Background: an optimization exercise with open tools, aiming at small area, a short achievable clock period and few clock cycles. Do not read the settings as production practice.
At most, simulation tests tie the RTL to the original design; equivalence was not proved.
The series may have gaps, and a smaller design here may also do less where the tests do not look.
For runs 2 to 9, only the layout was checked, not whether the RTL still works.

==> design.v <==
`timescale 1ns/10ps
module ELA(clk, rst, in_data, data_rd, req, wen, addr, data_wr, done);
	input				clk;
	input				rst;
	input		[7:0]	in_data;
	input		[7:0]	data_rd;
	output				req;
	output		reg		wen;
	output	reg	[9:0]	addr;
	output	reg	[7:0]	data_wr;
	output				done;
	reg [1:0]state, next_state;
	parameter IDLE = 2'b00;
	parameter READ = 2'b01;
	parameter CAL = 2'b10;
	parameter FINISH = 2'b11;
	reg [4:0]i;
	reg [4:0]j;
	reg [2:0]process;
    reg [7:0]min;
	reg ok;
	reg [7:0]data_tmp[0:5];
    reg [8:0]ans_tmp;
	wire [9:0]pos;
    wire [7:0]min1;
    wire [7:0]min2;
    wire [7:0]min3;
    assign min1 = (data_tmp[5] > data_tmp[0]) ? (data_tmp[5] - data_tmp[0]) : (data_tmp[0] - data_tmp[5]);  
    assign min2 = (data_tmp[3] > data_tmp[2]) ? (data_tmp[3] - data_tmp[2]) : (data_tmp[2] - data_tmp[3]);  
    assign min3 = (data_tmp[4] > data_tmp[1]) ? (data_tmp[4] - data_tmp[1]) : (data_tmp[1] - data_tmp[4]);  
	assign pos = (j << 5) + i;
	assign req = (next_state == READ) ? 1'd1 : 1'd0;
	assign done = (state == FINISH) ? 1'd1 : 1'd0;
	always@(posedge clk or posedge rst)begin
		if(rst)
			state <= IDLE;
		else 
			state <= next_state;
	end
	always@(*)begin
		if(rst)
			next_state = IDLE;
		else begin
			case(state)
				IDLE:
					next_state = READ;
				READ:begin
					if( pos == 991 ) next_state = CAL;
					else next_state = READ;  
				end
				CAL:begin
					if( j == 31 ) next_state = FINISH;
					else next_state = CAL;
				end 
				FINISH:
					next_state = FINISH;
				default:    next_state = IDLE;
			endcase
		end 
	end
	always@(posedge clk or posedge rst)begin	
		if(rst)begin
			i <= 0;
			j <= 0;
			ok <= 0;
			wen <= 0;
			addr <= 0;
			data_wr <= 0;
			process <= 0;
            min <= 255;
            data_tmp[5] <= 0;
            data_tmp[4] <= 0;
            data_tmp[3] <= 0;
            data_tmp[2] <= 0;
            data_tmp[1] <= 0;
            data_tmp[0] <= 0;
		end
		else begin
			if(state == READ)begin
				wen <= 1;
				addr <= pos;
				data_wr <= in_data;
				if(i == 31 && j == 30) begin
					j <= 1;
					i <= 0;
				end 
				else if(i == 31)begin
					j <= j + 5'd2;
					i <= 0;
				end
				else
					i <= i + 5'd1;
			end
			else if(state == CAL)begin
				if(ok == 1)begin
					wen <= 1;
					if(i == 31)begin
						j <= j + 5'd2;
						i <= 0;
						data_tmp[5] <= 0;
						data_tmp[4] <= 0;
						data_tmp[3] <= 0;
						data_tmp[2] <= 0;
						data_tmp[1] <= 0;
						data_tmp[0] <= 0;
					end
					else 
						i <= i + 5'd1;
					addr <= pos;
                    data_wr <= { 1'b0, ans_tmp[8:1] };
					ok <= 0;
				end
				else begin
					wen <= 0;
					case(process)
						0:begin
                            addr <= pos - 10'd32;
                            process <= process + 3'd1;
                        end
                        1:begin
                            addr <= pos + 10'd32;
                            data_tmp[3] <= data_rd;
                            process <= process + 3'd1;
                        end
                        2:begin
                            if(i == 5'd0)begin
                                data_tmp[4] <= data_rd;
                                data_tmp[5] <= data_tmp[3];
                                ans_tmp <= data_tmp[3] + data_rd;
                                ok <= 1;
                                process <= 0;
                            end
                            else if (i == 5'd31)begin
                                ans_tmp <= data_tmp[3] + data_tmp[2];
                                process <= 0;
                                ok <= 1;
                            end
                            else begin
                                addr <= pos - 10'd31;
                                data_tmp[2] <= data_rd;
                                process <= process + 3'd1;
                            end
                        end
                        3:begin
                            addr <= pos + 10'd33;
                            data_tmp[1] <= data_rd;
                            process <= process + 3'd1;
                        end
                        4:begin
                            data_tmp[0] <= data_rd;
                            min <= (min2 <= min3) ? min2 : min3;
                            ans_tmp <= (min2 <= min3) ? data_tmp[3] + data_tmp[2] : data_tmp[4] + data_tmp[1];
                            process <= process + 3'd1;
                        end
                        5:begin   
                            ans_tmp <= (min == min2 && min <= min1) ? ans_tmp : ((min >= min1) ? data_tmp[5] + data_tmp[0] : ans_tmp);
                            ok <= 1;
                            process <= 3'd6;
                        end
                        default:begin
                            data_tmp[5] <= data_tmp[3];
                            data_tmp[4] <= data_tmp[2];
                            data_tmp[3] <= data_tmp[1];
                            data_tmp[2] <= data_tmp[0];
                            addr <= pos - 10'd31;
                            process <= (i == 5'd31) ? 3'd2 : 3'd3;
                        end
					endcase
				end
			end
		end
	end
endmodule
==> run.sh <==
#!/bin/bash
# synth_recipe.tcl (not shown) runs the flow's synth.tcl, then flattens the netlist and writes it again
# the make line also repeats each setting of config.mk as NAME=value (left out here)
make -C /OpenROAD-flow-scripts/flow DESIGN_CONFIG=/design/flow/config.mk WORK_HOME=/design/flow/orfs CLKGATE_MAP_FILE= SYNTH_SCRIPT=/design/flow/synth_recipe.tcl finish
==> config.mk <==
export PLATFORM = sky130hd
export DESIGN_NAME = ELA
export DESIGN_NICKNAME = ELA
export VERILOG_FILES = /design/flow/design.v
export SDC_FILE = /design/flow/constraint.sdc
export NUM_CORES = 8
export LEC_CHECK = 0
export CAP_MARGIN = 20
export CORE_MARGIN = 2
export CORE_UTILIZATION = 40
export SLEW_MARGIN = 20
==> constraint.sdc <==
create_clock -name core_clock -period 5.0 [get_ports {clk}]
set_input_delay 1.0000 -clock core_clock [delete_from_list [all_inputs] [get_ports {clk}]]
set_output_delay 1.0000 -clock core_clock [all_outputs]
set_load 0.01 [all_outputs]
Figure 1. Floorplan with the power grid (run 1).
Bar = 50 µm. Pins as bars on the die edge.
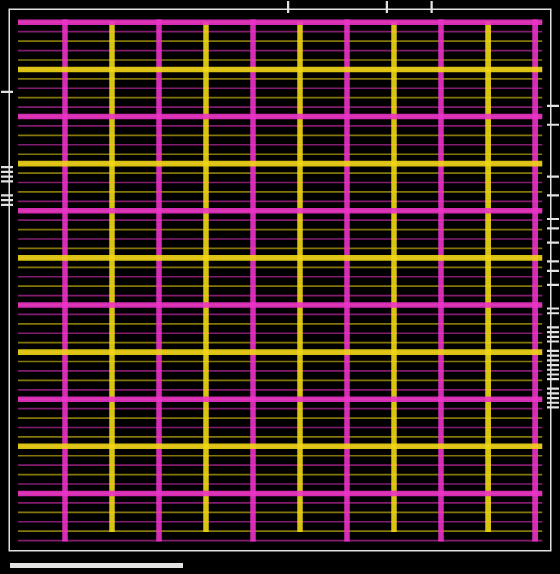
VDD -> yellow
VSS -> magenta
met1 rails = 56
signal pins = 39
met4 straps = 11
rows = 55
met5 straps = 11

Figure 2. Cell classes on the final placement (run 1).
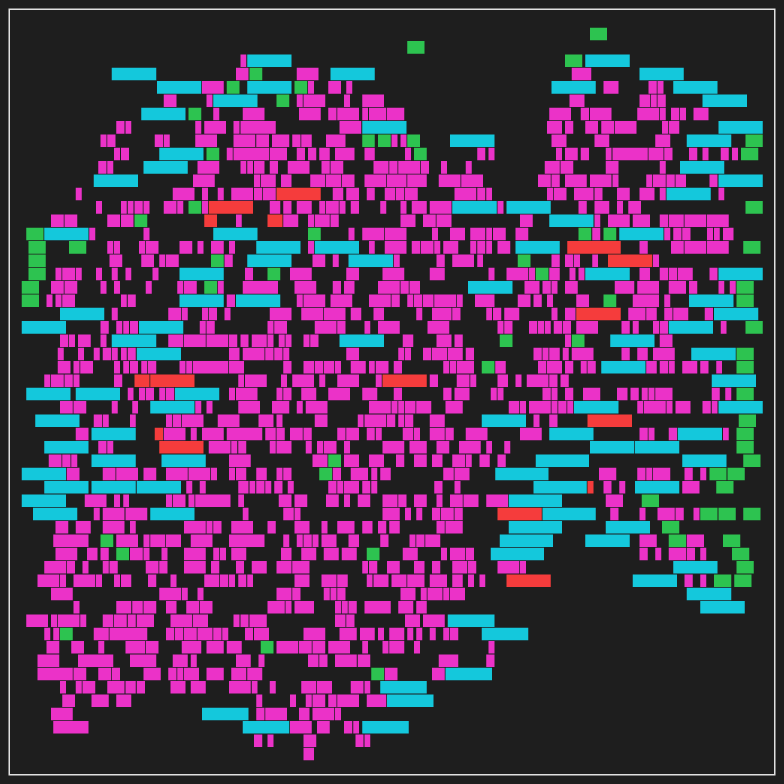
flops -> cyan  # cells 99, share of their area 25%
clock drivers and dummy loads -> red  # cells 16, share of their area 3.2%
combinational and other logic -> magenta  # cells 951, share of their area 65%
other buffers and delay cells -> green  # cells 70, share of their area 6.3%

Figure 3. Clock wires, drivers and flops (run 1).
Bar = 50 µm.
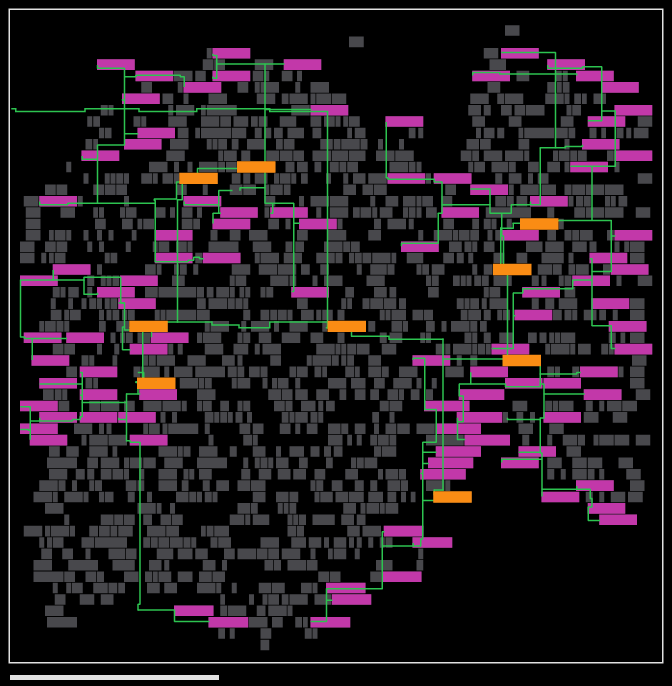
clock drivers -> orange  # count 9
flip-flops -> magenta  # count 99
clock wires -> green  # length 1530 µm
flops lie = spread over the die
routed clock nets = 10

Figure 4. Routed metal, one colour a layer (run 1).
Bar = 50 µm.
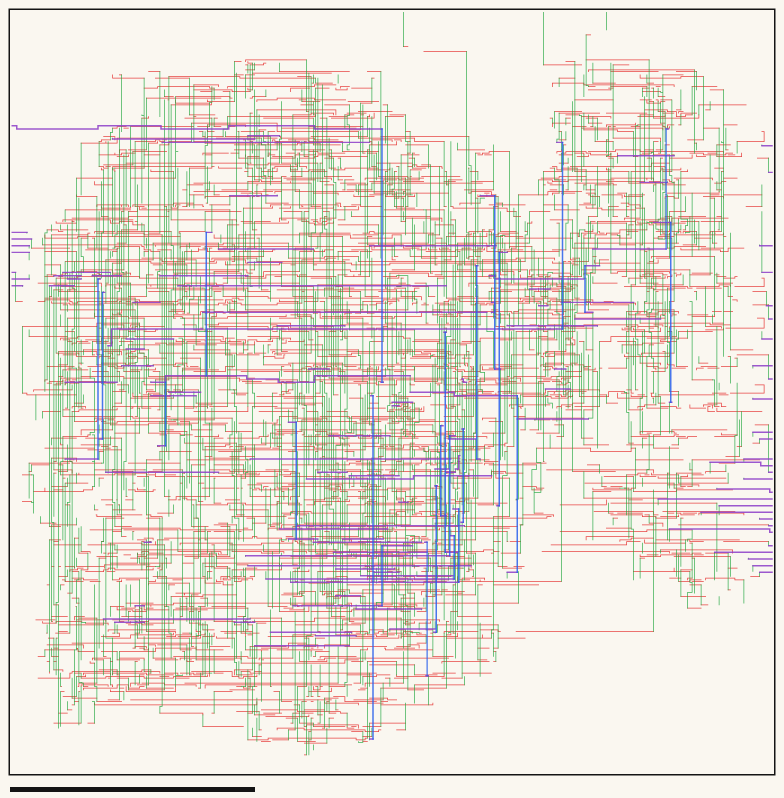
metal 1 -> red  # wire length 12200 µm
metal 2 -> green  # wire length 12200 µm
metal 3 -> purple  # wire length 1580 µm
metal 4 -> blue  # wire length 726 µm

==> impl_results.html, run 1 <==
<table>
<tr><th>Metric</th><th>Value</th></tr>
<tr><th colspan="2">Outcome</th></tr>
<tr><td>Outcome</td><td>complete, no violations</td></tr>
<tr><th colspan="2">Finish</th></tr>
<tr><td>Multi-input combinational cell area</td><td>6110 µm²</td></tr>
<tr><td>Sequential cells</td><td>99</td></tr>
<tr><td>Sequential fraction of total cell area</td><td>24.6%</td></tr>
<tr><td>Proportion of final cell area spent on non-clock buffers</td><td>6.03%</td></tr>
<tr><td>Commonest non-fill, non-tap cells in the layout</td><td>nand2_1, ha_1, o21ai_0, inv_1, dfrtp_1</td></tr>
<tr><td>Final #Nets</td><td>1271</td></tr>
<tr><td>Clock buffer count in the final layout</td><td>11</td></tr>
<tr><td>Largest register by flop count</td><td>data_tmp</td></tr>
<tr><td>Count of multi-input combinational gates</td><td>between 800 and 900</td></tr>
<tr><td>Inserted Diodes</td><td>1</td></tr>
<tr><td>Multi-input combinational area share</td><td>59.4%</td></tr>
<tr><td>Area of all placed cells without fillers</td><td>~10000 µm²</td></tr>
<tr><td>Fraction of final layout cells with drive strength greater than 1</td><td>8.27%</td></tr>
<tr><td>Final core occ</td><td>45.4%</td></tr>
<tr><td>Layout clock area frac</td><td>3.05%</td></tr>
<tr><td>Area growth from synthesis to layout</td><td>11.5%</td></tr>
<tr><td>Number of flip-flops in the largest register</td><td>48</td></tr>
<tr><td>Number of signal-net buffers in the layout</td><td>70</td></tr>
<tr><td>Most common cell after layout, fill and taps aside</td><td>nand2_1</td></tr>
<tr><td>Combined flip-flop and latch cell area</td><td>2530 µm²</td></tr>
<tr><td>Post-route non-filler standard cell count</td><td>1422</td></tr>
<tr><td>Invs w/o clock</td><td>between 90 and 100</td></tr>
<tr><td>Dominant class by area</td><td>multi-input combinational cells</td></tr>
<tr><td>Filler cell count in the final layout</td><td>2260</td></tr>
<tr><td>Largest registers ranked by flip-flop count</td><td>data_tmp: 48 flops, addr: 10 flops</td></tr>
<tr><th colspan="2">Yosys</th></tr>
<tr><td>Distinct cell type count of the synthesized netlist</td><td>82</td></tr>
<tr><td>Fraction of synthesis flops using an asynchronous set or reset pin</td><td>91.9%</td></tr>
<tr><td>Biggest area contributors in the synthesized netlist</td><td>dfrtp_1, ha_1, nand2_1, o21ai_0, xnor2_1</td></tr>
<tr><td>Compound-cell area share of the yosys netlist</td><td>22.8%</td></tr>
<tr><td>Synthesized instance count</td><td>1102</td></tr>
<tr><td>Average cell area after synthesis</td><td>8.37 µm²</td></tr>
<tr><td>Number of synthesized register bits</td><td>99</td></tr>
<tr><td>Yosys warning count</td><td>2</td></tr>
<tr><td>Primary FF master, synth</td><td>dfrtp_1</td></tr>
<tr><td>Fraction of post-synthesis cell area in the top cell type by area</td><td>about 23%</td></tr>
<tr><td>Library cell occupying the most area in the post-synthesis netlist</td><td>dfrtp_1</td></tr>
<tr><td>Synth Net Count</td><td>1242</td></tr>
<tr><td>Area share of xor/xnor cells in the synthesized design</td><td>~5.9%</td></tr>
<tr><td>Total standard cell area after synthesis</td><td>just over 9000 µm²</td></tr>
<tr><td>Dominant combinational cell family by area after synthesis</td><td>compound AO/OA/AOI/OAI gates</td></tr>
<tr><td>Basic-gate share of the synthesized area counting and, or, nand and nor cells</td><td>between 10% and 20%</td></tr>
<tr><td>Adder-cell area share of the yosys netlist</td><td>between 15 and 20%</td></tr>
<tr><td>Post-synth EDFFs</td><td>8</td></tr>
<tr><td>Sequential area share after synthesis</td><td>27.4%</td></tr>
<tr><td>Most instantiated library cell after synthesis</td><td>nand2_1</td></tr>
<tr><td>Post-synthesis mux area share</td><td>under 10%</td></tr>
<tr><td>Most frequent cells after synthesis</td><td>nand2_1, ha_1, o21ai_0</td></tr>
<tr><th colspan="2">Critical path</th></tr>
<tr><td>Count of buffering cells on the critical path with inverters included</td><td>2</td></tr>
<tr><td>Register-to-Register Setup Slack</td><td>~0.42 ns</td></tr>
<tr><td>Maximum fanout along the worst path</td><td>9</td></tr>
<tr><td>Sequence of cells on the critical path</td><td>inv_1 -&gt; ha_1 -&gt; inv_1 -&gt; fa_1 -&gt; nand3_1 -&gt; a21oi_1 -&gt; o22ai_2 -&gt; mux2_2 -&gt; or3_1 -&gt; o21ai_0 -&gt; a21oi_1 -&gt; xnor2_1 -&gt; ha_1 -&gt; nand4_1 -&gt; nor2_1 -&gt; nand3_1 -&gt; a211oi_1 -&gt; and3_1 -&gt; a31oi_1</td></tr>
<tr><td>Critical Path Start</td><td>data_tmp[5][0]</td></tr>
<tr><td>Type of the worst setup path</td><td>reg -&gt; reg</td></tr>
<tr><td>Capture instance of the worst register-to-register path</td><td>ans_tmp[4]</td></tr>
<tr><td>CP arrival</td><td>around 4.6 ns</td></tr>
<tr><td>Library cell contributing the largest single delay on the critical path</td><td>a31oi_1</td></tr>
<tr><td>CP endpoint kind</td><td>flop</td></tr>
<tr><td>Critical Path Start Type</td><td>flop</td></tr>
<tr><td>Family with the most delay on the worst path</td><td>compound AO/OA/AOI/OAI gates</td></tr>
<tr><td>Biggest cell delay along the critical path</td><td>0.66 ns</td></tr>
<tr><td>Critical R2R Launch</td><td>data_tmp[5][0]</td></tr>
<tr><td>Required time of the critical path</td><td>4.98 ns</td></tr>
<tr><td>Count of cell instances traversed by the critical path</td><td>19</td></tr>
<tr><td>CP endpoint</td><td>ans_tmp[4]</td></tr>
<tr><td>Count of cells along the worst register-to-register path</td><td>19</td></tr>
<tr><th colspan="2">Die</th></tr>
<tr><td>Count of inserted tapcells</td><td>285</td></tr>
<tr><td>Die span in y</td><td>156 µm</td></tr>
<tr><td>Floorplan die width</td><td>156 µm</td></tr>
<tr><td>Area enclosed by the die boundary</td><td>24300 µm²</td></tr>
<tr><td>Core Region</td><td>22600 µm²</td></tr>
<tr><td>Starting density of the core</td><td>40.7%</td></tr>
<tr><td>Total number of placement rows</td><td>55</td></tr>
<tr><td>Number of primary I/O pins</td><td>39</td></tr>
<tr><th colspan="2">Placed design</th></tr>
<tr><td>Number of buffer cells added on primary ports</td><td>38</td></tr>
<tr><td>RePlAce Congestion</td><td>around 0.96</td></tr>
<tr><td>Cell Area, Placed</td><td>9960 µm²</td></tr>
<tr><td>Hpwl dp</td><td>~21000 µm</td></tr>
<tr><td>Number of cells after detailed placement</td><td>about 1.4k</td></tr>
<tr><td>Pre-CTS WS</td><td>roughly 0.30 ns</td></tr>
<tr><th colspan="2">Global routing</th></tr>
<tr><td>GR Util met2</td><td>36.6%</td></tr>
<tr><td>Global route overflow</td><td>0</td></tr>
<tr><td>Met3 routing resource usage after global routing</td><td>4.25%</td></tr>
<tr><td>Initial antenna violation count</td><td>1</td></tr>
<tr><td>Routing layer with the top usage in global route</td><td>met2</td></tr>
<tr><td>Met1 track utilization from global routing</td><td>30.3%</td></tr>
<tr><td>Global-route wire length before repair</td><td>approximately 43000 µm</td></tr>
<tr><td>Pin count of the biggest net entering global routing</td><td>61</td></tr>
<tr><td>Gr usage total</td><td>between 20% and 30%</td></tr>
<tr><td>Via count of the first global-routing pass</td><td>about 7.7k</td></tr>
<tr><th colspan="2">Timing</th></tr>
<tr><td>Setup repair after global routing missed its margin</td><td>false</td></tr>
<tr><td>Crit path setup slack, layout</td><td>between 0.4 and 0.5 ns</td></tr>
<tr><td>Fin. Hold Viols</td><td>0</td></tr>
<tr><td>Max Clock Skew</td><td>0.0141 ns</td></tr>
<tr><td>Transition at the pin with the smallest max-transition slack</td><td>slightly above 1 ns</td></tr>
<tr><td>Setup violators final</td><td>0</td></tr>
<tr><td>Max-Slew Margin vs Limit</td><td>32.2%</td></tr>
<tr><td>Fmax achieved</td><td>approximately 220 MHz</td></tr>
<tr><td>Final hold slack</td><td>approximately 0.48 ns</td></tr>
<tr><td>Crit path time final</td><td>4.58 ns</td></tr>
<tr><td>Setup TNS</td><td>0 ns</td></tr>
<tr><td>Final Max Tran Viols</td><td>0</td></tr>
<tr><td>Final Cycle Share</td><td>a little over 90%</td></tr>
<tr><th colspan="2">Worst hold path</th></tr>
<tr><td>Class of the most critical hold timing path</td><td>reg -&gt; reg</td></tr>
<tr><td>Worst hold path startpoint</td><td>addr[1]</td></tr>
<tr><td>Hold Path End</td><td>addr[1]</td></tr>
<tr><td>Cell depth of the worst hold path</td><td>2</td></tr>
<tr><th colspan="2">CTS</th></tr>
<tr><td>Hold bufs inserted after CTS</td><td>0</td></tr>
<tr><td>Clock tree from TritonCTS</td><td>yes</td></tr>
<tr><td>Num CTS Buffers</td><td>9</td></tr>
<tr><td>Insertion delay of the later-clocked pin in the worst-skew pair</td><td>0.36 ns</td></tr>
<tr><td>H-Tree Level Count</td><td>3</td></tr>
<tr><td>Clock tree sinks</td><td>99</td></tr>
<tr><td>Master cell of the clock root buffer</td><td>clkbuf_16</td></tr>
<tr><td>Clk pin slew, worst setup/hold paths</td><td>0.07 ns</td></tr>
<tr><td>Maximum clock insertion buffer count</td><td>2</td></tr>
<tr><td>Number of setup buffers added after CTS</td><td>0</td></tr>
<tr><td>CTS-repair resized insts</td><td>0</td></tr>
<tr><th colspan="2">Routing</th></tr>
<tr><td>Met3 Routed Length</td><td>between 1500 and 2000 µm</td></tr>
<tr><td>Iteration-0 DRC count of the detailed router</td><td>~450</td></tr>
<tr><td>Router iterations before antenna repair</td><td>6</td></tr>
<tr><td>Routed metal-1 wirelength</td><td>12200 µm</td></tr>
<tr><td>Max Used Layer</td><td>met4</td></tr>
<tr><td>Average wire per cell in the routed design</td><td>between 15 and 20 µm</td></tr>
<tr><td>Number of design rule violations left after detail routing</td><td>0</td></tr>
<tr><td>Routed via count</td><td>roughly 8k</td></tr>
<tr><td>Per-cell via count in the routed design</td><td>5.55</td></tr>
<tr><td>Aggregate routed wire length</td><td>26700 µm</td></tr>
<tr><td>Post-route ant nets</td><td>0</td></tr>
<tr><td>Met2 wire length</td><td>12200 µm</td></tr>
<tr><th colspan="2">Job</th></tr>
<tr><td># Max-Cap Violations</td><td>0</td></tr>
</table>
Testbench counts for the RTL of run 1, summed over its fixed seeds: cycles 92,800.
Figure 5. Cell placement (run 1).
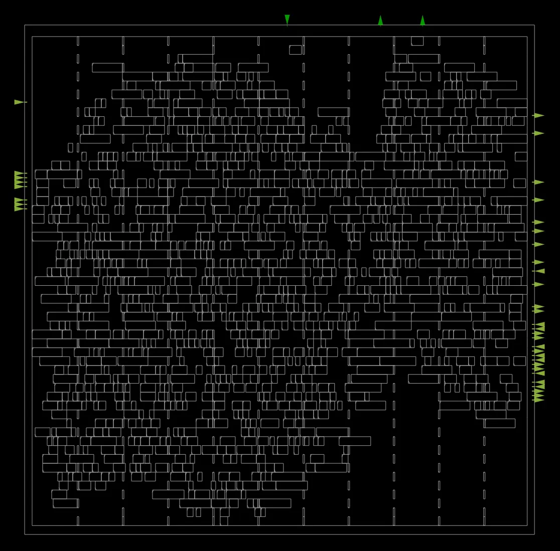

==> run 1 -> run 2 <==
==> design.v (replaced) <==
`timescale 1ns/10ps
module ELA(clk, rst, in_data, data_rd, req, wen, addr, data_wr, done);
	input				clk;
	input				rst;
	input		[7:0]	in_data;
	input		[7:0]	data_rd;
	output	reg			req;
	output	reg			wen;
	output	reg	[9:0]	addr;
	output	reg	[7:0]	data_wr;
	output	reg			done;
	reg			main, go, vld;
	reg			s0, s1, s2;
	reg	[4:0]	k;
	reg	[3:0]	j;
	reg	[7:0]	an, a1, a2, bn, b1, b2;
	reg	[7:0]	dreg, sreg, bd, bs;
	wire [7:0] x = s1 ? a2 : an;
	wire [7:0] y = s2 ? b2 : bn;
	wire [8:0] sum = x + y;
	wire [7:0] dxy = x - y;
	wire [7:0] dyx = y - x;
	wire [7:0] ad = (x > y) ? dxy : dyx;
	wire lt = dreg < bd;
	wire edge_col = s2 ? (k[4:1] == 4'd0) : (k == 5'd1 || k == 5'd2);
	wire upd = s1 | (lt & ~edge_col & (s2 | s0));
	wire [4:0] k1 = k + 5'd1;
	wire [3:0] jn = (k == 5'd31) ? j + 4'd1 : j;
	wire [3:0] jp1 = j + 4'd1;
	wire [3:0] jm1 = j - 4'd1;
	wire [4:0] km2 = k - 5'd2;
	always @(posedge clk) begin
		dreg <= ad;
		sreg <= sum[8:1];
		if (upd) begin
			bd <= dreg;
			bs <= sreg;
		end
		if (main & s0) begin
			an <= data_rd;
			a1 <= an;
			a2 <= a1;
			bn <= in_data;
			b1 <= bn;
			b2 <= b1;
		end
		data_wr <= s1 ? bs : in_data;
		if (!main) begin
			if (go) addr <= 10'd0;
			else addr <= {5'd0, k};
		end else if (s0)
			addr <= {jp1, 1'b0, k};
		else if (s1)
			addr <= {(k[4:1] == 4'd0) ? jm1 : j, 1'b1, km2};
		else
			addr <= {jn, 1'b0, k1};
	end
	always @(posedge clk or posedge rst) begin
		if (rst) begin
			main <= 1'b0;
			go <= 1'b0;
			vld <= 1'b0;
			s0 <= 1'b0;
			s1 <= 1'b0;
			s2 <= 1'b0;
			k <= 5'd0;
			j <= 4'd0;
			req <= 1'b1;
			wen <= 1'b0;
			done <= 1'b0;
		end else if (done) begin
			req <= 1'b0;
			wen <= 1'b0;
		end else if (!main) begin
			vld <= req & ~go;
			go <= vld & (k == 5'd31);
			if (vld) k <= k1;
			wen <= vld;
			req <= ~(vld & (k == 5'd30));
			if (go) begin
				main <= 1'b1;
				s0 <= 1'b1;
				req <= 1'b0;
				wen <= 1'b0;
			end
		end else begin
			s0 <= s2;
			s1 <= s0;
			s2 <= s1;
			req <= s1;
			if (s0) wen <= (j != 4'd15);
			else if (s1) wen <= 1'b1;
			else wen <= 1'b0;
			if (s2) begin
				k <= k1;
				j <= jn;
				if (j == 4'd15 && k == 5'd1) begin
					done <= 1'b1;
					main <= 1'b0;
				end
			end
		end
	end
endmodule
Figure 6. Cell placement (run 2).
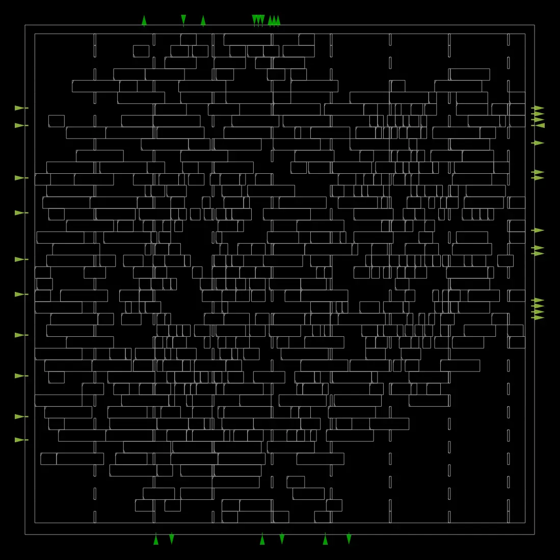
filler cell count in the final layout: 1135
sequential cells: 116
total number of placement rows: 42
count of inserted tapcells: 176
Core Region: 13100 µm²

Figure 7. Cell classes on the final placement (run 2).
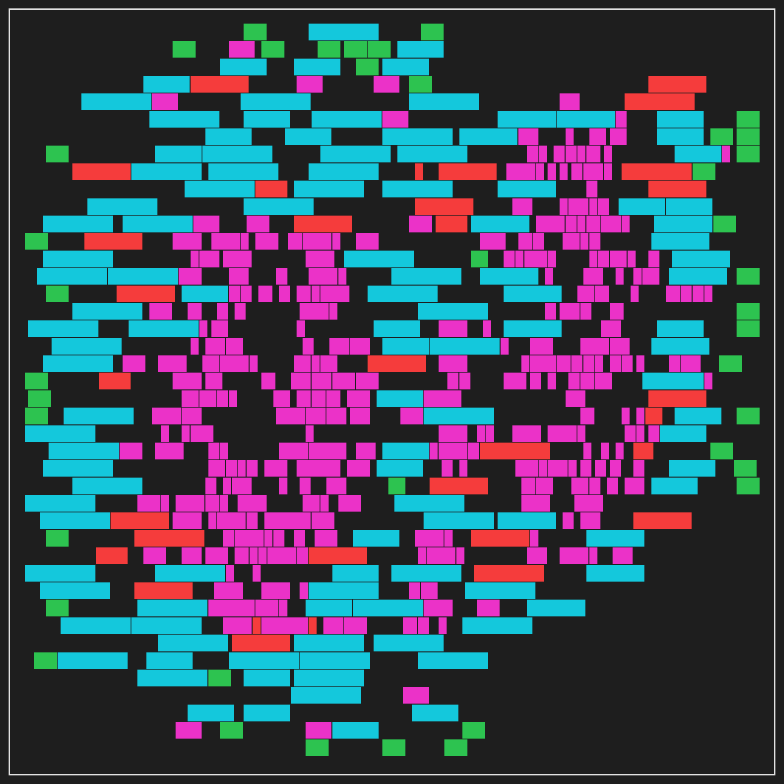
flops -> cyan  # cells 116, share of their area 49%
other buffers and delay cells -> green  # cells 40, share of their area 6.3%
clock drivers and dummy loads -> red  # cells 32, share of their area 11%
combinational and other logic -> magenta  # cells 295, share of their area 34%

==> run 2 against run 1 <==
Die area down 42%. Flip-flop and latch count grew 17. Final cell count fell by 54%. Still clean on timing, DRC and antenna. Area after synthesis decreased by 43%. Final area shrank 37%. Largest cell class is now flip-flops and latches. Global-route usage shrank 7.9 points. Synthesized cell count down 61%. Setup slack better by 1.5 ns. Worst hold slack lost 0.085 ns. Count of clock-buffer cells in the layout is 14 higher. Critical endpoint is now dreg[2].
==> impl_results.html, run 2 <==
<table>
<tr><th>Metric</th><th>Value</th></tr>
<tr><th colspan="2">Timing</th></tr>
<tr><td>Max-Slew Margin vs Limit</td><td>around a third</td></tr>
<tr><td>Fmax achieved</td><td>327 MHz</td></tr>
<tr><td>Transition at the pin with the smallest max-transition slack</td><td>slightly above 1 ns</td></tr>
<tr><td>Setup TNS</td><td>0 ns</td></tr>
<tr><td>Setup repair after global routing missed its margin</td><td>false</td></tr>
<tr><td>Setup violators final</td><td>0</td></tr>
<tr><td>Final Max Tran Viols</td><td>0</td></tr>
<tr><td>Crit path setup slack, layout</td><td>1.94 ns</td></tr>
<tr><td>Final hold slack</td><td>0.396 ns</td></tr>
<tr><td>Fin. Hold Viols</td><td>0</td></tr>
<tr><td>Final Cycle Share</td><td>between 60 and 70%</td></tr>
<tr><td>Max Clock Skew</td><td>0.00999 ns</td></tr>
<tr><td>Crit path time final</td><td>3.06 ns</td></tr>
<tr><th colspan="2">Global routing</th></tr>
<tr><td>GR Util met2</td><td>23.8%</td></tr>
<tr><td>Routing layer with the top usage in global route</td><td>met2</td></tr>
<tr><td>Met1 track utilization from global routing</td><td>17.5%</td></tr>
<tr><td>Met3 routing resource usage after global routing</td><td>around 4.2%</td></tr>
<tr><td>Initial antenna violation count</td><td>0</td></tr>
<tr><td>Via count of the first global-routing pass</td><td>3301</td></tr>
<tr><td>Global route overflow</td><td>0</td></tr>
<tr><td>Pin count of the biggest net entering global routing</td><td>50</td></tr>
<tr><td>Gr usage total</td><td>14.7%</td></tr>
<tr><td>Global-route wire length before repair</td><td>around 16000 µm</td></tr>
<tr><th colspan="2">Yosys</th></tr>
<tr><td>Most instantiated library cell after synthesis</td><td>edfxtp_1</td></tr>
<tr><td>Total standard cell area after synthesis</td><td>around 5300 µm²</td></tr>
<tr><td>Sequential area share after synthesis</td><td>around 58%</td></tr>
<tr><td>Area share of xor/xnor cells in the synthesized design</td><td>about 3.3%</td></tr>
<tr><td>Distinct cell type count of the synthesized netlist</td><td>56</td></tr>
<tr><td>Basic-gate share of the synthesized area counting and, or, nand and nor cells</td><td>6.93%</td></tr>
<tr><td>Library cell occupying the most area in the post-synthesis netlist</td><td>edfxtp_1</td></tr>
<tr><td>Yosys warning count</td><td>1</td></tr>
<tr><td>Synth Net Count</td><td>487</td></tr>
<tr><td>Biggest area contributors in the synthesized netlist</td><td>edfxtp_1, dfxtp_1, ha_1, dfrtp_1, mux2i_1</td></tr>
<tr><td>Post-synthesis mux area share</td><td>7.07%</td></tr>
<tr><td>Number of synthesized register bits</td><td>~120</td></tr>
<tr><td>Most frequent cells after synthesis</td><td>edfxtp_1, inv_1, ha_1</td></tr>
<tr><td>Post-synth EDFFs</td><td>64</td></tr>
<tr><td>Average cell area after synthesis</td><td>12.4 µm²</td></tr>
<tr><td>Fraction of synthesis flops using an asynchronous set or reset pin</td><td>between 15 and 20%</td></tr>
<tr><td>Compound-cell area share of the yosys netlist</td><td>10.4%</td></tr>
<tr><td>Fraction of post-synthesis cell area in the top cell type by area</td><td>a little over a third</td></tr>
<tr><td>Dominant combinational cell family by area after synthesis</td><td>compound AO/OA/AOI/OAI gates</td></tr>
<tr><td>Synthesized instance count</td><td>approximately 430</td></tr>
<tr><td>Primary FF master, synth</td><td>edfxtp_1</td></tr>
<tr><td>Adder-cell area share of the yosys netlist</td><td>10.1%</td></tr>
<tr><th colspan="2">Routing</th></tr>
<tr><td>Met3 Routed Length</td><td>432 µm</td></tr>
<tr><td>Post-route ant nets</td><td>0</td></tr>
<tr><td>Routed via count</td><td>3258</td></tr>
<tr><td>Routed metal-1 wirelength</td><td>4220 µm</td></tr>
<tr><td>Iteration-0 DRC count of the detailed router</td><td>214</td></tr>
<tr><td>Met2 wire length</td><td>between 4000 and 5000 µm</td></tr>
<tr><td>Router iterations before antenna repair</td><td>4</td></tr>
<tr><td>Per-cell via count in the routed design</td><td>a little under 5</td></tr>
<tr><td>Average wire per cell in the routed design</td><td>14.5 µm</td></tr>
<tr><td>Number of design rule violations left after detail routing</td><td>0</td></tr>
<tr><td>Aggregate routed wire length</td><td>roughly 9500 µm</td></tr>
<tr><td>Max Used Layer</td><td>met4</td></tr>
<tr><th colspan="2">Worst hold path</th></tr>
<tr><td>Cell depth of the worst hold path</td><td>0</td></tr>
<tr><td>Class of the most critical hold timing path</td><td>reg -&gt; reg</td></tr>
<tr><td>Worst hold path startpoint</td><td>sreg[6]</td></tr>
<tr><td>Hold Path End</td><td>bs[6]</td></tr>
<tr><th colspan="2">Critical path</th></tr>
<tr><td>Family with the most delay on the worst path</td><td>compound AO/OA/AOI/OAI gates</td></tr>
<tr><td>CP endpoint</td><td>dreg[2]</td></tr>
<tr><td>Type of the worst setup path</td><td>reg -&gt; reg</td></tr>
<tr><td>Count of buffering cells on the critical path with inverters included</td><td>1</td></tr>
<tr><td>Sequence of cells on the critical path</td><td>mux2i_1 -&gt; inv_1 -&gt; ha_1 -&gt; a21o_1 -&gt; a211o_1 -&gt; o21ai_4 -&gt; mux2i_1 -&gt; xor2_1</td></tr>
<tr><td>Critical path's most frequent cell</td><td>mux2i_1</td></tr>
<tr><td>CP arrival</td><td>3.39 ns</td></tr>
<tr><td>Critical Path Start</td><td>s1</td></tr>
<tr><td>CP endpoint kind</td><td>flop</td></tr>
<tr><td>Capture instance of the worst register-to-register path</td><td>dreg[2]</td></tr>
<tr><td>Biggest cell delay along the critical path</td><td>0.84 ns</td></tr>
<tr><td>Library cell contributing the largest single delay on the critical path</td><td>dfrtp_1</td></tr>
<tr><td>Maximum fanout along the worst path</td><td>16</td></tr>
<tr><td>Count of cell instances traversed by the critical path</td><td>8</td></tr>
<tr><td>Critical Path Start Type</td><td>flop</td></tr>
<tr><td>Required time of the critical path</td><td>5.33 ns</td></tr>
<tr><td>Critical R2R Launch</td><td>s1</td></tr>
<tr><td>Count of cells along the worst register-to-register path</td><td>8</td></tr>
<tr><td>Register-to-Register Setup Slack</td><td>1.94 ns</td></tr>
<tr><th colspan="2">Placed design</th></tr>
<tr><td>Cell Area, Placed</td><td>5830 µm²</td></tr>
<tr><td>Number of cells after detailed placement</td><td>627</td></tr>
<tr><td>Hpwl dp</td><td>6530 µm</td></tr>
<tr><td>Pre-CTS WS</td><td>1.98 ns</td></tr>
<tr><td>Number of buffer cells added on primary ports</td><td>38</td></tr>
<tr><td>RePlAce Congestion</td><td>just over 0.8</td></tr>
<tr><th colspan="2">Finish</th></tr>
<tr><td>Final #Nets</td><td>around 530</td></tr>
<tr><td>Dominant class by area</td><td>flip-flops and latches</td></tr>
<tr><td>Commonest non-fill, non-tap cells in the layout</td><td>edfxtp_1, inv_1, ha_1, clkdlybuf4s50_1, dfxtp_1</td></tr>
<tr><td>Multi-input combinational cell area</td><td>2010 µm²</td></tr>
<tr><td>Proportion of final cell area spent on non-clock buffers</td><td>6.07%</td></tr>
<tr><td>Final core occ</td><td>49.8%</td></tr>
<tr><td>Clock buffer count in the final layout</td><td>25</td></tr>
<tr><td>Area growth from synthesis to layout</td><td>23.1%</td></tr>
<tr><td>Most common cell after layout, fill and taps aside</td><td>edfxtp_1</td></tr>
<tr><td>Count of multi-input combinational gates</td><td>255</td></tr>
<tr><td>Multi-input combinational area share</td><td>30.9%</td></tr>
<tr><td>Area of all placed cells without fillers</td><td>6520 µm²</td></tr>
<tr><td>Inserted Diodes</td><td>0</td></tr>
<tr><td>Number of flip-flops in the largest register</td><td>10</td></tr>
<tr><td>Fraction of final layout cells with drive strength greater than 1</td><td>11.0%</td></tr>
<tr><td>Number of signal-net buffers in the layout</td><td>40</td></tr>
<tr><td>Largest register by flop count</td><td>addr</td></tr>
<tr><td>Invs w/o clock</td><td>40</td></tr>
<tr><td>Combined flip-flop and latch cell area</td><td>3050 µm²</td></tr>
<tr><td>Sequential fraction of total cell area</td><td>46.9%</td></tr>
<tr><td>Layout clock area frac</td><td>between 10% and 20%</td></tr>
<tr><td>Post-route non-filler standard cell count</td><td>659</td></tr>
<tr><th colspan="2">CTS</th></tr>
<tr><td>Master cell of the clock root buffer</td><td>clkbuf_16</td></tr>
<tr><td>Number of setup buffers added after CTS</td><td>0</td></tr>
<tr><td>Hold bufs inserted after CTS</td><td>0</td></tr>
<tr><td>Clock tree sinks</td><td>approximately 120</td></tr>
<tr><td>CTS-repair resized insts</td><td>0</td></tr>
<tr><td>Insertion delay of the later-clocked pin in the worst-skew pair</td><td>0.41 ns</td></tr>
<tr><td>Num CTS Buffers</td><td>17</td></tr>
<tr><td>Clk pin slew, worst setup/hold paths</td><td>0.06 ns</td></tr>
<tr><td>Maximum clock insertion buffer count</td><td>2</td></tr>
<tr><td>Clock tree from TritonCTS</td><td>yes</td></tr>
<tr><td>H-Tree Level Count</td><td>4</td></tr>
<tr><th colspan="2">Die</th></tr>
<tr><td>Number of primary I/O pins</td><td>39</td></tr>
<tr><td>Area enclosed by the die boundary</td><td>between 10000 and 15000 µm²</td></tr>
<tr><td>Floorplan die width</td><td>119 µm</td></tr>
<tr><td>Starting density of the core</td><td>around two fifths</td></tr>
<tr><td>Die span in y</td><td>119 µm</td></tr>
<tr><th colspan="2">Job</th></tr>
<tr><td># Max-Cap Violations</td><td>0</td></tr>
<tr><th colspan="2">Outcome</th></tr>
<tr><td>Outcome</td><td>complete, no violations</td></tr>
</table>
Figure 8. Clock wires, drivers and flops (run 2).
Bar = 20 µm.
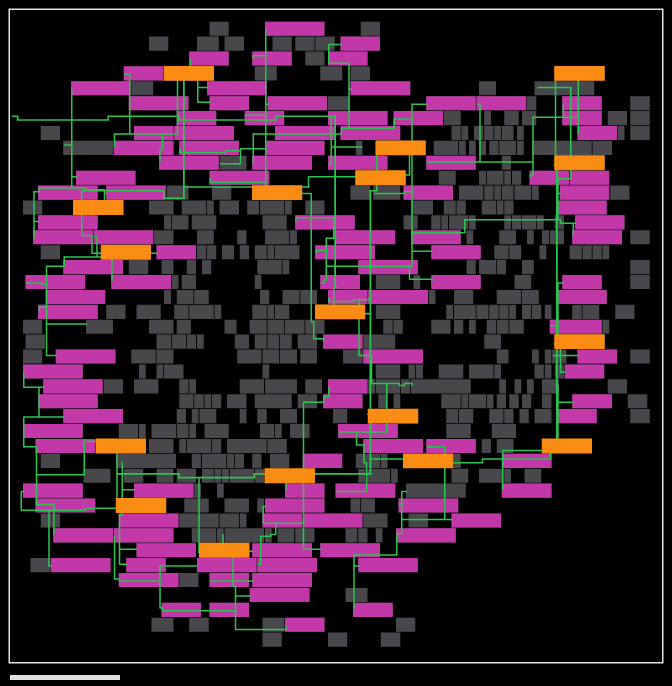

==> run 2 -> run 3 <==
--- a/config.mk
+++ b/config.mk
@@ -8,4 +8,5 @@
 export CAP_MARGIN = 20
 export CORE_MARGIN = 2
 export CORE_UTILIZATION = 40
+export SETUP_SLACK_MARGIN = 2.5
 export SLEW_MARGIN = 20
Figure 9. Clock wires, drivers and flops (run 3).
Bar = 20 µm.
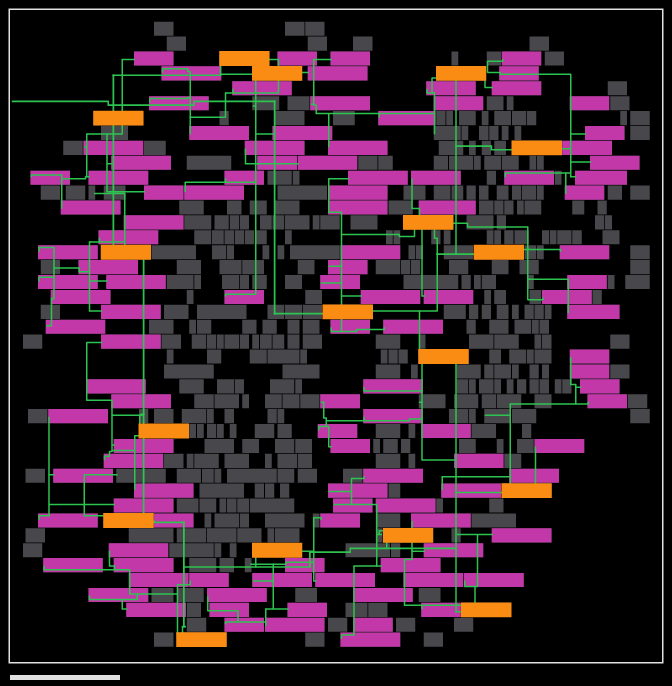

==> run 3 against run 2 <==
Still clean on timing, DRC and antenna. Setup slack improved by 0.58 ns. Critical path depth grew 1. Routed wire length is 6.1% higher. Die area stayed put. Synthesized cell count did not move. Critical path type unchanged.
==> impl_results.html, run 3 <==
<table>
<tr><th>Metric</th><th>Value</th></tr>
<tr><th colspan="2">Global routing</th></tr>
<tr><td>Gr usage total</td><td>15.5%</td></tr>
<tr><td>Met3 routing resource usage after global routing</td><td>5.41%</td></tr>
<tr><td>Initial antenna violation count</td><td>0</td></tr>
<tr><td>GR Util met2</td><td>24.5%</td></tr>
<tr><td>Global-route wire length before repair</td><td>16800 µm</td></tr>
<tr><td>Met1 track utilization from global routing</td><td>between 10% and 20%</td></tr>
<tr><th colspan="2">Yosys</th></tr>
<tr><td>Distinct cell type count of the synthesized netlist</td><td>56</td></tr>
<tr><td>Area share of xor/xnor cells in the synthesized design</td><td>3.31%</td></tr>
<tr><td>Number of synthesized register bits</td><td>116</td></tr>
<tr><td>Library cell occupying the most area in the post-synthesis netlist</td><td>edfxtp_1</td></tr>
<tr><td>Post-synthesis mux area share</td><td>7.07%</td></tr>
<tr><td>Most instantiated library cell after synthesis</td><td>edfxtp_1</td></tr>
<tr><td>Most frequent cells after synthesis</td><td>edfxtp_1, inv_1, ha_1</td></tr>
<tr><td>Basic-gate share of the synthesized area counting and, or, nand and nor cells</td><td>6.93%</td></tr>
<tr><td>Yosys warning count</td><td>1</td></tr>
<tr><td>Synth Net Count</td><td>487</td></tr>
<tr><td>Synthesized instance count</td><td>428</td></tr>
<tr><th colspan="2">Outcome</th></tr>
<tr><td>Outcome</td><td>complete, no violations</td></tr>
<tr><th colspan="2">Die</th></tr>
<tr><td>Die span in y</td><td>119 µm</td></tr>
<tr><td>Total number of placement rows</td><td>42</td></tr>
<tr><td>Number of primary I/O pins</td><td>39</td></tr>
<tr><td>Count of inserted tapcells</td><td>176</td></tr>
<tr><td>Floorplan die width</td><td>119 µm</td></tr>
<tr><th colspan="2">Critical path</th></tr>
<tr><td>Library cell contributing the largest single delay on the critical path</td><td>dfrtp_4</td></tr>
<tr><td>CP endpoint kind</td><td>flop</td></tr>
<tr><td>Count of cells along the worst register-to-register path</td><td>9</td></tr>
<tr><td>Register-to-Register Setup Slack</td><td>2.52 ns</td></tr>
<tr><td>Critical R2R Launch</td><td>s1</td></tr>
<tr><td>Maximum fanout along the worst path</td><td>8</td></tr>
<tr><td>Count of cell instances traversed by the critical path</td><td>9</td></tr>
<tr><td>Sequence of cells on the critical path</td><td>buf_8 -&gt; buf_6 -&gt; mux2_4 -&gt; ha_4 -&gt; and4_2 -&gt; a31oi_2 -&gt; o21ai_4 -&gt; mux2i_1 -&gt; xor2_1</td></tr>
<tr><td>CP arrival</td><td>2.82 ns</td></tr>
<tr><td>Required time of the critical path</td><td>5.34 ns</td></tr>
<tr><td>Type of the worst setup path</td><td>reg -&gt; reg</td></tr>
<tr><th colspan="2">Finish</th></tr>
<tr><td>Dominant class by area</td><td>flip-flops and latches</td></tr>
<tr><td>Clock buffer count in the final layout</td><td>29</td></tr>
<tr><td>Area growth from synthesis to layout</td><td>26.9%</td></tr>
<tr><td>Sequential cells</td><td>~120</td></tr>
<tr><td>Largest register by flop count</td><td>addr</td></tr>
<tr><td>Proportion of final cell area spent on non-clock buffers</td><td>under 10%</td></tr>
<tr><td>Fraction of final layout cells with drive strength greater than 1</td><td>18.6%</td></tr>
<tr><td>Commonest non-fill, non-tap cells in the layout</td><td>edfxtp_1, inv_1, clkdlybuf4s50_1, dfxtp_1, ha_1</td></tr>
<tr><td>Final #Nets</td><td>540</td></tr>
<tr><td>Most common cell after layout, fill and taps aside</td><td>edfxtp_1</td></tr>
<tr><td>Inserted Diodes</td><td>0</td></tr>
<tr><td>Multi-input combinational area share</td><td>32.9%</td></tr>
<tr><th colspan="2">CTS</th></tr>
<tr><td>CTS-repair resized insts</td><td>23</td></tr>
<tr><td>Clock tree sinks</td><td>about 120</td></tr>
<tr><td>Insertion delay of the later-clocked pin in the worst-skew pair</td><td>0.41 ns</td></tr>
<tr><td>Hold bufs inserted after CTS</td><td>0</td></tr>
<tr><th colspan="2">Routing</th></tr>
<tr><td>Routed metal-1 wirelength</td><td>4540 µm</td></tr>
<tr><td>Met2 wire length</td><td>4980 µm</td></tr>
<tr><td>Aggregate routed wire length</td><td>a little over 10000 µm</td></tr>
<tr><th colspan="2">Placed design</th></tr>
<tr><td>Number of buffer cells added on primary ports</td><td>38</td></tr>
<tr><td>RePlAce Congestion</td><td>0.843</td></tr>
<tr><td>Pre-CTS WS</td><td>1.83 ns</td></tr>
<tr><td>Number of cells after detailed placement</td><td>626</td></tr>
<tr><th colspan="2">Timing</th></tr>
<tr><td>Final Max Tran Viols</td><td>0</td></tr>
<tr><td>Setup TNS</td><td>0 ns</td></tr>
<tr><td>Max Clock Skew</td><td>a little under 0.007 ns</td></tr>
<tr><td>Transition at the pin with the smallest max-transition slack</td><td>0.754 ns</td></tr>
<tr><th colspan="2">Worst hold path</th></tr>
<tr><td>Worst hold path startpoint</td><td>sreg[4]</td></tr>
<tr><th colspan="2">Job</th></tr>
<tr><td># Max-Cap Violations</td><td>0</td></tr>
</table>
Figure 10. Cell placement (run 3).
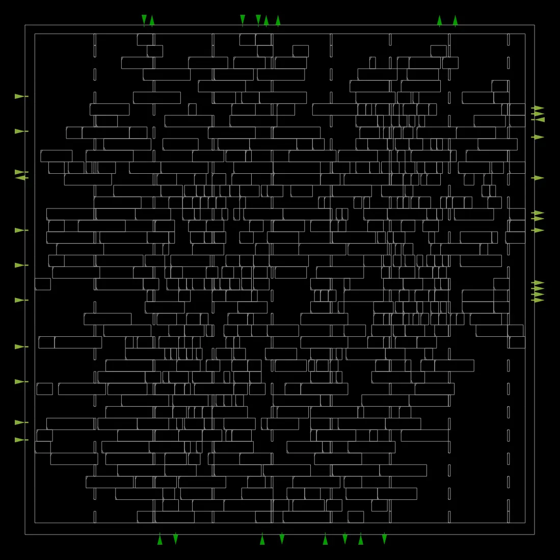
post-route non-filler standard cell count: 670
sequential fraction of total cell area: 45.6%
filler cell count in the final layout: 1126
final core occ: 51.3%

Figure 11. Routed metal, one colour a layer (run 3).
Bar = 20 µm.
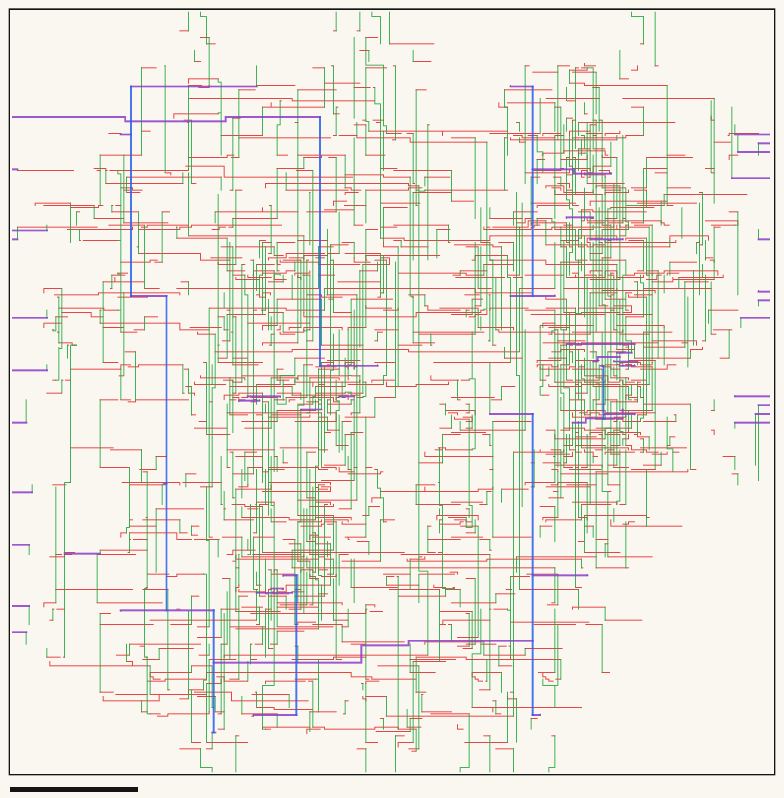

==> run 3 -> run 4 <==
--- a/config.mk
+++ b/config.mk
@@ -8,5 +8,6 @@
 export CAP_MARGIN = 20
 export CORE_MARGIN = 2
 export CORE_UTILIZATION = 40
-export SETUP_SLACK_MARGIN = 2.5
+export CTS_BUF_LIST = sky130_fd_sc_hd__clkbuf_4
+export CTS_CLUSTER_SIZE = 40
 export SLEW_MARGIN = 20
Figure 12. Routed metal, one colour a layer (run 4).
Bar = 20 µm.
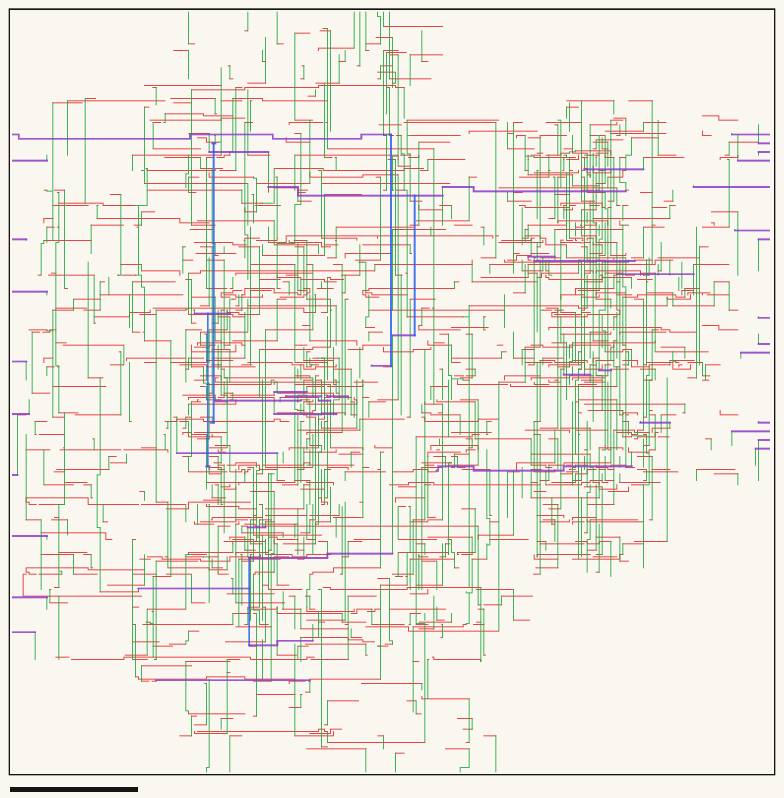
metal 1 -> red  # wire length 4210 µm
metal 4 -> blue  # wire length 139 µm
metal 2 -> green  # wire length 4650 µm
metal 3 -> purple  # wire length 440 µm

Figure 13. Cell placement (run 4).
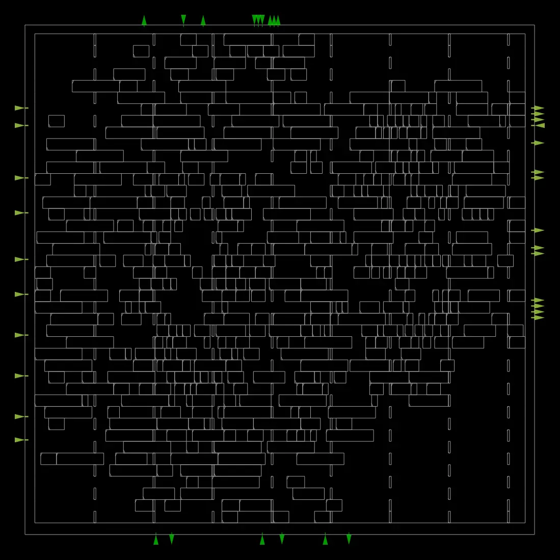
filler cell count in the final layout: 1173
sequential fraction of total cell area: 49.3%

==> run 4 against run 3 <==
Utilization decreased by 4.0 points. Sequential share of layout area increased by 3.7 points. Routed wire length decreased by 6.6%. Maximum frequency decreased by 18%. Count of clock-buffer cells in the layout decreased by 9. Register-to-register slack got worse by 0.56 ns. Final area decreased by 7.8%. Via count decreased by 1.5%. Critical path type unchanged. Critical endpoint is now sreg[5].
==> impl_results.html, run 4 <==
<table>
<tr><th>Metric</th><th>Value</th></tr>
<tr><th colspan="2">Worst hold path</th></tr>
<tr><td>Cell depth of the worst hold path</td><td>0</td></tr>
<tr><td>Hold Path End</td><td>bs[6]</td></tr>
<tr><th colspan="2">Yosys</th></tr>
<tr><td>Biggest area contributors in the synthesized netlist</td><td>edfxtp_1, dfxtp_1, ha_1, dfrtp_1, mux2i_1</td></tr>
<tr><td>Compound-cell area share of the yosys netlist</td><td>10.4%</td></tr>
<tr><td>Post-synthesis mux area share</td><td>7.07%</td></tr>
<tr><td>Basic-gate share of the synthesized area counting and, or, nand and nor cells</td><td>between 6 and 7%</td></tr>
<tr><td>Distinct cell type count of the synthesized netlist</td><td>56</td></tr>
<tr><td>Adder-cell area share of the yosys netlist</td><td>10.1%</td></tr>
<tr><td>Number of synthesized register bits</td><td>116</td></tr>
<tr><td>Synth Net Count</td><td>just under 500</td></tr>
<tr><td>Post-synth EDFFs</td><td>64</td></tr>
<tr><td>Dominant combinational cell family by area after synthesis</td><td>compound AO/OA/AOI/OAI gates</td></tr>
<tr><td>Area share of xor/xnor cells in the synthesized design</td><td>between 3 and 4%</td></tr>
<tr><td>Fraction of post-synthesis cell area in the top cell type by area</td><td>36.3%</td></tr>
<tr><th colspan="2">Timing</th></tr>
<tr><td>Max Clock Skew</td><td>0.0225 ns</td></tr>
<tr><td>Final Max Tran Viols</td><td>0</td></tr>
<tr><td>Setup violators final</td><td>0</td></tr>
<tr><td>Setup repair after global routing missed its margin</td><td>false</td></tr>
<tr><td>Final hold slack</td><td>between 0.4 and 0.5 ns</td></tr>
<tr><td>Crit path setup slack, layout</td><td>1.96 ns</td></tr>
<tr><th colspan="2">Finish</th></tr>
<tr><td>Final #Nets</td><td>about 530</td></tr>
<tr><td>Area growth from synthesis to layout</td><td>17.1%</td></tr>
<tr><td>Number of signal-net buffers in the layout</td><td>40</td></tr>
<tr><td>Dominant class by area</td><td>flip-flops and latches</td></tr>
<tr><td>Layout clock area frac</td><td>5.84%</td></tr>
<tr><td>Fraction of final layout cells with drive strength greater than 1</td><td>a little over a tenth</td></tr>
<tr><td>Multi-input combinational cell area</td><td>around 2000 µm²</td></tr>
<tr><td>Count of multi-input combinational gates</td><td>255</td></tr>
<tr><td>Proportion of final cell area spent on non-clock buffers</td><td>under 10%</td></tr>
<tr><td>Commonest non-fill, non-tap cells in the layout</td><td>edfxtp_1, inv_1, ha_1, clkdlybuf4s50_1, dfxtp_1</td></tr>
<tr><td>Sequential cells</td><td>116</td></tr>
<tr><th colspan="2">CTS</th></tr>
<tr><td>H-Tree Level Count</td><td>4</td></tr>
<tr><td>Master cell of the clock root buffer</td><td>clkbuf_4</td></tr>
<tr><td>Number of setup buffers added after CTS</td><td>0</td></tr>
<tr><td>Insertion delay of the later-clocked pin in the worst-skew pair</td><td>0.53 ns</td></tr>
<tr><td>Clock tree sinks</td><td>roughly 120</td></tr>
<tr><th colspan="2">Critical path</th></tr>
<tr><td>CP arrival</td><td>3.45 ns</td></tr>
<tr><td>Count of cell instances traversed by the critical path</td><td>8</td></tr>
<tr><td>Maximum fanout along the worst path</td><td>16</td></tr>
<tr><td>Count of buffering cells on the critical path with inverters included</td><td>1</td></tr>
<tr><td>Critical R2R Launch</td><td>s1</td></tr>
<tr><td>Sequence of cells on the critical path</td><td>mux2i_1 -&gt; inv_1 -&gt; fa_1 -&gt; nand2b_1 -&gt; a21oi_1 -&gt; o21ba_2 -&gt; or4_1 -&gt; o311ai_0</td></tr>
<tr><td>CP endpoint kind</td><td>flop</td></tr>
<tr><td>Biggest cell delay along the critical path</td><td>0.86 ns</td></tr>
<tr><th colspan="2">Global routing</th></tr>
<tr><td>Gr usage total</td><td>14.3%</td></tr>
<tr><td>Met1 track utilization from global routing</td><td>17.0%</td></tr>
<tr><td>GR Util met2</td><td>23.3%</td></tr>
<tr><th colspan="2">Placed design</th></tr>
<tr><td>RePlAce Congestion</td><td>a little over 0.8</td></tr>
<tr><th colspan="2">Routing</th></tr>
<tr><td>Met2 wire length</td><td>between 4000 and 5000 µm</td></tr>
<tr><td>Iteration-0 DRC count of the detailed router</td><td>221</td></tr>
<tr><td>Aggregate routed wire length</td><td>9440 µm</td></tr>
<tr><th colspan="2">Outcome</th></tr>
<tr><td>Outcome</td><td>complete, no violations</td></tr>
<tr><th colspan="2">Die</th></tr>
<tr><td>Total number of placement rows</td><td>42</td></tr>
</table>
Figure 14. Clock wires, drivers and flops (run 4).
Bar = 20 µm.
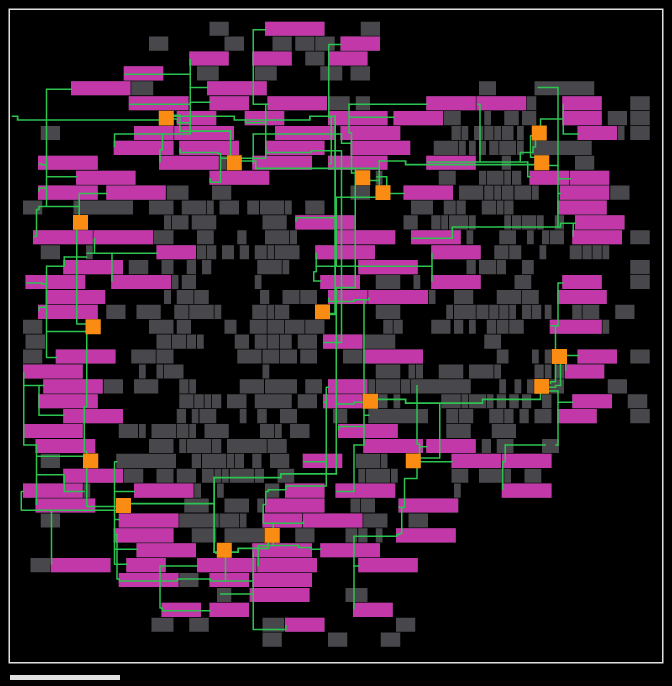

==> run 4 -> run 5 <==
==> design.v (replaced) <==
`timescale 1ns/10ps
module ELA(clk, rst, in_data, data_rd, req, wen, addr, data_wr, done);
	input				clk;
	input				rst;
	input		[7:0]	in_data;
	input		[7:0]	data_rd;
	output	reg			req;
	output	reg			wen;
	output	reg	[9:0]	addr;
	output	reg	[7:0]	data_wr;
	output	reg			done;
	reg			main, vld;
	reg			s0, s1, s2;
	reg	[4:0]	k;
	reg	[3:0]	j;
	reg	[7:0]	xr, v, yr, p, q;
	reg	[7:0]	dreg, sreg, bd, bs;
	wire [8:0] sum = xr + yr;
	wire [8:0] dif = {1'b0, xr} - {1'b0, yr};
	wire [7:0] ad = dif[8] ? -dif[7:0] : dif[7:0];
	wire lt = dreg < bd;
	wire edge_col = (k == 5'd1) || (k == 5'd2);
	wire upd = s1 | (lt & ~edge_col & (s2 | s0));
	wire [4:0] k1 = k + 5'd1;
	always @(posedge clk) begin
		dreg <= ad;
		sreg <= sum[8:1];
		if (upd) begin
			bd <= dreg;
			bs <= sreg;
		end
		if (s0) begin
			xr <= v;
			v <= xr;
		end else if (s1)
			xr <= data_rd;
		if (s0)
			yr <= data_wr;
		else if (s1)
			yr <= q;
		else
			yr <= p;
		if (s1) begin
			p <= yr;
			q <= p;
		end
		data_wr <= s1 ? bs : in_data;
		addr[4:0] <= s1 ? k - 5'd2 : k;
		addr[5] <= s1;
		if (!main)
			addr[9:6] <= 4'd0;
		else if (s2)
			addr[9:6] <= j + 4'd1;
		else if (s1 && k[4:1] == 4'd0)
			addr[9:6] <= j - 4'd1;
		else
			addr[9:6] <= j;
	end
	always @(posedge clk or posedge rst) begin
		if (rst) begin
			main <= 1'b0;
			vld <= 1'b0;
			s0 <= 1'b0;
			s1 <= 1'b0;
			s2 <= 1'b0;
			k <= 5'd0;
			j <= 4'd0;
			req <= 1'b1;
			wen <= 1'b0;
			done <= 1'b0;
		end else if (done) begin
			req <= 1'b0;
			wen <= 1'b0;
		end else if (!main) begin
			vld <= req;
			if (vld) k <= k1;
			wen <= vld;
			if (vld && k == 5'd31) begin
				main <= 1'b1;
				s2 <= 1'b1;
				req <= 1'b0;
			end
		end else begin
			s0 <= s2;
			s1 <= s0;
			s2 <= s1;
			req <= s0;
			if (s1) begin
				k <= k1;
				if (k == 5'd31) j <= j + 4'd1;
			end
			if (s2) begin
				wen <= (j != 4'd15);
				if (j == 4'd15 && k == 5'd2) begin
					done <= 1'b1;
					main <= 1'b0;
					wen <= 1'b0;
				end
			end else
				wen <= s1;
		end
	end
endmodule
--- a/config.mk
+++ b/config.mk
@@ -8,6 +8,4 @@
 export CAP_MARGIN = 20
 export CORE_MARGIN = 2
 export CORE_UTILIZATION = 40
-export CTS_BUF_LIST = sky130_fd_sc_hd__clkbuf_4
-export CTS_CLUSTER_SIZE = 40
 export SLEW_MARGIN = 20
Figure 15. Clock wires, drivers and flops (run 5).
Bar = 20 µm.
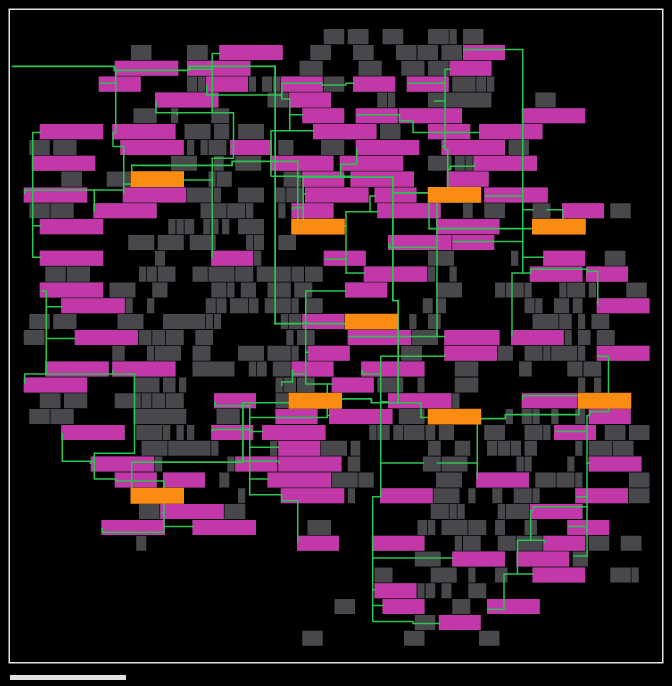
clock drivers -> orange  # count 9
flip-flops -> magenta  # count 107
clock wires -> green  # length 1290 µm
flops lie = spread over the die

==> run 5 against run 4 <==
Still clean. Utilization increased by 0.66 points. Synthesized cell count down 12%. Sequential share of layout area increased by 0.14 points. Count of clock-buffer cells in the layout fell by 8. Routed wire length shrank 17%. Global-route usage down 0.61 points. Area after synthesis fell by 12%. Die area down 11%. Critical endpoint is now done. Largest cell class unchanged.
==> impl_results.html, run 5 <==
<table>
<tr><th>Metric</th><th>Value</th></tr>
<tr><th colspan="2">Critical path</th></tr>
<tr><td>Count of cells along the worst register-to-register path</td><td>9</td></tr>
<tr><td>Library cell contributing the largest single delay on the critical path</td><td>clkdlybuf4s50_1</td></tr>
<tr><td>CP arrival</td><td>1.50 ns</td></tr>
<tr><td>Register-to-Register Setup Slack</td><td>2.75 ns</td></tr>
<tr><td>CP endpoint kind</td><td>output port</td></tr>
<tr><td>Type of the worst setup path</td><td>reg -&gt; out</td></tr>
<tr><td>CP endpoint</td><td>done</td></tr>
<tr><td>Maximum fanout along the worst path</td><td>11</td></tr>
<tr><td>Critical Path Start</td><td>done</td></tr>
<tr><td>Sequence of cells on the critical path</td><td>clkdlybuf4s50_1</td></tr>
<tr><td>Required time of the critical path</td><td>4.00 ns</td></tr>
<tr><td>Family with the most delay on the worst path</td><td>buffers and inverters</td></tr>
<tr><td>Count of buffering cells on the critical path with inverters included</td><td>1</td></tr>
<tr><td>Critical Path Start Type</td><td>flop</td></tr>
<tr><td>Critical R2R Launch</td><td>xr[0]</td></tr>
<tr><td>Biggest cell delay along the critical path</td><td>~0.60 ns</td></tr>
<tr><th colspan="2">Timing</th></tr>
<tr><td>Crit path setup slack, layout</td><td>2.50 ns</td></tr>
<tr><td>Fmax achieved</td><td>around 400 MHz</td></tr>
<tr><td>Crit path time final</td><td>2.50 ns</td></tr>
<tr><td>Transition at the pin with the smallest max-transition slack</td><td>1.03 ns</td></tr>
<tr><td>Setup TNS</td><td>0 ns</td></tr>
<tr><td>Max Clock Skew</td><td>0.00457 ns</td></tr>
<tr><td>Final Cycle Share</td><td>50.1%</td></tr>
<tr><td>Fin. Hold Viols</td><td>0</td></tr>
<tr><td>Setup repair after global routing missed its margin</td><td>false</td></tr>
<tr><td>Final Max Tran Viols</td><td>0</td></tr>
<tr><th colspan="2">Yosys</th></tr>
<tr><td>Area share of xor/xnor cells in the synthesized design</td><td>5.60%</td></tr>
<tr><td>Post-synth EDFFs</td><td>48</td></tr>
<tr><td>Biggest area contributors in the synthesized netlist</td><td>edfxtp_1, dfxtp_1, ha_1, dfrtp_1, mux2_2</td></tr>
<tr><td>Yosys warning count</td><td>1</td></tr>
<tr><td>Dominant combinational cell family by area after synthesis</td><td>adder cells</td></tr>
<tr><td>Synth Net Count</td><td>428</td></tr>
<tr><td>Number of synthesized register bits</td><td>roughly 110</td></tr>
<tr><td>Fraction of synthesis flops using an asynchronous set or reset pin</td><td>around 16%</td></tr>
<tr><td>Distinct cell type count of the synthesized netlist</td><td>55</td></tr>
<tr><td>Sequential area share after synthesis</td><td>58.0%</td></tr>
<tr><td>Basic-gate share of the synthesized area counting and, or, nand and nor cells</td><td>7.43%</td></tr>
<tr><td>Average cell area after synthesis</td><td>12.4 µm²</td></tr>
<tr><td>Total standard cell area after synthesis</td><td>4670 µm²</td></tr>
<tr><td>Fraction of post-synthesis cell area in the top cell type by area</td><td>30.9%</td></tr>
<tr><td>Library cell occupying the most area in the post-synthesis netlist</td><td>edfxtp_1</td></tr>
<tr><td>Compound-cell area share of the yosys netlist</td><td>8.07%</td></tr>
<tr><th colspan="2">Finish</th></tr>
<tr><td>Layout clock area frac</td><td>roughly 5.7%</td></tr>
<tr><td>Count of multi-input combinational gates</td><td>221</td></tr>
<tr><td>Sequential fraction of total cell area</td><td>49.4%</td></tr>
<tr><td>Area growth from synthesis to layout</td><td>17.5%</td></tr>
<tr><td>Commonest non-fill, non-tap cells in the layout</td><td>edfxtp_1, dfxtp_1, clkdlybuf4s50_1, inv_1, ha_1</td></tr>
<tr><td>Sequential cells</td><td>between 100 and 150</td></tr>
<tr><td>Filler cell count in the final layout</td><td>about 1k</td></tr>
<tr><td>Number of flip-flops in the largest register</td><td>10</td></tr>
<tr><td>Proportion of final cell area spent on non-clock buffers</td><td>7.08%</td></tr>
<tr><td>Post-route non-filler standard cell count</td><td>560</td></tr>
<tr><td>Number of signal-net buffers in the layout</td><td>39</td></tr>
<tr><td>Most common cell after layout, fill and taps aside</td><td>edfxtp_1</td></tr>
<tr><td>Combined flip-flop and latch cell area</td><td>2710 µm²</td></tr>
<tr><td>Area of all placed cells without fillers</td><td>5480 µm²</td></tr>
<tr><td>Clock buffer count in the final layout</td><td>12</td></tr>
<tr><td>Inserted Diodes</td><td>0</td></tr>
<tr><td>Multi-input combinational area share</td><td>32.2%</td></tr>
<tr><th colspan="2">Die</th></tr>
<tr><td>Core Region</td><td>11400 µm²</td></tr>
<tr><td>Area enclosed by the die boundary</td><td>12500 µm²</td></tr>
<tr><td>Floorplan die width</td><td>roughly 110 µm</td></tr>
<tr><th colspan="2">Routing</th></tr>
<tr><td>Aggregate routed wire length</td><td>7790 µm</td></tr>
<tr><td>Routed metal-1 wirelength</td><td>3790 µm</td></tr>
<tr><td>Iteration-0 DRC count of the detailed router</td><td>202</td></tr>
<tr><td>Per-cell via count in the routed design</td><td>4.76</td></tr>
<tr><td>Max Used Layer</td><td>met4</td></tr>
<tr><td>Router iterations before antenna repair</td><td>4</td></tr>
<tr><td>Number of design rule violations left after detail routing</td><td>0</td></tr>
<tr><th colspan="2">Global routing</th></tr>
<tr><td>GR Util met2</td><td>around a fifth</td></tr>
<tr><td>Global-route wire length before repair</td><td>13500 µm</td></tr>
<tr><td>Gr usage total</td><td>13.7%</td></tr>
<tr><td>Routing layer with the top usage in global route</td><td>met2</td></tr>
<tr><td>Pin count of the biggest net entering global routing</td><td>48</td></tr>
<tr><td>Met1 track utilization from global routing</td><td>between 15 and 20%</td></tr>
<tr><th colspan="2">Placed design</th></tr>
<tr><td>RePlAce Congestion</td><td>0.764</td></tr>
<tr><td>Number of cells after detailed placement</td><td>544</td></tr>
<tr><td>Pre-CTS WS</td><td>roughly 2.7 ns</td></tr>
<tr><td>Cell Area, Placed</td><td>5170 µm²</td></tr>
<tr><td>Number of buffer cells added on primary ports</td><td>38</td></tr>
<tr><th colspan="2">Worst hold path</th></tr>
<tr><td>Worst hold path startpoint</td><td>sreg[0]</td></tr>
<tr><td>Hold Path End</td><td>bs[0]</td></tr>
<tr><td>Cell depth of the worst hold path</td><td>0</td></tr>
<tr><th colspan="2">CTS</th></tr>
<tr><td>Number of setup buffers added after CTS</td><td>0</td></tr>
<tr><td>Clock tree sinks</td><td>about 110</td></tr>
<tr><td>Clk pin slew, worst setup/hold paths</td><td>approximately 0.070 ns</td></tr>
<tr><td>H-Tree Level Count</td><td>3</td></tr>
<tr><td>Num CTS Buffers</td><td>9</td></tr>
<tr><td>Insertion delay of the later-clocked pin in the worst-skew pair</td><td>0.35 ns</td></tr>
<tr><td>Clock tree from TritonCTS</td><td>yes</td></tr>
<tr><td>CTS-repair resized insts</td><td>0</td></tr>
<tr><td>Master cell of the clock root buffer</td><td>clkbuf_16</td></tr>
<tr><th colspan="2">Job</th></tr>
<tr><td># Max-Cap Violations</td><td>0</td></tr>
<tr><th colspan="2">Outcome</th></tr>
<tr><td>Outcome</td><td>complete, no violations</td></tr>
</table>
Figure 16. Routed metal, one colour a layer (run 5).
Bar = 20 µm.
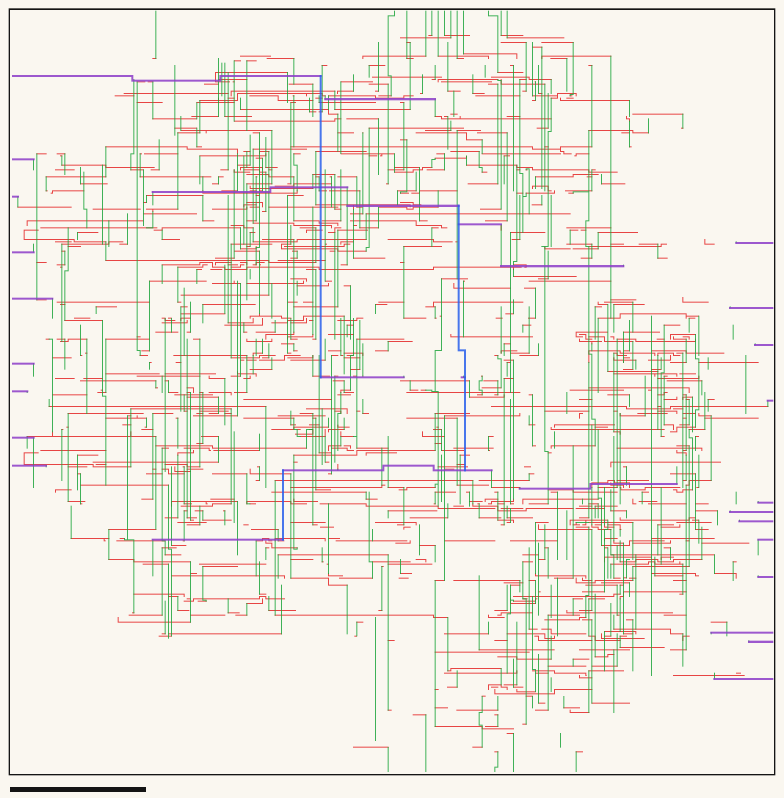
metal 2 -> green  # wire length 3610 µm
metal 1 -> red  # wire length 3790 µm
metal 3 -> purple  # wire length 298 µm
metal 4 -> blue  # wire length 94.1 µm

Figure 17. Floorplan with the power grid (run 5).
Bar = 20 µm. Pins as bars on the die edge.
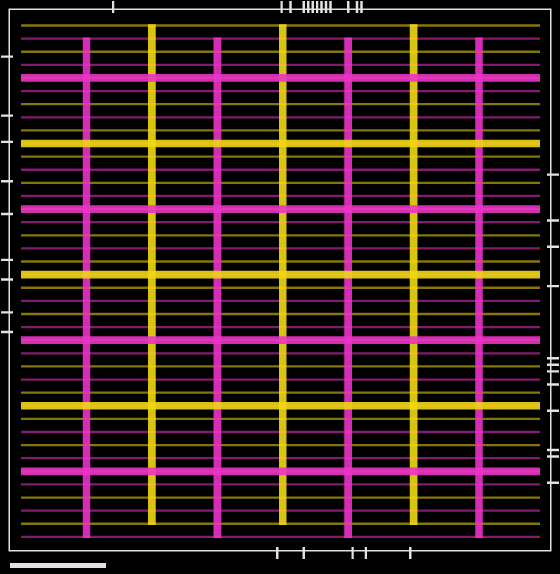

==> run 5 -> run 6 <==
--- a/config.mk
+++ b/config.mk
@@ -8,4 +8,5 @@
 export CAP_MARGIN = 20
 export CORE_MARGIN = 2
 export CORE_UTILIZATION = 40
+export SETUP_SLACK_MARGIN = 3.0
 export SLEW_MARGIN = 20
Figure 18. Floorplan with the power grid (run 6).
Bar = 20 µm. Pins as bars on the die edge.
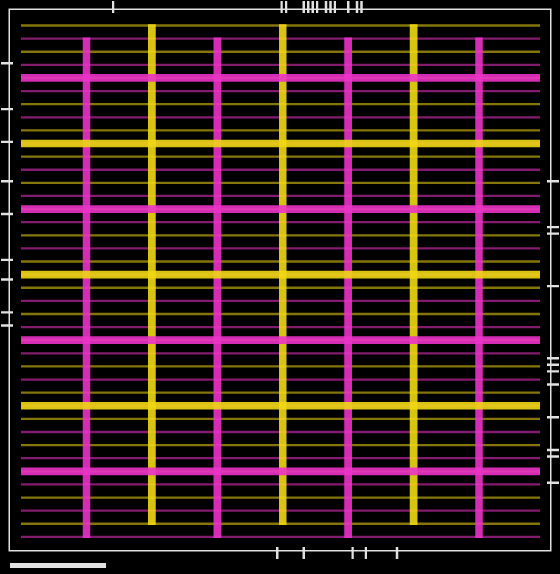
VDD -> yellow
VSS -> magenta
signal pins = 39
rows = 39
met5 straps = 7

Figure 19. Cell classes on the final placement (run 6).
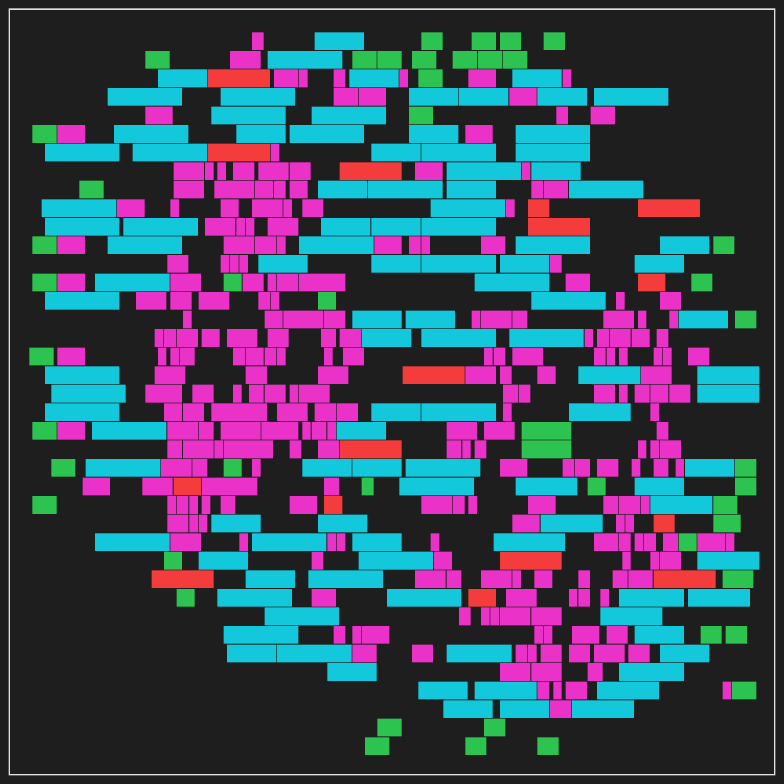
combinational and other logic -> magenta  # cells 255, share of their area 36%
clock drivers and dummy loads -> red  # cells 16, share of their area 5.7%
flops -> cyan  # cells 107, share of their area 50%
other buffers and delay cells -> green  # cells 47, share of their area 8.4%

==> run 6 against run 5 <==
Clock skew is 0.0048 ns higher. Area after synthesis stayed put. Critical path type is now reg -> reg. Non-clock buffer count is 8 higher. Critical endpoint is now dreg[7]. Still clean on timing, DRC and antenna. Sequential share of layout area is 1.0 points lower. Final area is 2.3% higher.
==> impl_results.html, run 6 <==
<table>
<tr><th>Metric</th><th>Value</th></tr>
<tr><th colspan="2">Timing</th></tr>
<tr><td>Transition at the pin with the smallest max-transition slack</td><td>roughly 0.66 ns</td></tr>
<tr><td>Fmax achieved</td><td>roughly 460 MHz</td></tr>
<tr><td>Final hold slack</td><td>0.400 ns</td></tr>
<tr><td>Setup violators final</td><td>0</td></tr>
<tr><td>Final Max Tran Viols</td><td>0</td></tr>
<tr><td>Max Clock Skew</td><td>between 0.009 and 0.01 ns</td></tr>
<tr><td>Final Cycle Share</td><td>43.5%</td></tr>
<tr><td>Crit path setup slack, layout</td><td>2.83 ns</td></tr>
<tr><td>Setup repair after global routing missed its margin</td><td>true</td></tr>
<tr><th colspan="2">Finish</th></tr>
<tr><td>Most common cell after layout, fill and taps aside</td><td>edfxtp_1</td></tr>
<tr><td>Combined flip-flop and latch cell area</td><td>2720 µm²</td></tr>
<tr><td>Commonest non-fill, non-tap cells in the layout</td><td>edfxtp_1, dfxtp_1, inv_1, ha_1, nor2_1</td></tr>
<tr><td>Area growth from synthesis to layout</td><td>20.2%</td></tr>
<tr><td>Final #Nets</td><td>roughly 470</td></tr>
<tr><td>Layout clock area frac</td><td>5.51%</td></tr>
<tr><td>Clock buffer count in the final layout</td><td>10</td></tr>
<tr><td>Fraction of final layout cells with drive strength greater than 1</td><td>between 10% and 20%</td></tr>
<tr><td>Proportion of final cell area spent on non-clock buffers</td><td>8.12%</td></tr>
<tr><td>Invs w/o clock</td><td>34</td></tr>
<tr><td>Inserted Diodes</td><td>0</td></tr>
<tr><td>Final core occ</td><td>49.1%</td></tr>
<tr><td>Sequential fraction of total cell area</td><td>48.4%</td></tr>
<tr><td>Largest register by flop count</td><td>addr</td></tr>
<tr><td>Filler cell count in the final layout</td><td>1030</td></tr>
<tr><td>Area of all placed cells without fillers</td><td>5610 µm²</td></tr>
<tr><td>Sequential cells</td><td>107</td></tr>
<tr><td>Multi-input combinational cell area</td><td>roughly 1800 µm²</td></tr>
<tr><td>Dominant class by area</td><td>flip-flops and latches</td></tr>
<tr><td>Multi-input combinational area share</td><td>32.5%</td></tr>
<tr><th colspan="2">Global routing</th></tr>
<tr><td>Global-route wire length before repair</td><td>13000 µm</td></tr>
<tr><td>Via count of the first global-routing pass</td><td>around 2.6k</td></tr>
<tr><td>Met1 track utilization from global routing</td><td>17.3%</td></tr>
<tr><td>Gr usage total</td><td>a little over an eighth</td></tr>
<tr><td>Global route overflow</td><td>0</td></tr>
<tr><td>Routing layer with the top usage in global route</td><td>met2</td></tr>
<tr><td>GR Util met2</td><td>21.1%</td></tr>
<tr><td>Pin count of the biggest net entering global routing</td><td>between 40 and 50</td></tr>
<tr><td>Initial antenna violation count</td><td>0</td></tr>
<tr><th colspan="2">Critical path</th></tr>
<tr><td>Critical Path Start Type</td><td>flop</td></tr>
<tr><td>CP endpoint kind</td><td>flop</td></tr>
<tr><td>Critical path's most frequent cell</td><td>inv_1</td></tr>
<tr><td>Sequence of cells on the critical path</td><td>inv_1 -&gt; ha_1 -&gt; inv_1 -&gt; fa_2 -&gt; a211oi_4 -&gt; o21bai_1 -&gt; a21oi_2 -&gt; xor2_2 -&gt; a31oi_1 -&gt; xnor2_1</td></tr>
<tr><td>Capture instance of the worst register-to-register path</td><td>dreg[7]</td></tr>
<tr><td>Maximum fanout along the worst path</td><td>3</td></tr>
<tr><td>Count of buffering cells on the critical path with inverters included</td><td>2</td></tr>
<tr><td>CP endpoint</td><td>dreg[7]</td></tr>
<tr><td>Count of cell instances traversed by the critical path</td><td>10</td></tr>
<tr><td>Count of cells along the worst register-to-register path</td><td>10</td></tr>
<tr><td>Type of the worst setup path</td><td>reg -&gt; reg</td></tr>
<tr><td>Critical Path Start</td><td>xr[0]</td></tr>
<tr><td>Library cell contributing the largest single delay on the critical path</td><td>edfxtp_1</td></tr>
<tr><td>Required time of the critical path</td><td>5.24 ns</td></tr>
<tr><td>Register-to-Register Setup Slack</td><td>2.83 ns</td></tr>
<tr><td>Critical R2R Launch</td><td>xr[0]</td></tr>
<tr><td>Family with the most delay on the worst path</td><td>compound AO/OA/AOI/OAI gates</td></tr>
<tr><td>CP arrival</td><td>2.42 ns</td></tr>
<tr><td>Biggest cell delay along the critical path</td><td>0.40 ns</td></tr>
<tr><th colspan="2">Placed design</th></tr>
<tr><td>RePlAce Congestion</td><td>0.760</td></tr>
<tr><td>Number of cells after detailed placement</td><td>544</td></tr>
<tr><td>Hpwl dp</td><td>about 5300 µm</td></tr>
<tr><td>Number of buffer cells added on primary ports</td><td>38</td></tr>
<tr><td>Cell Area, Placed</td><td>between 5000 and 6000 µm²</td></tr>
<tr><th colspan="2">Yosys</th></tr>
<tr><td>Total standard cell area after synthesis</td><td>4670 µm²</td></tr>
<tr><td>Library cell occupying the most area in the post-synthesis netlist</td><td>edfxtp_1</td></tr>
<tr><td>Post-synthesis mux area share</td><td>approximately 7%</td></tr>
<tr><td>Basic-gate share of the synthesized area counting and, or, nand and nor cells</td><td>under 10%</td></tr>
<tr><td>Fraction of synthesis flops using an asynchronous set or reset pin</td><td>15.9%</td></tr>
<tr><td>Compound-cell area share of the yosys netlist</td><td>8.07%</td></tr>
<tr><td>Adder-cell area share of the yosys netlist</td><td>9.71%</td></tr>
<tr><td>Most instantiated library cell after synthesis</td><td>edfxtp_1</td></tr>
<tr><td>Fraction of post-synthesis cell area in the top cell type by area</td><td>a little over 30%</td></tr>
<tr><td>Yosys warning count</td><td>1</td></tr>
<tr><td>Number of synthesized register bits</td><td>107</td></tr>
<tr><td>Distinct cell type count of the synthesized netlist</td><td>55</td></tr>
<tr><td>Biggest area contributors in the synthesized netlist</td><td>edfxtp_1, dfxtp_1, ha_1, dfrtp_1, mux2_2</td></tr>
<tr><td>Sequential area share after synthesis</td><td>58.0%</td></tr>
<tr><td>Average cell area after synthesis</td><td>12.4 µm²</td></tr>
<tr><td>Area share of xor/xnor cells in the synthesized design</td><td>roughly 5.6%</td></tr>
<tr><td>Synth Net Count</td><td>428</td></tr>
<tr><td>Dominant combinational cell family by area after synthesis</td><td>adder cells</td></tr>
<tr><td>Post-synth EDFFs</td><td>48</td></tr>
<tr><td>Synthesized instance count</td><td>approximately 380</td></tr>
<tr><th colspan="2">Die</th></tr>
<tr><td>Area enclosed by the die boundary</td><td>12500 µm²</td></tr>
<tr><td>Number of primary I/O pins</td><td>39</td></tr>
<tr><td>Floorplan die width</td><td>112 µm</td></tr>
<tr><td>Core Region</td><td>11400 µm²</td></tr>
<tr><td>Count of inserted tapcells</td><td>143</td></tr>
<tr><td>Total number of placement rows</td><td>39</td></tr>
<tr><td>Starting density of the core</td><td>about 40%</td></tr>
<tr><th colspan="2">CTS</th></tr>
<tr><td>Hold bufs inserted after CTS</td><td>0</td></tr>
<tr><td>Number of setup buffers added after CTS</td><td>4</td></tr>
<tr><td>Clock tree sinks</td><td>107</td></tr>
<tr><td>Clock tree from TritonCTS</td><td>yes</td></tr>
<tr><td>CTS-repair resized insts</td><td>29</td></tr>
<tr><td>Num CTS Buffers</td><td>9</td></tr>
<tr><td>Master cell of the clock root buffer</td><td>clkbuf_16</td></tr>
<tr><td>Maximum clock insertion buffer count</td><td>2</td></tr>
<tr><th colspan="2">Routing</th></tr>
<tr><td>Average wire per cell in the routed design</td><td>13.8 µm</td></tr>
<tr><td>Aggregate routed wire length</td><td>a little under 8000 µm</td></tr>
<tr><td>Iteration-0 DRC count of the detailed router</td><td>130</td></tr>
<tr><td>Post-route ant nets</td><td>0</td></tr>
<tr><td>Met2 wire length</td><td>3650 µm</td></tr>
<tr><td>Number of design rule violations left after detail routing</td><td>0</td></tr>
<tr><td>Met3 Routed Length</td><td>304 µm</td></tr>
<tr><td>Router iterations before antenna repair</td><td>4</td></tr>
<tr><td>Per-cell via count in the routed design</td><td>4.77</td></tr>
<tr><td>Max Used Layer</td><td>met4</td></tr>
<tr><td>Routed via count</td><td>~2.7k</td></tr>
<tr><th colspan="2">Worst hold path</th></tr>
<tr><td>Hold Path End</td><td>bs[1]</td></tr>
<tr><td>Cell depth of the worst hold path</td><td>0</td></tr>
<tr><td>Class of the most critical hold timing path</td><td>reg -&gt; reg</td></tr>
<tr><th colspan="2">Job</th></tr>
<tr><td># Max-Cap Violations</td><td>0</td></tr>
<tr><th colspan="2">Outcome</th></tr>
<tr><td>Outcome</td><td>complete, no violations</td></tr>
</table>
Figure 20. Cell placement (run 6).
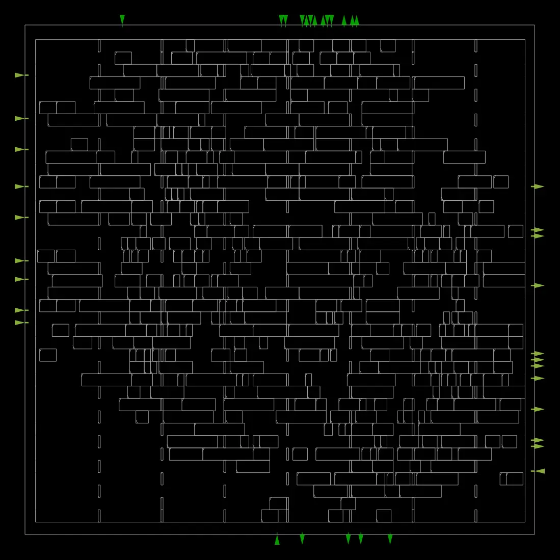

==> run 6 -> run 7 <==
--- a/config.mk
+++ b/config.mk
@@ -8,5 +8,8 @@
 export CAP_MARGIN = 20
 export CORE_MARGIN = 2
 export CORE_UTILIZATION = 40
+export CTS_BUF_LIST = sky130_fd_sc_hd__clkbuf_8
+export CTS_CLUSTER_DIAMETER = 500
+export CTS_CLUSTER_SIZE = 100
 export SETUP_SLACK_MARGIN = 3.0
 export SLEW_MARGIN = 20
Figure 21. Cell placement (run 7).
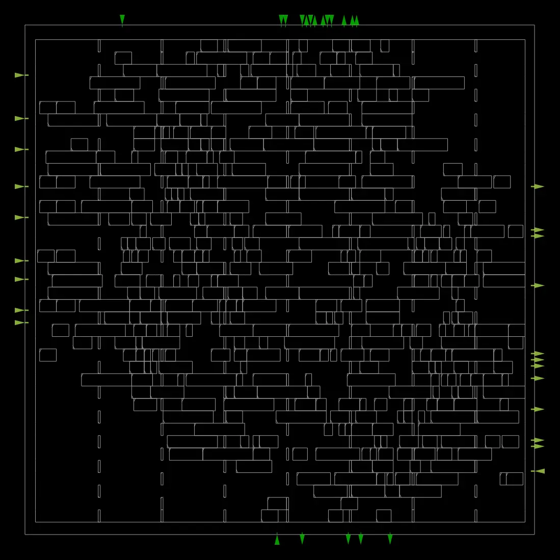
count of inserted tapcells: 143
final core occ: 48.3%
post-route non-filler standard cell count: 568
sequential fraction of total cell area: 49.4%
total number of placement rows: 39

Figure 22. Routed metal, one colour a layer (run 7).
Bar = 20 µm.
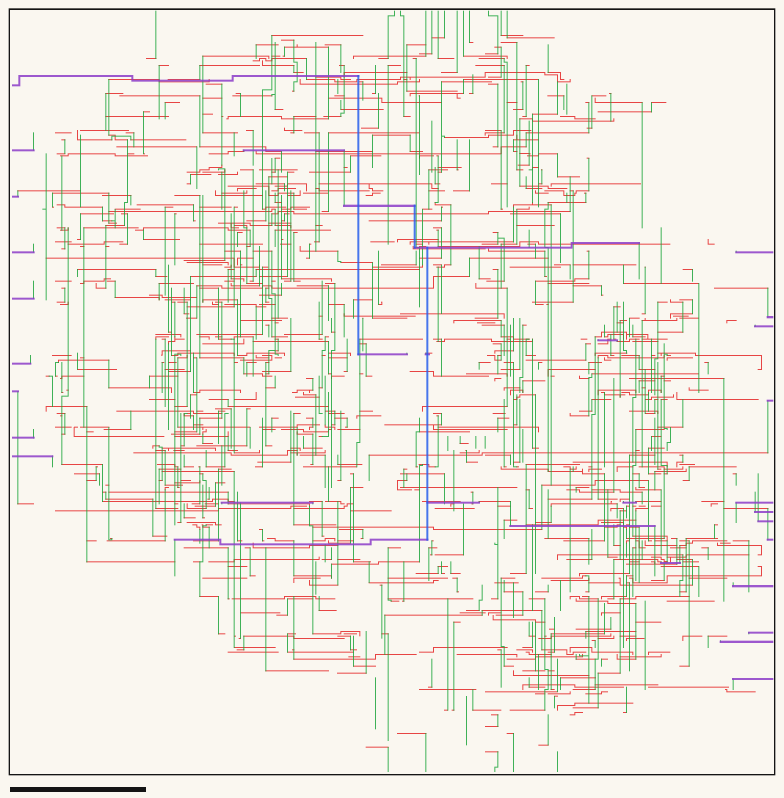
metal 1 -> red  # wire length 3800 µm
metal 2 -> green  # wire length 3610 µm
metal 3 -> purple  # wire length 271 µm
metal 4 -> blue  # wire length 89.8 µm

==> run 7 against run 6 <==
Maximum frequency is 1.2% lower. Register-to-register slack worse by 0.03 ns. Critical path depth did not move. Final area shrank 1.8%. Die area did not move. Non-clock buffer count unchanged. Final cell count did not move. Critical path type unchanged. Highest routed layer unchanged.
==> impl_results.html, run 7 <==
<table>
<tr><th>Metric</th><th>Value</th></tr>
<tr><th colspan="2">Outcome</th></tr>
<tr><td>Outcome</td><td>complete, no violations</td></tr>
<tr><th colspan="2">Finish</th></tr>
<tr><td>Sequential cells</td><td>107</td></tr>
<tr><td>Most common cell after layout, fill and taps aside</td><td>edfxtp_1</td></tr>
<tr><td>Inserted Diodes</td><td>0</td></tr>
<tr><td>Filler cell count in the final layout</td><td>~1.1k</td></tr>
<tr><td>Multi-input combinational area share</td><td>33.3%</td></tr>
<tr><td>Commonest non-fill, non-tap cells in the layout</td><td>edfxtp_1, dfxtp_1, inv_1, ha_1, nor2_1</td></tr>
<tr><td>Final #Nets</td><td>about 470</td></tr>
<tr><td>Largest register by flop count</td><td>addr</td></tr>
<tr><td>Invs w/o clock</td><td>34</td></tr>
<tr><td>Fraction of final layout cells with drive strength greater than 1</td><td>22.1%</td></tr>
<tr><td>Layout clock area frac</td><td>3.86%</td></tr>
<tr><td>Number of signal-net buffers in the layout</td><td>47</td></tr>
<tr><td>Proportion of final cell area spent on non-clock buffers</td><td>under 10%</td></tr>
<tr><td>Count of multi-input combinational gates</td><td>221</td></tr>
<tr><td>Combined flip-flop and latch cell area</td><td>2720 µm²</td></tr>
<tr><td>Multi-input combinational cell area</td><td>1830 µm²</td></tr>
<tr><td>Clock buffer count in the final layout</td><td>9</td></tr>
<tr><td>Number of flip-flops in the largest register</td><td>10</td></tr>
<tr><th colspan="2">Timing</th></tr>
<tr><td>Setup TNS</td><td>0 ns</td></tr>
<tr><td>Fmax achieved</td><td>455 MHz</td></tr>
<tr><td>Max-Slew Margin vs Limit</td><td>approximately 56%</td></tr>
<tr><td>Setup violators final</td><td>0</td></tr>
<tr><td>Transition at the pin with the smallest max-transition slack</td><td>0.662 ns</td></tr>
<tr><td>Crit path time final</td><td>2.20 ns</td></tr>
<tr><td>Final Cycle Share</td><td>44.0%</td></tr>
<tr><td>Max Clock Skew</td><td>0.0154 ns</td></tr>
<tr><td>Setup repair after global routing missed its margin</td><td>true</td></tr>
<tr><td>Fin. Hold Viols</td><td>0</td></tr>
<tr><th colspan="2">Yosys</th></tr>
<tr><td>Post-synth EDFFs</td><td>48</td></tr>
<tr><td>Adder-cell area share of the yosys netlist</td><td>9.71%</td></tr>
<tr><td>Compound-cell area share of the yosys netlist</td><td>8.07%</td></tr>
<tr><td>Fraction of synthesis flops using an asynchronous set or reset pin</td><td>15.9%</td></tr>
<tr><td>Fraction of post-synthesis cell area in the top cell type by area</td><td>30.9%</td></tr>
<tr><td>Basic-gate share of the synthesized area counting and, or, nand and nor cells</td><td>7.43%</td></tr>
<tr><td>Sequential area share after synthesis</td><td>58.0%</td></tr>
<tr><td>Number of synthesized register bits</td><td>107</td></tr>
<tr><td>Area share of xor/xnor cells in the synthesized design</td><td>5.60%</td></tr>
<tr><td>Average cell area after synthesis</td><td>12.4 µm²</td></tr>
<tr><td>Primary FF master, synth</td><td>edfxtp_1</td></tr>
<tr><td>Yosys warning count</td><td>1</td></tr>
<tr><td>Distinct cell type count of the synthesized netlist</td><td>55</td></tr>
<tr><td>Dominant combinational cell family by area after synthesis</td><td>adder cells</td></tr>
<tr><td>Synthesized instance count</td><td>375</td></tr>
<tr><td>Total standard cell area after synthesis</td><td>4670 µm²</td></tr>
<tr><td>Synth Net Count</td><td>428</td></tr>
<tr><th colspan="2">Critical path</th></tr>
<tr><td>CP endpoint</td><td>dreg[7]</td></tr>
<tr><td>Type of the worst setup path</td><td>reg -&gt; reg</td></tr>
<tr><td>Capture instance of the worst register-to-register path</td><td>dreg[7]</td></tr>
<tr><td>Count of cell instances traversed by the critical path</td><td>10</td></tr>
<tr><td>Count of cells along the worst register-to-register path</td><td>10</td></tr>
<tr><td>CP arrival</td><td>between 2 and 2.5 ns</td></tr>
<tr><td>Critical R2R Launch</td><td>xr[0]</td></tr>
<tr><th colspan="2">Global routing</th></tr>
<tr><td>Global-route wire length before repair</td><td>13000 µm</td></tr>
<tr><td>Initial antenna violation count</td><td>0</td></tr>
<tr><td>Global route overflow</td><td>0</td></tr>
<tr><td>Routing layer with the top usage in global route</td><td>met2</td></tr>
<tr><td>GR Util met2</td><td>a little over a fifth</td></tr>
<tr><th colspan="2">Die</th></tr>
<tr><td>Area enclosed by the die boundary</td><td>12500 µm²</td></tr>
<tr><td>Die span in y</td><td>112 µm</td></tr>
<tr><td>Floorplan die width</td><td>112 µm</td></tr>
<tr><td>Number of primary I/O pins</td><td>39</td></tr>
<tr><td>Core Region</td><td>between 10000 and 15000 µm²</td></tr>
<tr><th colspan="2">Placed design</th></tr>
<tr><td>Pre-CTS WS</td><td>2.82 ns</td></tr>
<tr><td>Number of cells after detailed placement</td><td>544</td></tr>
<tr><td>Hpwl dp</td><td>5340 µm</td></tr>
<tr><td>RePlAce Congestion</td><td>0.760</td></tr>
<tr><td>Number of buffer cells added on primary ports</td><td>38</td></tr>
<tr><th colspan="2">Routing</th></tr>
<tr><td>Router iterations before antenna repair</td><td>4</td></tr>
<tr><td>Max Used Layer</td><td>met4</td></tr>
<tr><td>Routed via count</td><td>roughly 2.7k</td></tr>
<tr><td>Number of design rule violations left after detail routing</td><td>0</td></tr>
<tr><td>Aggregate routed wire length</td><td>7770 µm</td></tr>
<tr><th colspan="2">CTS</th></tr>
<tr><td>Maximum clock insertion buffer count</td><td>2</td></tr>
<tr><td>Num CTS Buffers</td><td>9</td></tr>
<tr><td>Clk pin slew, worst setup/hold paths</td><td>0.11 ns</td></tr>
<tr><td>Number of setup buffers added after CTS</td><td>4</td></tr>
<tr><td>Insertion delay of the later-clocked pin in the worst-skew pair</td><td>0.38 ns</td></tr>
<tr><td>Hold bufs inserted after CTS</td><td>0</td></tr>
<tr><td>Clock tree from TritonCTS</td><td>yes</td></tr>
<tr><td>H-Tree Level Count</td><td>3</td></tr>
<tr><th colspan="2">Worst hold path</th></tr>
<tr><td>Worst hold path startpoint</td><td>sreg[1]</td></tr>
<tr><td>Hold Path End</td><td>bs[1]</td></tr>
<tr><th colspan="2">Job</th></tr>
<tr><td># Max-Cap Violations</td><td>0</td></tr>
</table>
==> run 7 -> run 8 <==
--- a/config.mk
+++ b/config.mk
@@ -5,6 +5,7 @@
 export SDC_FILE = /design/flow/constraint.sdc
 export NUM_CORES = 8
 export LEC_CHECK = 0
+export ABC_CLOCK_PERIOD_IN_PS = 1500
 export CAP_MARGIN = 20
 export CORE_MARGIN = 2
 export CORE_UTILIZATION = 40
Figure 23. Cell classes on the final placement (run 8).
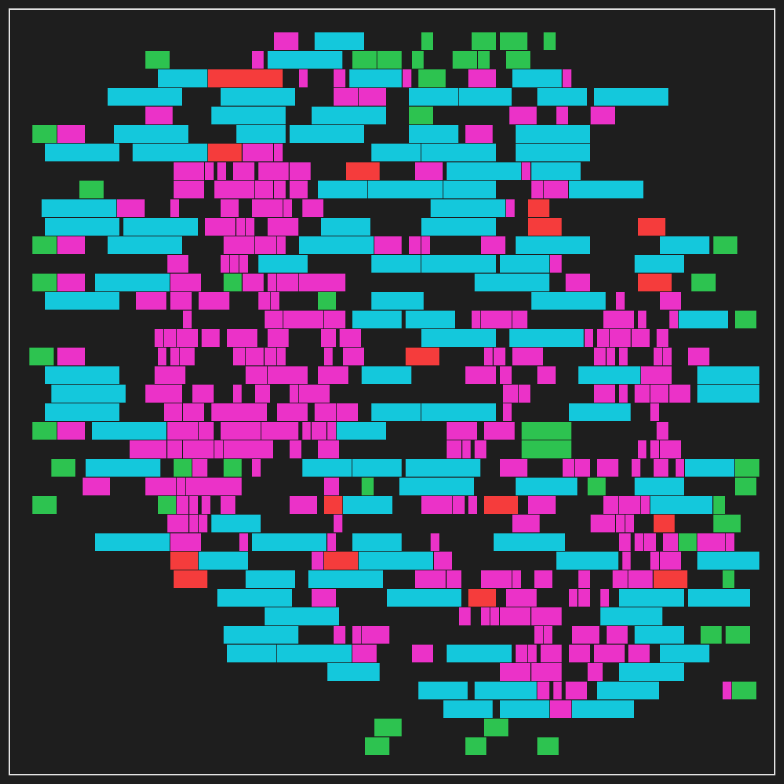
combinational and other logic -> magenta  # cells 255, share of their area 37%
clock drivers and dummy loads -> red  # cells 16, share of their area 4.0%
other buffers and delay cells -> green  # cells 47, share of their area 8.2%
flops -> cyan  # cells 107, share of their area 51%

Figure 24. Clock wires, drivers and flops (run 8).
Bar = 20 µm.
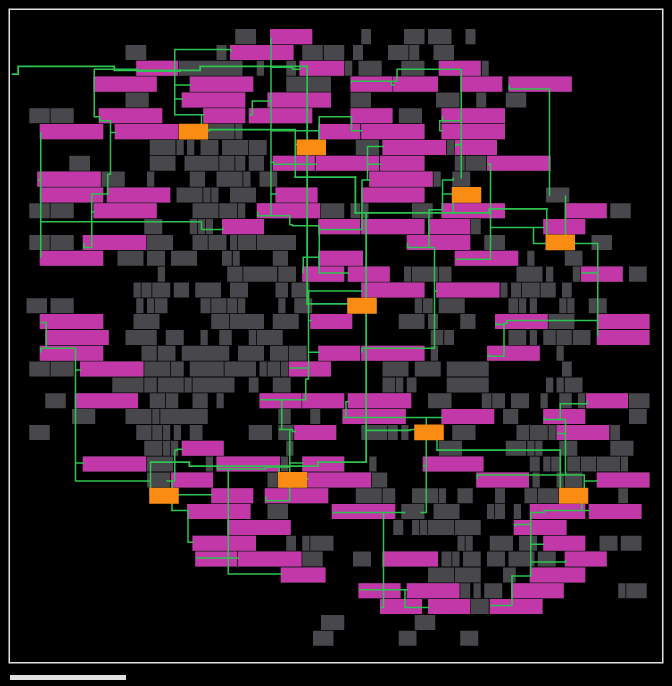
clock wires -> green  # length 1210 µm
flip-flops -> magenta  # count 107
clock drivers -> orange  # count 9
flops lie = spread over the die
routed clock nets = 10

==> run 8 against run 7 <==
Clock skew unchanged. Worst hold slack unchanged. Die area unchanged. Global-route usage unchanged. Critical endpoint unchanged. Highest routed layer unchanged. Maximum frequency unchanged.
==> impl_results.html, run 8 <==
<table>
<tr><th>Metric</th><th>Value</th></tr>
<tr><th colspan="2">Die</th></tr>
<tr><td>Core Region</td><td>11400 µm²</td></tr>
<tr><td>Area enclosed by the die boundary</td><td>12500 µm²</td></tr>
<tr><td>Starting density of the core</td><td>40.9%</td></tr>
<tr><td>Total number of placement rows</td><td>39</td></tr>
<tr><td>Floorplan die width</td><td>112 µm</td></tr>
<tr><td>Die span in y</td><td>112 µm</td></tr>
<tr><td>Count of inserted tapcells</td><td>143</td></tr>
<tr><td>Number of primary I/O pins</td><td>39</td></tr>
<tr><th colspan="2">Finish</th></tr>
<tr><td>Sequential fraction of total cell area</td><td>approximately 49%</td></tr>
<tr><td>Filler cell count in the final layout</td><td>approximately 1.1k</td></tr>
<tr><td>Most common cell after layout, fill and taps aside</td><td>edfxtp_1</td></tr>
<tr><td>Largest register by flop count</td><td>addr</td></tr>
<tr><td>Post-route non-filler standard cell count</td><td>568</td></tr>
<tr><td>Combined flip-flop and latch cell area</td><td>2720 µm²</td></tr>
<tr><td>Final #Nets</td><td>473</td></tr>
<tr><td>Sequential cells</td><td>107</td></tr>
<tr><td>Area growth from synthesis to layout</td><td>18.1%</td></tr>
<tr><td>Final core occ</td><td>48.3%</td></tr>
<tr><td>Clock buffer count in the final layout</td><td>9</td></tr>
<tr><td>Invs w/o clock</td><td>34</td></tr>
<tr><td>Multi-input combinational area share</td><td>33.3%</td></tr>
<tr><td>Fraction of final layout cells with drive strength greater than 1</td><td>between 20% and 30%</td></tr>
<tr><td>Multi-input combinational cell area</td><td>1830 µm²</td></tr>
<tr><td>Number of flip-flops in the largest register</td><td>10</td></tr>
<tr><td>Area of all placed cells without fillers</td><td>around 5500 µm²</td></tr>
<tr><td>Dominant class by area</td><td>flip-flops and latches</td></tr>
<tr><td>Number of signal-net buffers in the layout</td><td>47</td></tr>
<tr><td>Inserted Diodes</td><td>0</td></tr>
<tr><td>Commonest non-fill, non-tap cells in the layout</td><td>edfxtp_1, dfxtp_1, inv_1, ha_1, nor2_1</td></tr>
<tr><td>Count of multi-input combinational gates</td><td>221</td></tr>
<tr><td>Proportion of final cell area spent on non-clock buffers</td><td>roughly 7.9%</td></tr>
<tr><td>Layout clock area frac</td><td>3.86%</td></tr>
<tr><th colspan="2">Timing</th></tr>
<tr><td>Setup TNS</td><td>0 ns</td></tr>
<tr><td>Crit path setup slack, layout</td><td>2.80 ns</td></tr>
<tr><td>Crit path time final</td><td>between 2 and 2.5 ns</td></tr>
<tr><td>Setup repair after global routing missed its margin</td><td>true</td></tr>
<tr><td>Max-Slew Margin vs Limit</td><td>55.8%</td></tr>
<tr><td>Setup violators final</td><td>0</td></tr>
<tr><td>Fmax achieved</td><td>around 450 MHz</td></tr>
<tr><td>Fin. Hold Viols</td><td>0</td></tr>
<tr><td>Final Cycle Share</td><td>around 44%</td></tr>
<tr><td>Final hold slack</td><td>roughly 0.40 ns</td></tr>
<tr><td>Final Max Tran Viols</td><td>0</td></tr>
<tr><td>Max Clock Skew</td><td>0.0154 ns</td></tr>
<tr><td>Transition at the pin with the smallest max-transition slack</td><td>approximately 0.66 ns</td></tr>
<tr><th colspan="2">Routing</th></tr>
<tr><td>Met2 wire length</td><td>3610 µm</td></tr>
<tr><td>Post-route ant nets</td><td>0</td></tr>
<tr><td>Routed via count</td><td>2699</td></tr>
<tr><td>Per-cell via count in the routed design</td><td>4.75</td></tr>
<tr><td>Iteration-0 DRC count of the detailed router</td><td>159</td></tr>
<tr><td>Number of design rule violations left after detail routing</td><td>0</td></tr>
<tr><td>Router iterations before antenna repair</td><td>4</td></tr>
<tr><td>Met3 Routed Length</td><td>271 µm</td></tr>
<tr><td>Aggregate routed wire length</td><td>7770 µm</td></tr>
<tr><td>Routed metal-1 wirelength</td><td>3800 µm</td></tr>
<tr><td>Average wire per cell in the routed design</td><td>13.7 µm</td></tr>
<tr><td>Max Used Layer</td><td>met4</td></tr>
<tr><th colspan="2">CTS</th></tr>
<tr><td>Clock tree sinks</td><td>107</td></tr>
<tr><td>Hold bufs inserted after CTS</td><td>0</td></tr>
<tr><td>CTS-repair resized insts</td><td>46</td></tr>
<tr><td>Clk pin slew, worst setup/hold paths</td><td>0.11 ns</td></tr>
<tr><td>Maximum clock insertion buffer count</td><td>2</td></tr>
<tr><td>Num CTS Buffers</td><td>9</td></tr>
<tr><td>Master cell of the clock root buffer</td><td>clkbuf_8</td></tr>
<tr><td>Insertion delay of the later-clocked pin in the worst-skew pair</td><td>0.38 ns</td></tr>
<tr><td>Clock tree from TritonCTS</td><td>yes</td></tr>
<tr><td>Number of setup buffers added after CTS</td><td>4</td></tr>
<tr><td>H-Tree Level Count</td><td>3</td></tr>
<tr><th colspan="2">Yosys</th></tr>
<tr><td>Biggest area contributors in the synthesized netlist</td><td>edfxtp_1, dfxtp_1, ha_1, dfrtp_1, mux2_2</td></tr>
<tr><td>Library cell occupying the most area in the post-synthesis netlist</td><td>edfxtp_1</td></tr>
<tr><td>Synthesized instance count</td><td>roughly 380</td></tr>
<tr><td>Average cell area after synthesis</td><td>12.4 µm²</td></tr>
<tr><td>Distinct cell type count of the synthesized netlist</td><td>55</td></tr>
<tr><td>Total standard cell area after synthesis</td><td>between 4000 and 5000 µm²</td></tr>
<tr><td>Compound-cell area share of the yosys netlist</td><td>under 10%</td></tr>
<tr><td>Most frequent cells after synthesis</td><td>edfxtp_1, dfxtp_1, ha_1, inv_1, nor2_1</td></tr>
<tr><td>Synth Net Count</td><td>about 430</td></tr>
<tr><td>Fraction of post-synthesis cell area in the top cell type by area</td><td>30.9%</td></tr>
<tr><td>Number of synthesized register bits</td><td>around 110</td></tr>
<tr><td>Dominant combinational cell family by area after synthesis</td><td>adder cells</td></tr>
<tr><td>Adder-cell area share of the yosys netlist</td><td>9.71%</td></tr>
<tr><td>Post-synthesis mux area share</td><td>about 7.0%</td></tr>
<tr><td>Yosys warning count</td><td>1</td></tr>
<tr><td>Fraction of synthesis flops using an asynchronous set or reset pin</td><td>15.9%</td></tr>
<tr><td>Most instantiated library cell after synthesis</td><td>edfxtp_1</td></tr>
<tr><td>Post-synth EDFFs</td><td>48</td></tr>
<tr><td>Basic-gate share of the synthesized area counting and, or, nand and nor cells</td><td>7.43%</td></tr>
<tr><td>Area share of xor/xnor cells in the synthesized design</td><td>5.60%</td></tr>
<tr><td>Primary FF master, synth</td><td>edfxtp_1</td></tr>
<tr><td>Sequential area share after synthesis</td><td>58.0%</td></tr>
<tr><th colspan="2">Critical path</th></tr>
<tr><td>Maximum fanout along the worst path</td><td>3</td></tr>
<tr><td>CP arrival</td><td>roughly 2.5 ns</td></tr>
<tr><td>CP endpoint</td><td>dreg[7]</td></tr>
<tr><td>Family with the most delay on the worst path</td><td>compound AO/OA/AOI/OAI gates</td></tr>
<tr><td>Register-to-Register Setup Slack</td><td>2.80 ns</td></tr>
<tr><td>Sequence of cells on the critical path</td><td>inv_1 -&gt; ha_2 -&gt; inv_2 -&gt; fa_2 -&gt; a211oi_4 -&gt; o21bai_1 -&gt; a21oi_2 -&gt; xor2_2 -&gt; a31oi_1 -&gt; xnor2_1</td></tr>
<tr><td>Type of the worst setup path</td><td>reg -&gt; reg</td></tr>
<tr><td>Count of cells along the worst register-to-register path</td><td>10</td></tr>
<tr><td>Biggest cell delay along the critical path</td><td>0.40 ns</td></tr>
<tr><td>Critical R2R Launch</td><td>xr[0]</td></tr>
<tr><td>CP endpoint kind</td><td>flop</td></tr>
<tr><td>Count of cell instances traversed by the critical path</td><td>10</td></tr>
<tr><td>Critical Path Start</td><td>xr[0]</td></tr>
<tr><td>Capture instance of the worst register-to-register path</td><td>dreg[7]</td></tr>
<tr><td>Critical Path Start Type</td><td>flop</td></tr>
<tr><td>Library cell contributing the largest single delay on the critical path</td><td>edfxtp_1</td></tr>
<tr><td>Required time of the critical path</td><td>5.28 ns</td></tr>
<tr><td>Count of buffering cells on the critical path with inverters included</td><td>2</td></tr>
<tr><th colspan="2">Placed design</th></tr>
<tr><td>Number of cells after detailed placement</td><td>544</td></tr>
<tr><td>Number of buffer cells added on primary ports</td><td>38</td></tr>
<tr><td>Pre-CTS WS</td><td>roughly 2.8 ns</td></tr>
<tr><td>Cell Area, Placed</td><td>5170 µm²</td></tr>
<tr><td>RePlAce Congestion</td><td>0.760</td></tr>
<tr><td>Hpwl dp</td><td>5340 µm</td></tr>
<tr><th colspan="2">Global routing</th></tr>
<tr><td>Pin count of the biggest net entering global routing</td><td>48</td></tr>
<tr><td>Via count of the first global-routing pass</td><td>2665</td></tr>
<tr><td>Global-route wire length before repair</td><td>~13000 µm</td></tr>
<tr><td>Gr usage total</td><td>13.2%</td></tr>
<tr><td>Routing layer with the top usage in global route</td><td>met2</td></tr>
<tr><td>Global route overflow</td><td>0</td></tr>
<tr><td>Met1 track utilization from global routing</td><td>17.0%</td></tr>
<tr><td>Met3 routing resource usage after global routing</td><td>4.70%</td></tr>
<tr><td>Initial antenna violation count</td><td>0</td></tr>
<tr><td>GR Util met2</td><td>21.2%</td></tr>
<tr><th colspan="2">Worst hold path</th></tr>
<tr><td>Hold Path End</td><td>bs[1]</td></tr>
<tr><td>Cell depth of the worst hold path</td><td>0</td></tr>
<tr><td>Class of the most critical hold timing path</td><td>reg -&gt; reg</td></tr>
<tr><td>Worst hold path startpoint</td><td>sreg[1]</td></tr>
<tr><th colspan="2">Job</th></tr>
<tr><td># Max-Cap Violations</td><td>0</td></tr>
<tr><th colspan="2">Outcome</th></tr>
<tr><td>Outcome</td><td>complete, no violations</td></tr>
</table>
==> run 8 -> run 9 <==
==> config.mk (replaced) <==
export PLATFORM = sky130hd
export DESIGN_NAME = ELA
export DESIGN_NICKNAME = ELA
export VERILOG_FILES = /design/flow/design.v
export SDC_FILE = /design/flow/constraint.sdc
export NUM_CORES = 8
export LEC_CHECK = 0
export CAP_MARGIN = 20
export CORE_MARGIN = 2
export CORE_UTILIZATION = 40
export CTS_BUF_LIST = sky130_fd_sc_hd__clkbuf_8
export CTS_CLUSTER_DIAMETER = 500
export CTS_CLUSTER_SIZE = 100
export SETUP_SLACK_MARGIN = 3.3
export SLEW_MARGIN = 20
Figure 25. Routed metal, one colour a layer (run 9).
Bar = 20 µm.
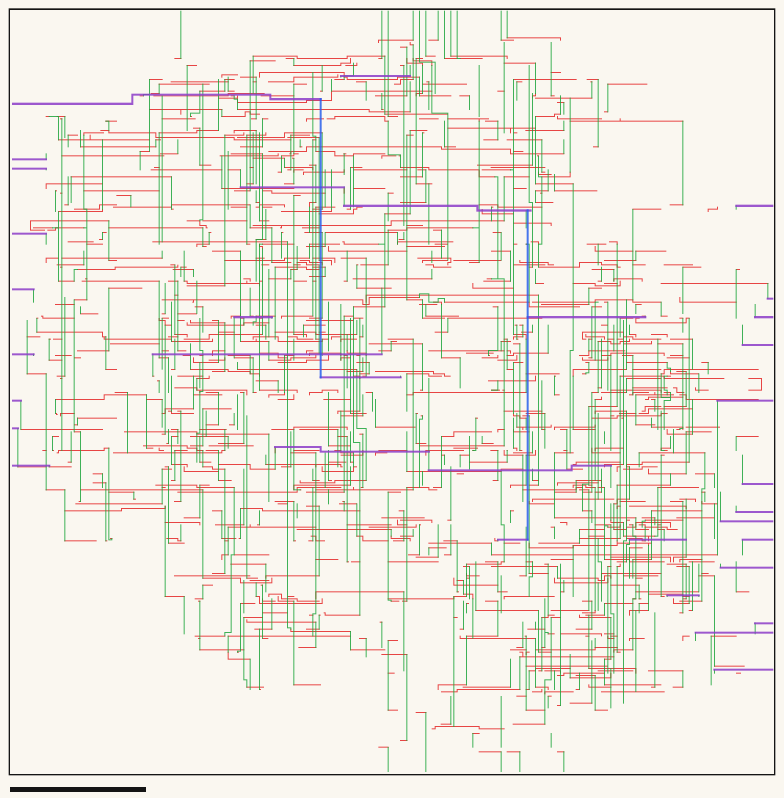
metal 1 -> red  # wire length 3840 µm
metal 4 -> blue  # wire length 89.1 µm
metal 3 -> purple  # wire length 336 µm
metal 2 -> green  # wire length 3920 µm

Figure 26. Cell classes on the final placement (run 9).
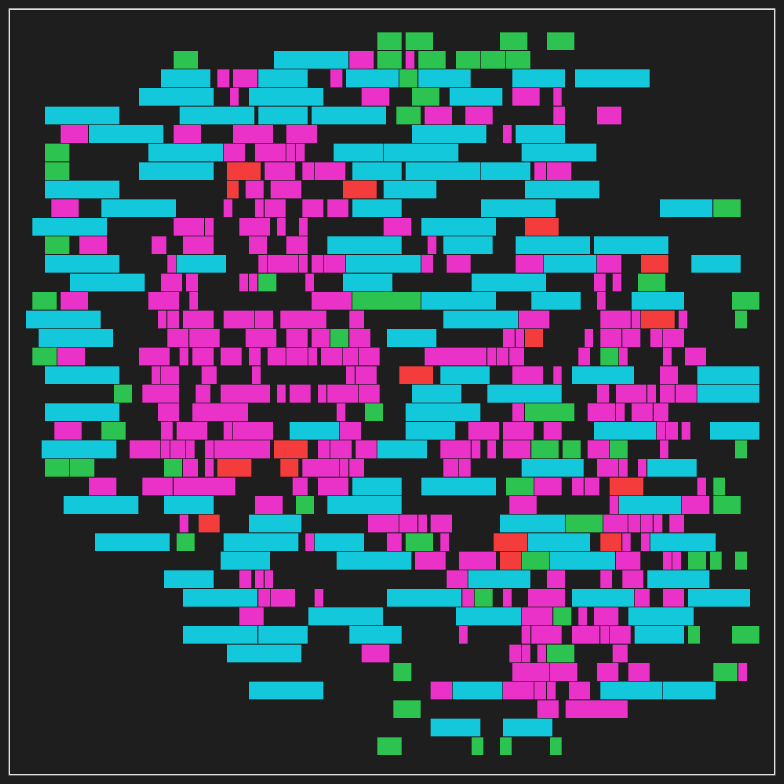
combinational and other logic -> magenta  # cells 255, share of their area 37%
clock drivers and dummy loads -> red  # cells 16, share of their area 3.3%
other buffers and delay cells -> green  # cells 60, share of their area 10%
flops -> cyan  # cells 107, share of their area 50%

==> run 9 against run 8 <==
Still clean on timing, DRC and antenna. Register-to-register slack improved by 0.08 ns. Routed wire length increased by 5.4%. Setup slack improved by 0.075 ns.
==> impl_results.html, run 9 <==
<table>
<tr><th>Metric</th><th>Value</th></tr>
<tr><th colspan="2">Routing</th></tr>
<tr><td>Routed metal-1 wirelength</td><td>3840 µm</td></tr>
<tr><td>Router iterations before antenna repair</td><td>4</td></tr>
<tr><td>Routed via count</td><td>roughly 2.8k</td></tr>
<tr><td>Met2 wire length</td><td>approximately 3900 µm</td></tr>
<tr><td>Aggregate routed wire length</td><td>roughly 8000 µm</td></tr>
<tr><td>Max Used Layer</td><td>met4</td></tr>
<tr><td>Average wire per cell in the routed design</td><td>14.1 µm</td></tr>
<tr><td>Post-route ant nets</td><td>0</td></tr>
<tr><th colspan="2">CTS</th></tr>
<tr><td>Num CTS Buffers</td><td>9</td></tr>
<tr><td>Number of setup buffers added after CTS</td><td>13</td></tr>
<tr><td>Clock tree sinks</td><td>107</td></tr>
<tr><td>Clk pin slew, worst setup/hold paths</td><td>0.10 ns</td></tr>
<tr><td>H-Tree Level Count</td><td>3</td></tr>
<tr><td>Master cell of the clock root buffer</td><td>clkbuf_8</td></tr>
<tr><td>CTS-repair resized insts</td><td>111</td></tr>
<tr><td>Maximum clock insertion buffer count</td><td>2</td></tr>
<tr><th colspan="2">Critical path</th></tr>
<tr><td>Family with the most delay on the worst path</td><td>compound AO/OA/AOI/OAI gates</td></tr>
<tr><td>Sequence of cells on the critical path</td><td>inv_2 -&gt; ha_4 -&gt; inv_2 -&gt; fa_2 -&gt; a211oi_4 -&gt; o21bai_1 -&gt; a21oi_2 -&gt; xor2_2 -&gt; a31oi_1 -&gt; xnor2_1</td></tr>
<tr><td>Critical path's most frequent cell</td><td>inv_2</td></tr>
<tr><td>Capture instance of the worst register-to-register path</td><td>dreg[7]</td></tr>
<tr><td>Maximum fanout along the worst path</td><td>3</td></tr>
<tr><td>Critical Path Start Type</td><td>flop</td></tr>
<tr><td>Critical R2R Launch</td><td>xr[0]</td></tr>
<tr><td>Count of buffering cells on the critical path with inverters included</td><td>2</td></tr>
<tr><td>Count of cell instances traversed by the critical path</td><td>10</td></tr>
<tr><td>CP endpoint kind</td><td>flop</td></tr>
<tr><th colspan="2">Yosys</th></tr>
<tr><td>Library cell occupying the most area in the post-synthesis netlist</td><td>edfxtp_1</td></tr>
<tr><td>Sequential area share after synthesis</td><td>58.0%</td></tr>
<tr><td>Compound-cell area share of the yosys netlist</td><td>8.07%</td></tr>
<tr><td>Total standard cell area after synthesis</td><td>4670 µm²</td></tr>
<tr><td>Area share of xor/xnor cells in the synthesized design</td><td>5.60%</td></tr>
<tr><td>Post-synth EDFFs</td><td>48</td></tr>
<tr><td>Primary FF master, synth</td><td>edfxtp_1</td></tr>
<tr><td>Number of synthesized register bits</td><td>107</td></tr>
<tr><td>Average cell area after synthesis</td><td>12.4 µm²</td></tr>
<tr><td>Fraction of synthesis flops using an asynchronous set or reset pin</td><td>~16%</td></tr>
<tr><td>Most frequent cells after synthesis</td><td>edfxtp_1, dfxtp_1, ha_1, inv_1, nor2_1</td></tr>
<tr><th colspan="2">Die</th></tr>
<tr><td>Number of primary I/O pins</td><td>39</td></tr>
<tr><td>Total number of placement rows</td><td>39</td></tr>
<tr><td>Starting density of the core</td><td>40.9%</td></tr>
<tr><td>Floorplan die width</td><td>112 µm</td></tr>
<tr><td>Area enclosed by the die boundary</td><td>about 13000 µm²</td></tr>
<tr><th colspan="2">Global routing</th></tr>
<tr><td>Global route overflow</td><td>0</td></tr>
<tr><td>Met1 track utilization from global routing</td><td>17.4%</td></tr>
<tr><td>Initial antenna violation count</td><td>0</td></tr>
<tr><td>GR Util met2</td><td>22.5%</td></tr>
<tr><th colspan="2">Finish</th></tr>
<tr><td>Area of all placed cells without fillers</td><td>5680 µm²</td></tr>
<tr><td>Commonest non-fill, non-tap cells in the layout</td><td>edfxtp_1, dfxtp_1, inv_1, nor2_1, ha_1</td></tr>
<tr><td>Multi-input combinational cell area</td><td>1900 µm²</td></tr>
<tr><td>Invs w/o clock</td><td>34</td></tr>
<tr><td>Fraction of final layout cells with drive strength greater than 1</td><td>31.7%</td></tr>
<tr><td>Count of multi-input combinational gates</td><td>221</td></tr>
<tr><td>Layout clock area frac</td><td>3.19%</td></tr>
<tr><td>Combined flip-flop and latch cell area</td><td>2730 µm²</td></tr>
<tr><td>Multi-input combinational area share</td><td>33.4%</td></tr>
<tr><td>Final core occ</td><td>49.8%</td></tr>
<tr><th colspan="2">Placed design</th></tr>
<tr><td>Pre-CTS WS</td><td>2.83 ns</td></tr>
<tr><th colspan="2">Worst hold path</th></tr>
<tr><td>Class of the most critical hold timing path</td><td>reg -&gt; reg</td></tr>
<tr><td>Hold Path End</td><td>bs[1]</td></tr>
<tr><th colspan="2">Outcome</th></tr>
<tr><td>Outcome</td><td>complete, no violations</td></tr>
<tr><th colspan="2">Timing</th></tr>
<tr><td>Transition at the pin with the smallest max-transition slack</td><td>0.665 ns</td></tr>
<tr><td>Fin. Hold Viols</td><td>0</td></tr>
<tr><td>Setup violators final</td><td>0</td></tr>
<tr><td>Setup repair after global routing missed its margin</td><td>true</td></tr>
</table>

[static timing again, ports no longer ideal]
No port has a modelled driver above. Below, the same layouts with a new extraction and two added sets of constraints.
Step 1 (the two cells are an assumption about what drives the block):
set clk [get_ports {clk}]
set_driving_cell -lib_cell sky130_fd_sc_hd__clkbuf_16 $clk
set_driving_cell -lib_cell sky130_fd_sc_hd__buf_2 [delete_from_list [all_inputs] $clk]
Step 2 adds t to the input delays and takes it off the output delays; t is the mean of the earliest and latest rising clock arrival at the registers after step 1. Input paths then give back, and output paths get back, about the clock's delay inside the block.
Slacks: no drivers / after step 1 / after step 2; pairs: no drivers / after step 1.
| run | shift t [ns] | setup slack, ns | cell pins on the clock port's net |
|---|---|---|---|
| run 1 | 0.399 | 0.424 / 0.424 / 0.424 | 1 |
| run 2 | 0.447 | 1.938 / 1.938 / 1.938 | 1 |
| run 3 | 0.449 | 2.515 / 2.515 / 2.515 | 1 |
| run 4 | 0.549 | 1.960 / 1.960 / 1.960 | 1 |
| run 5 | 0.384 | 2.497 / 2.457 / 2.749 | 1 |
| run 6 | 0.386 | 2.826 / 2.826 / 2.826 | 1 |
| run 7 | 0.405 | 2.800 / 2.800 / 2.800 | 1 |
| run 8 | 0.405 | 2.800 / 2.800 / 2.800 | 1 |
| run 9 | 0.405 | 2.876 / 2.876 / 2.876 | 1 |
After both steps every run listed still meets setup and hold.
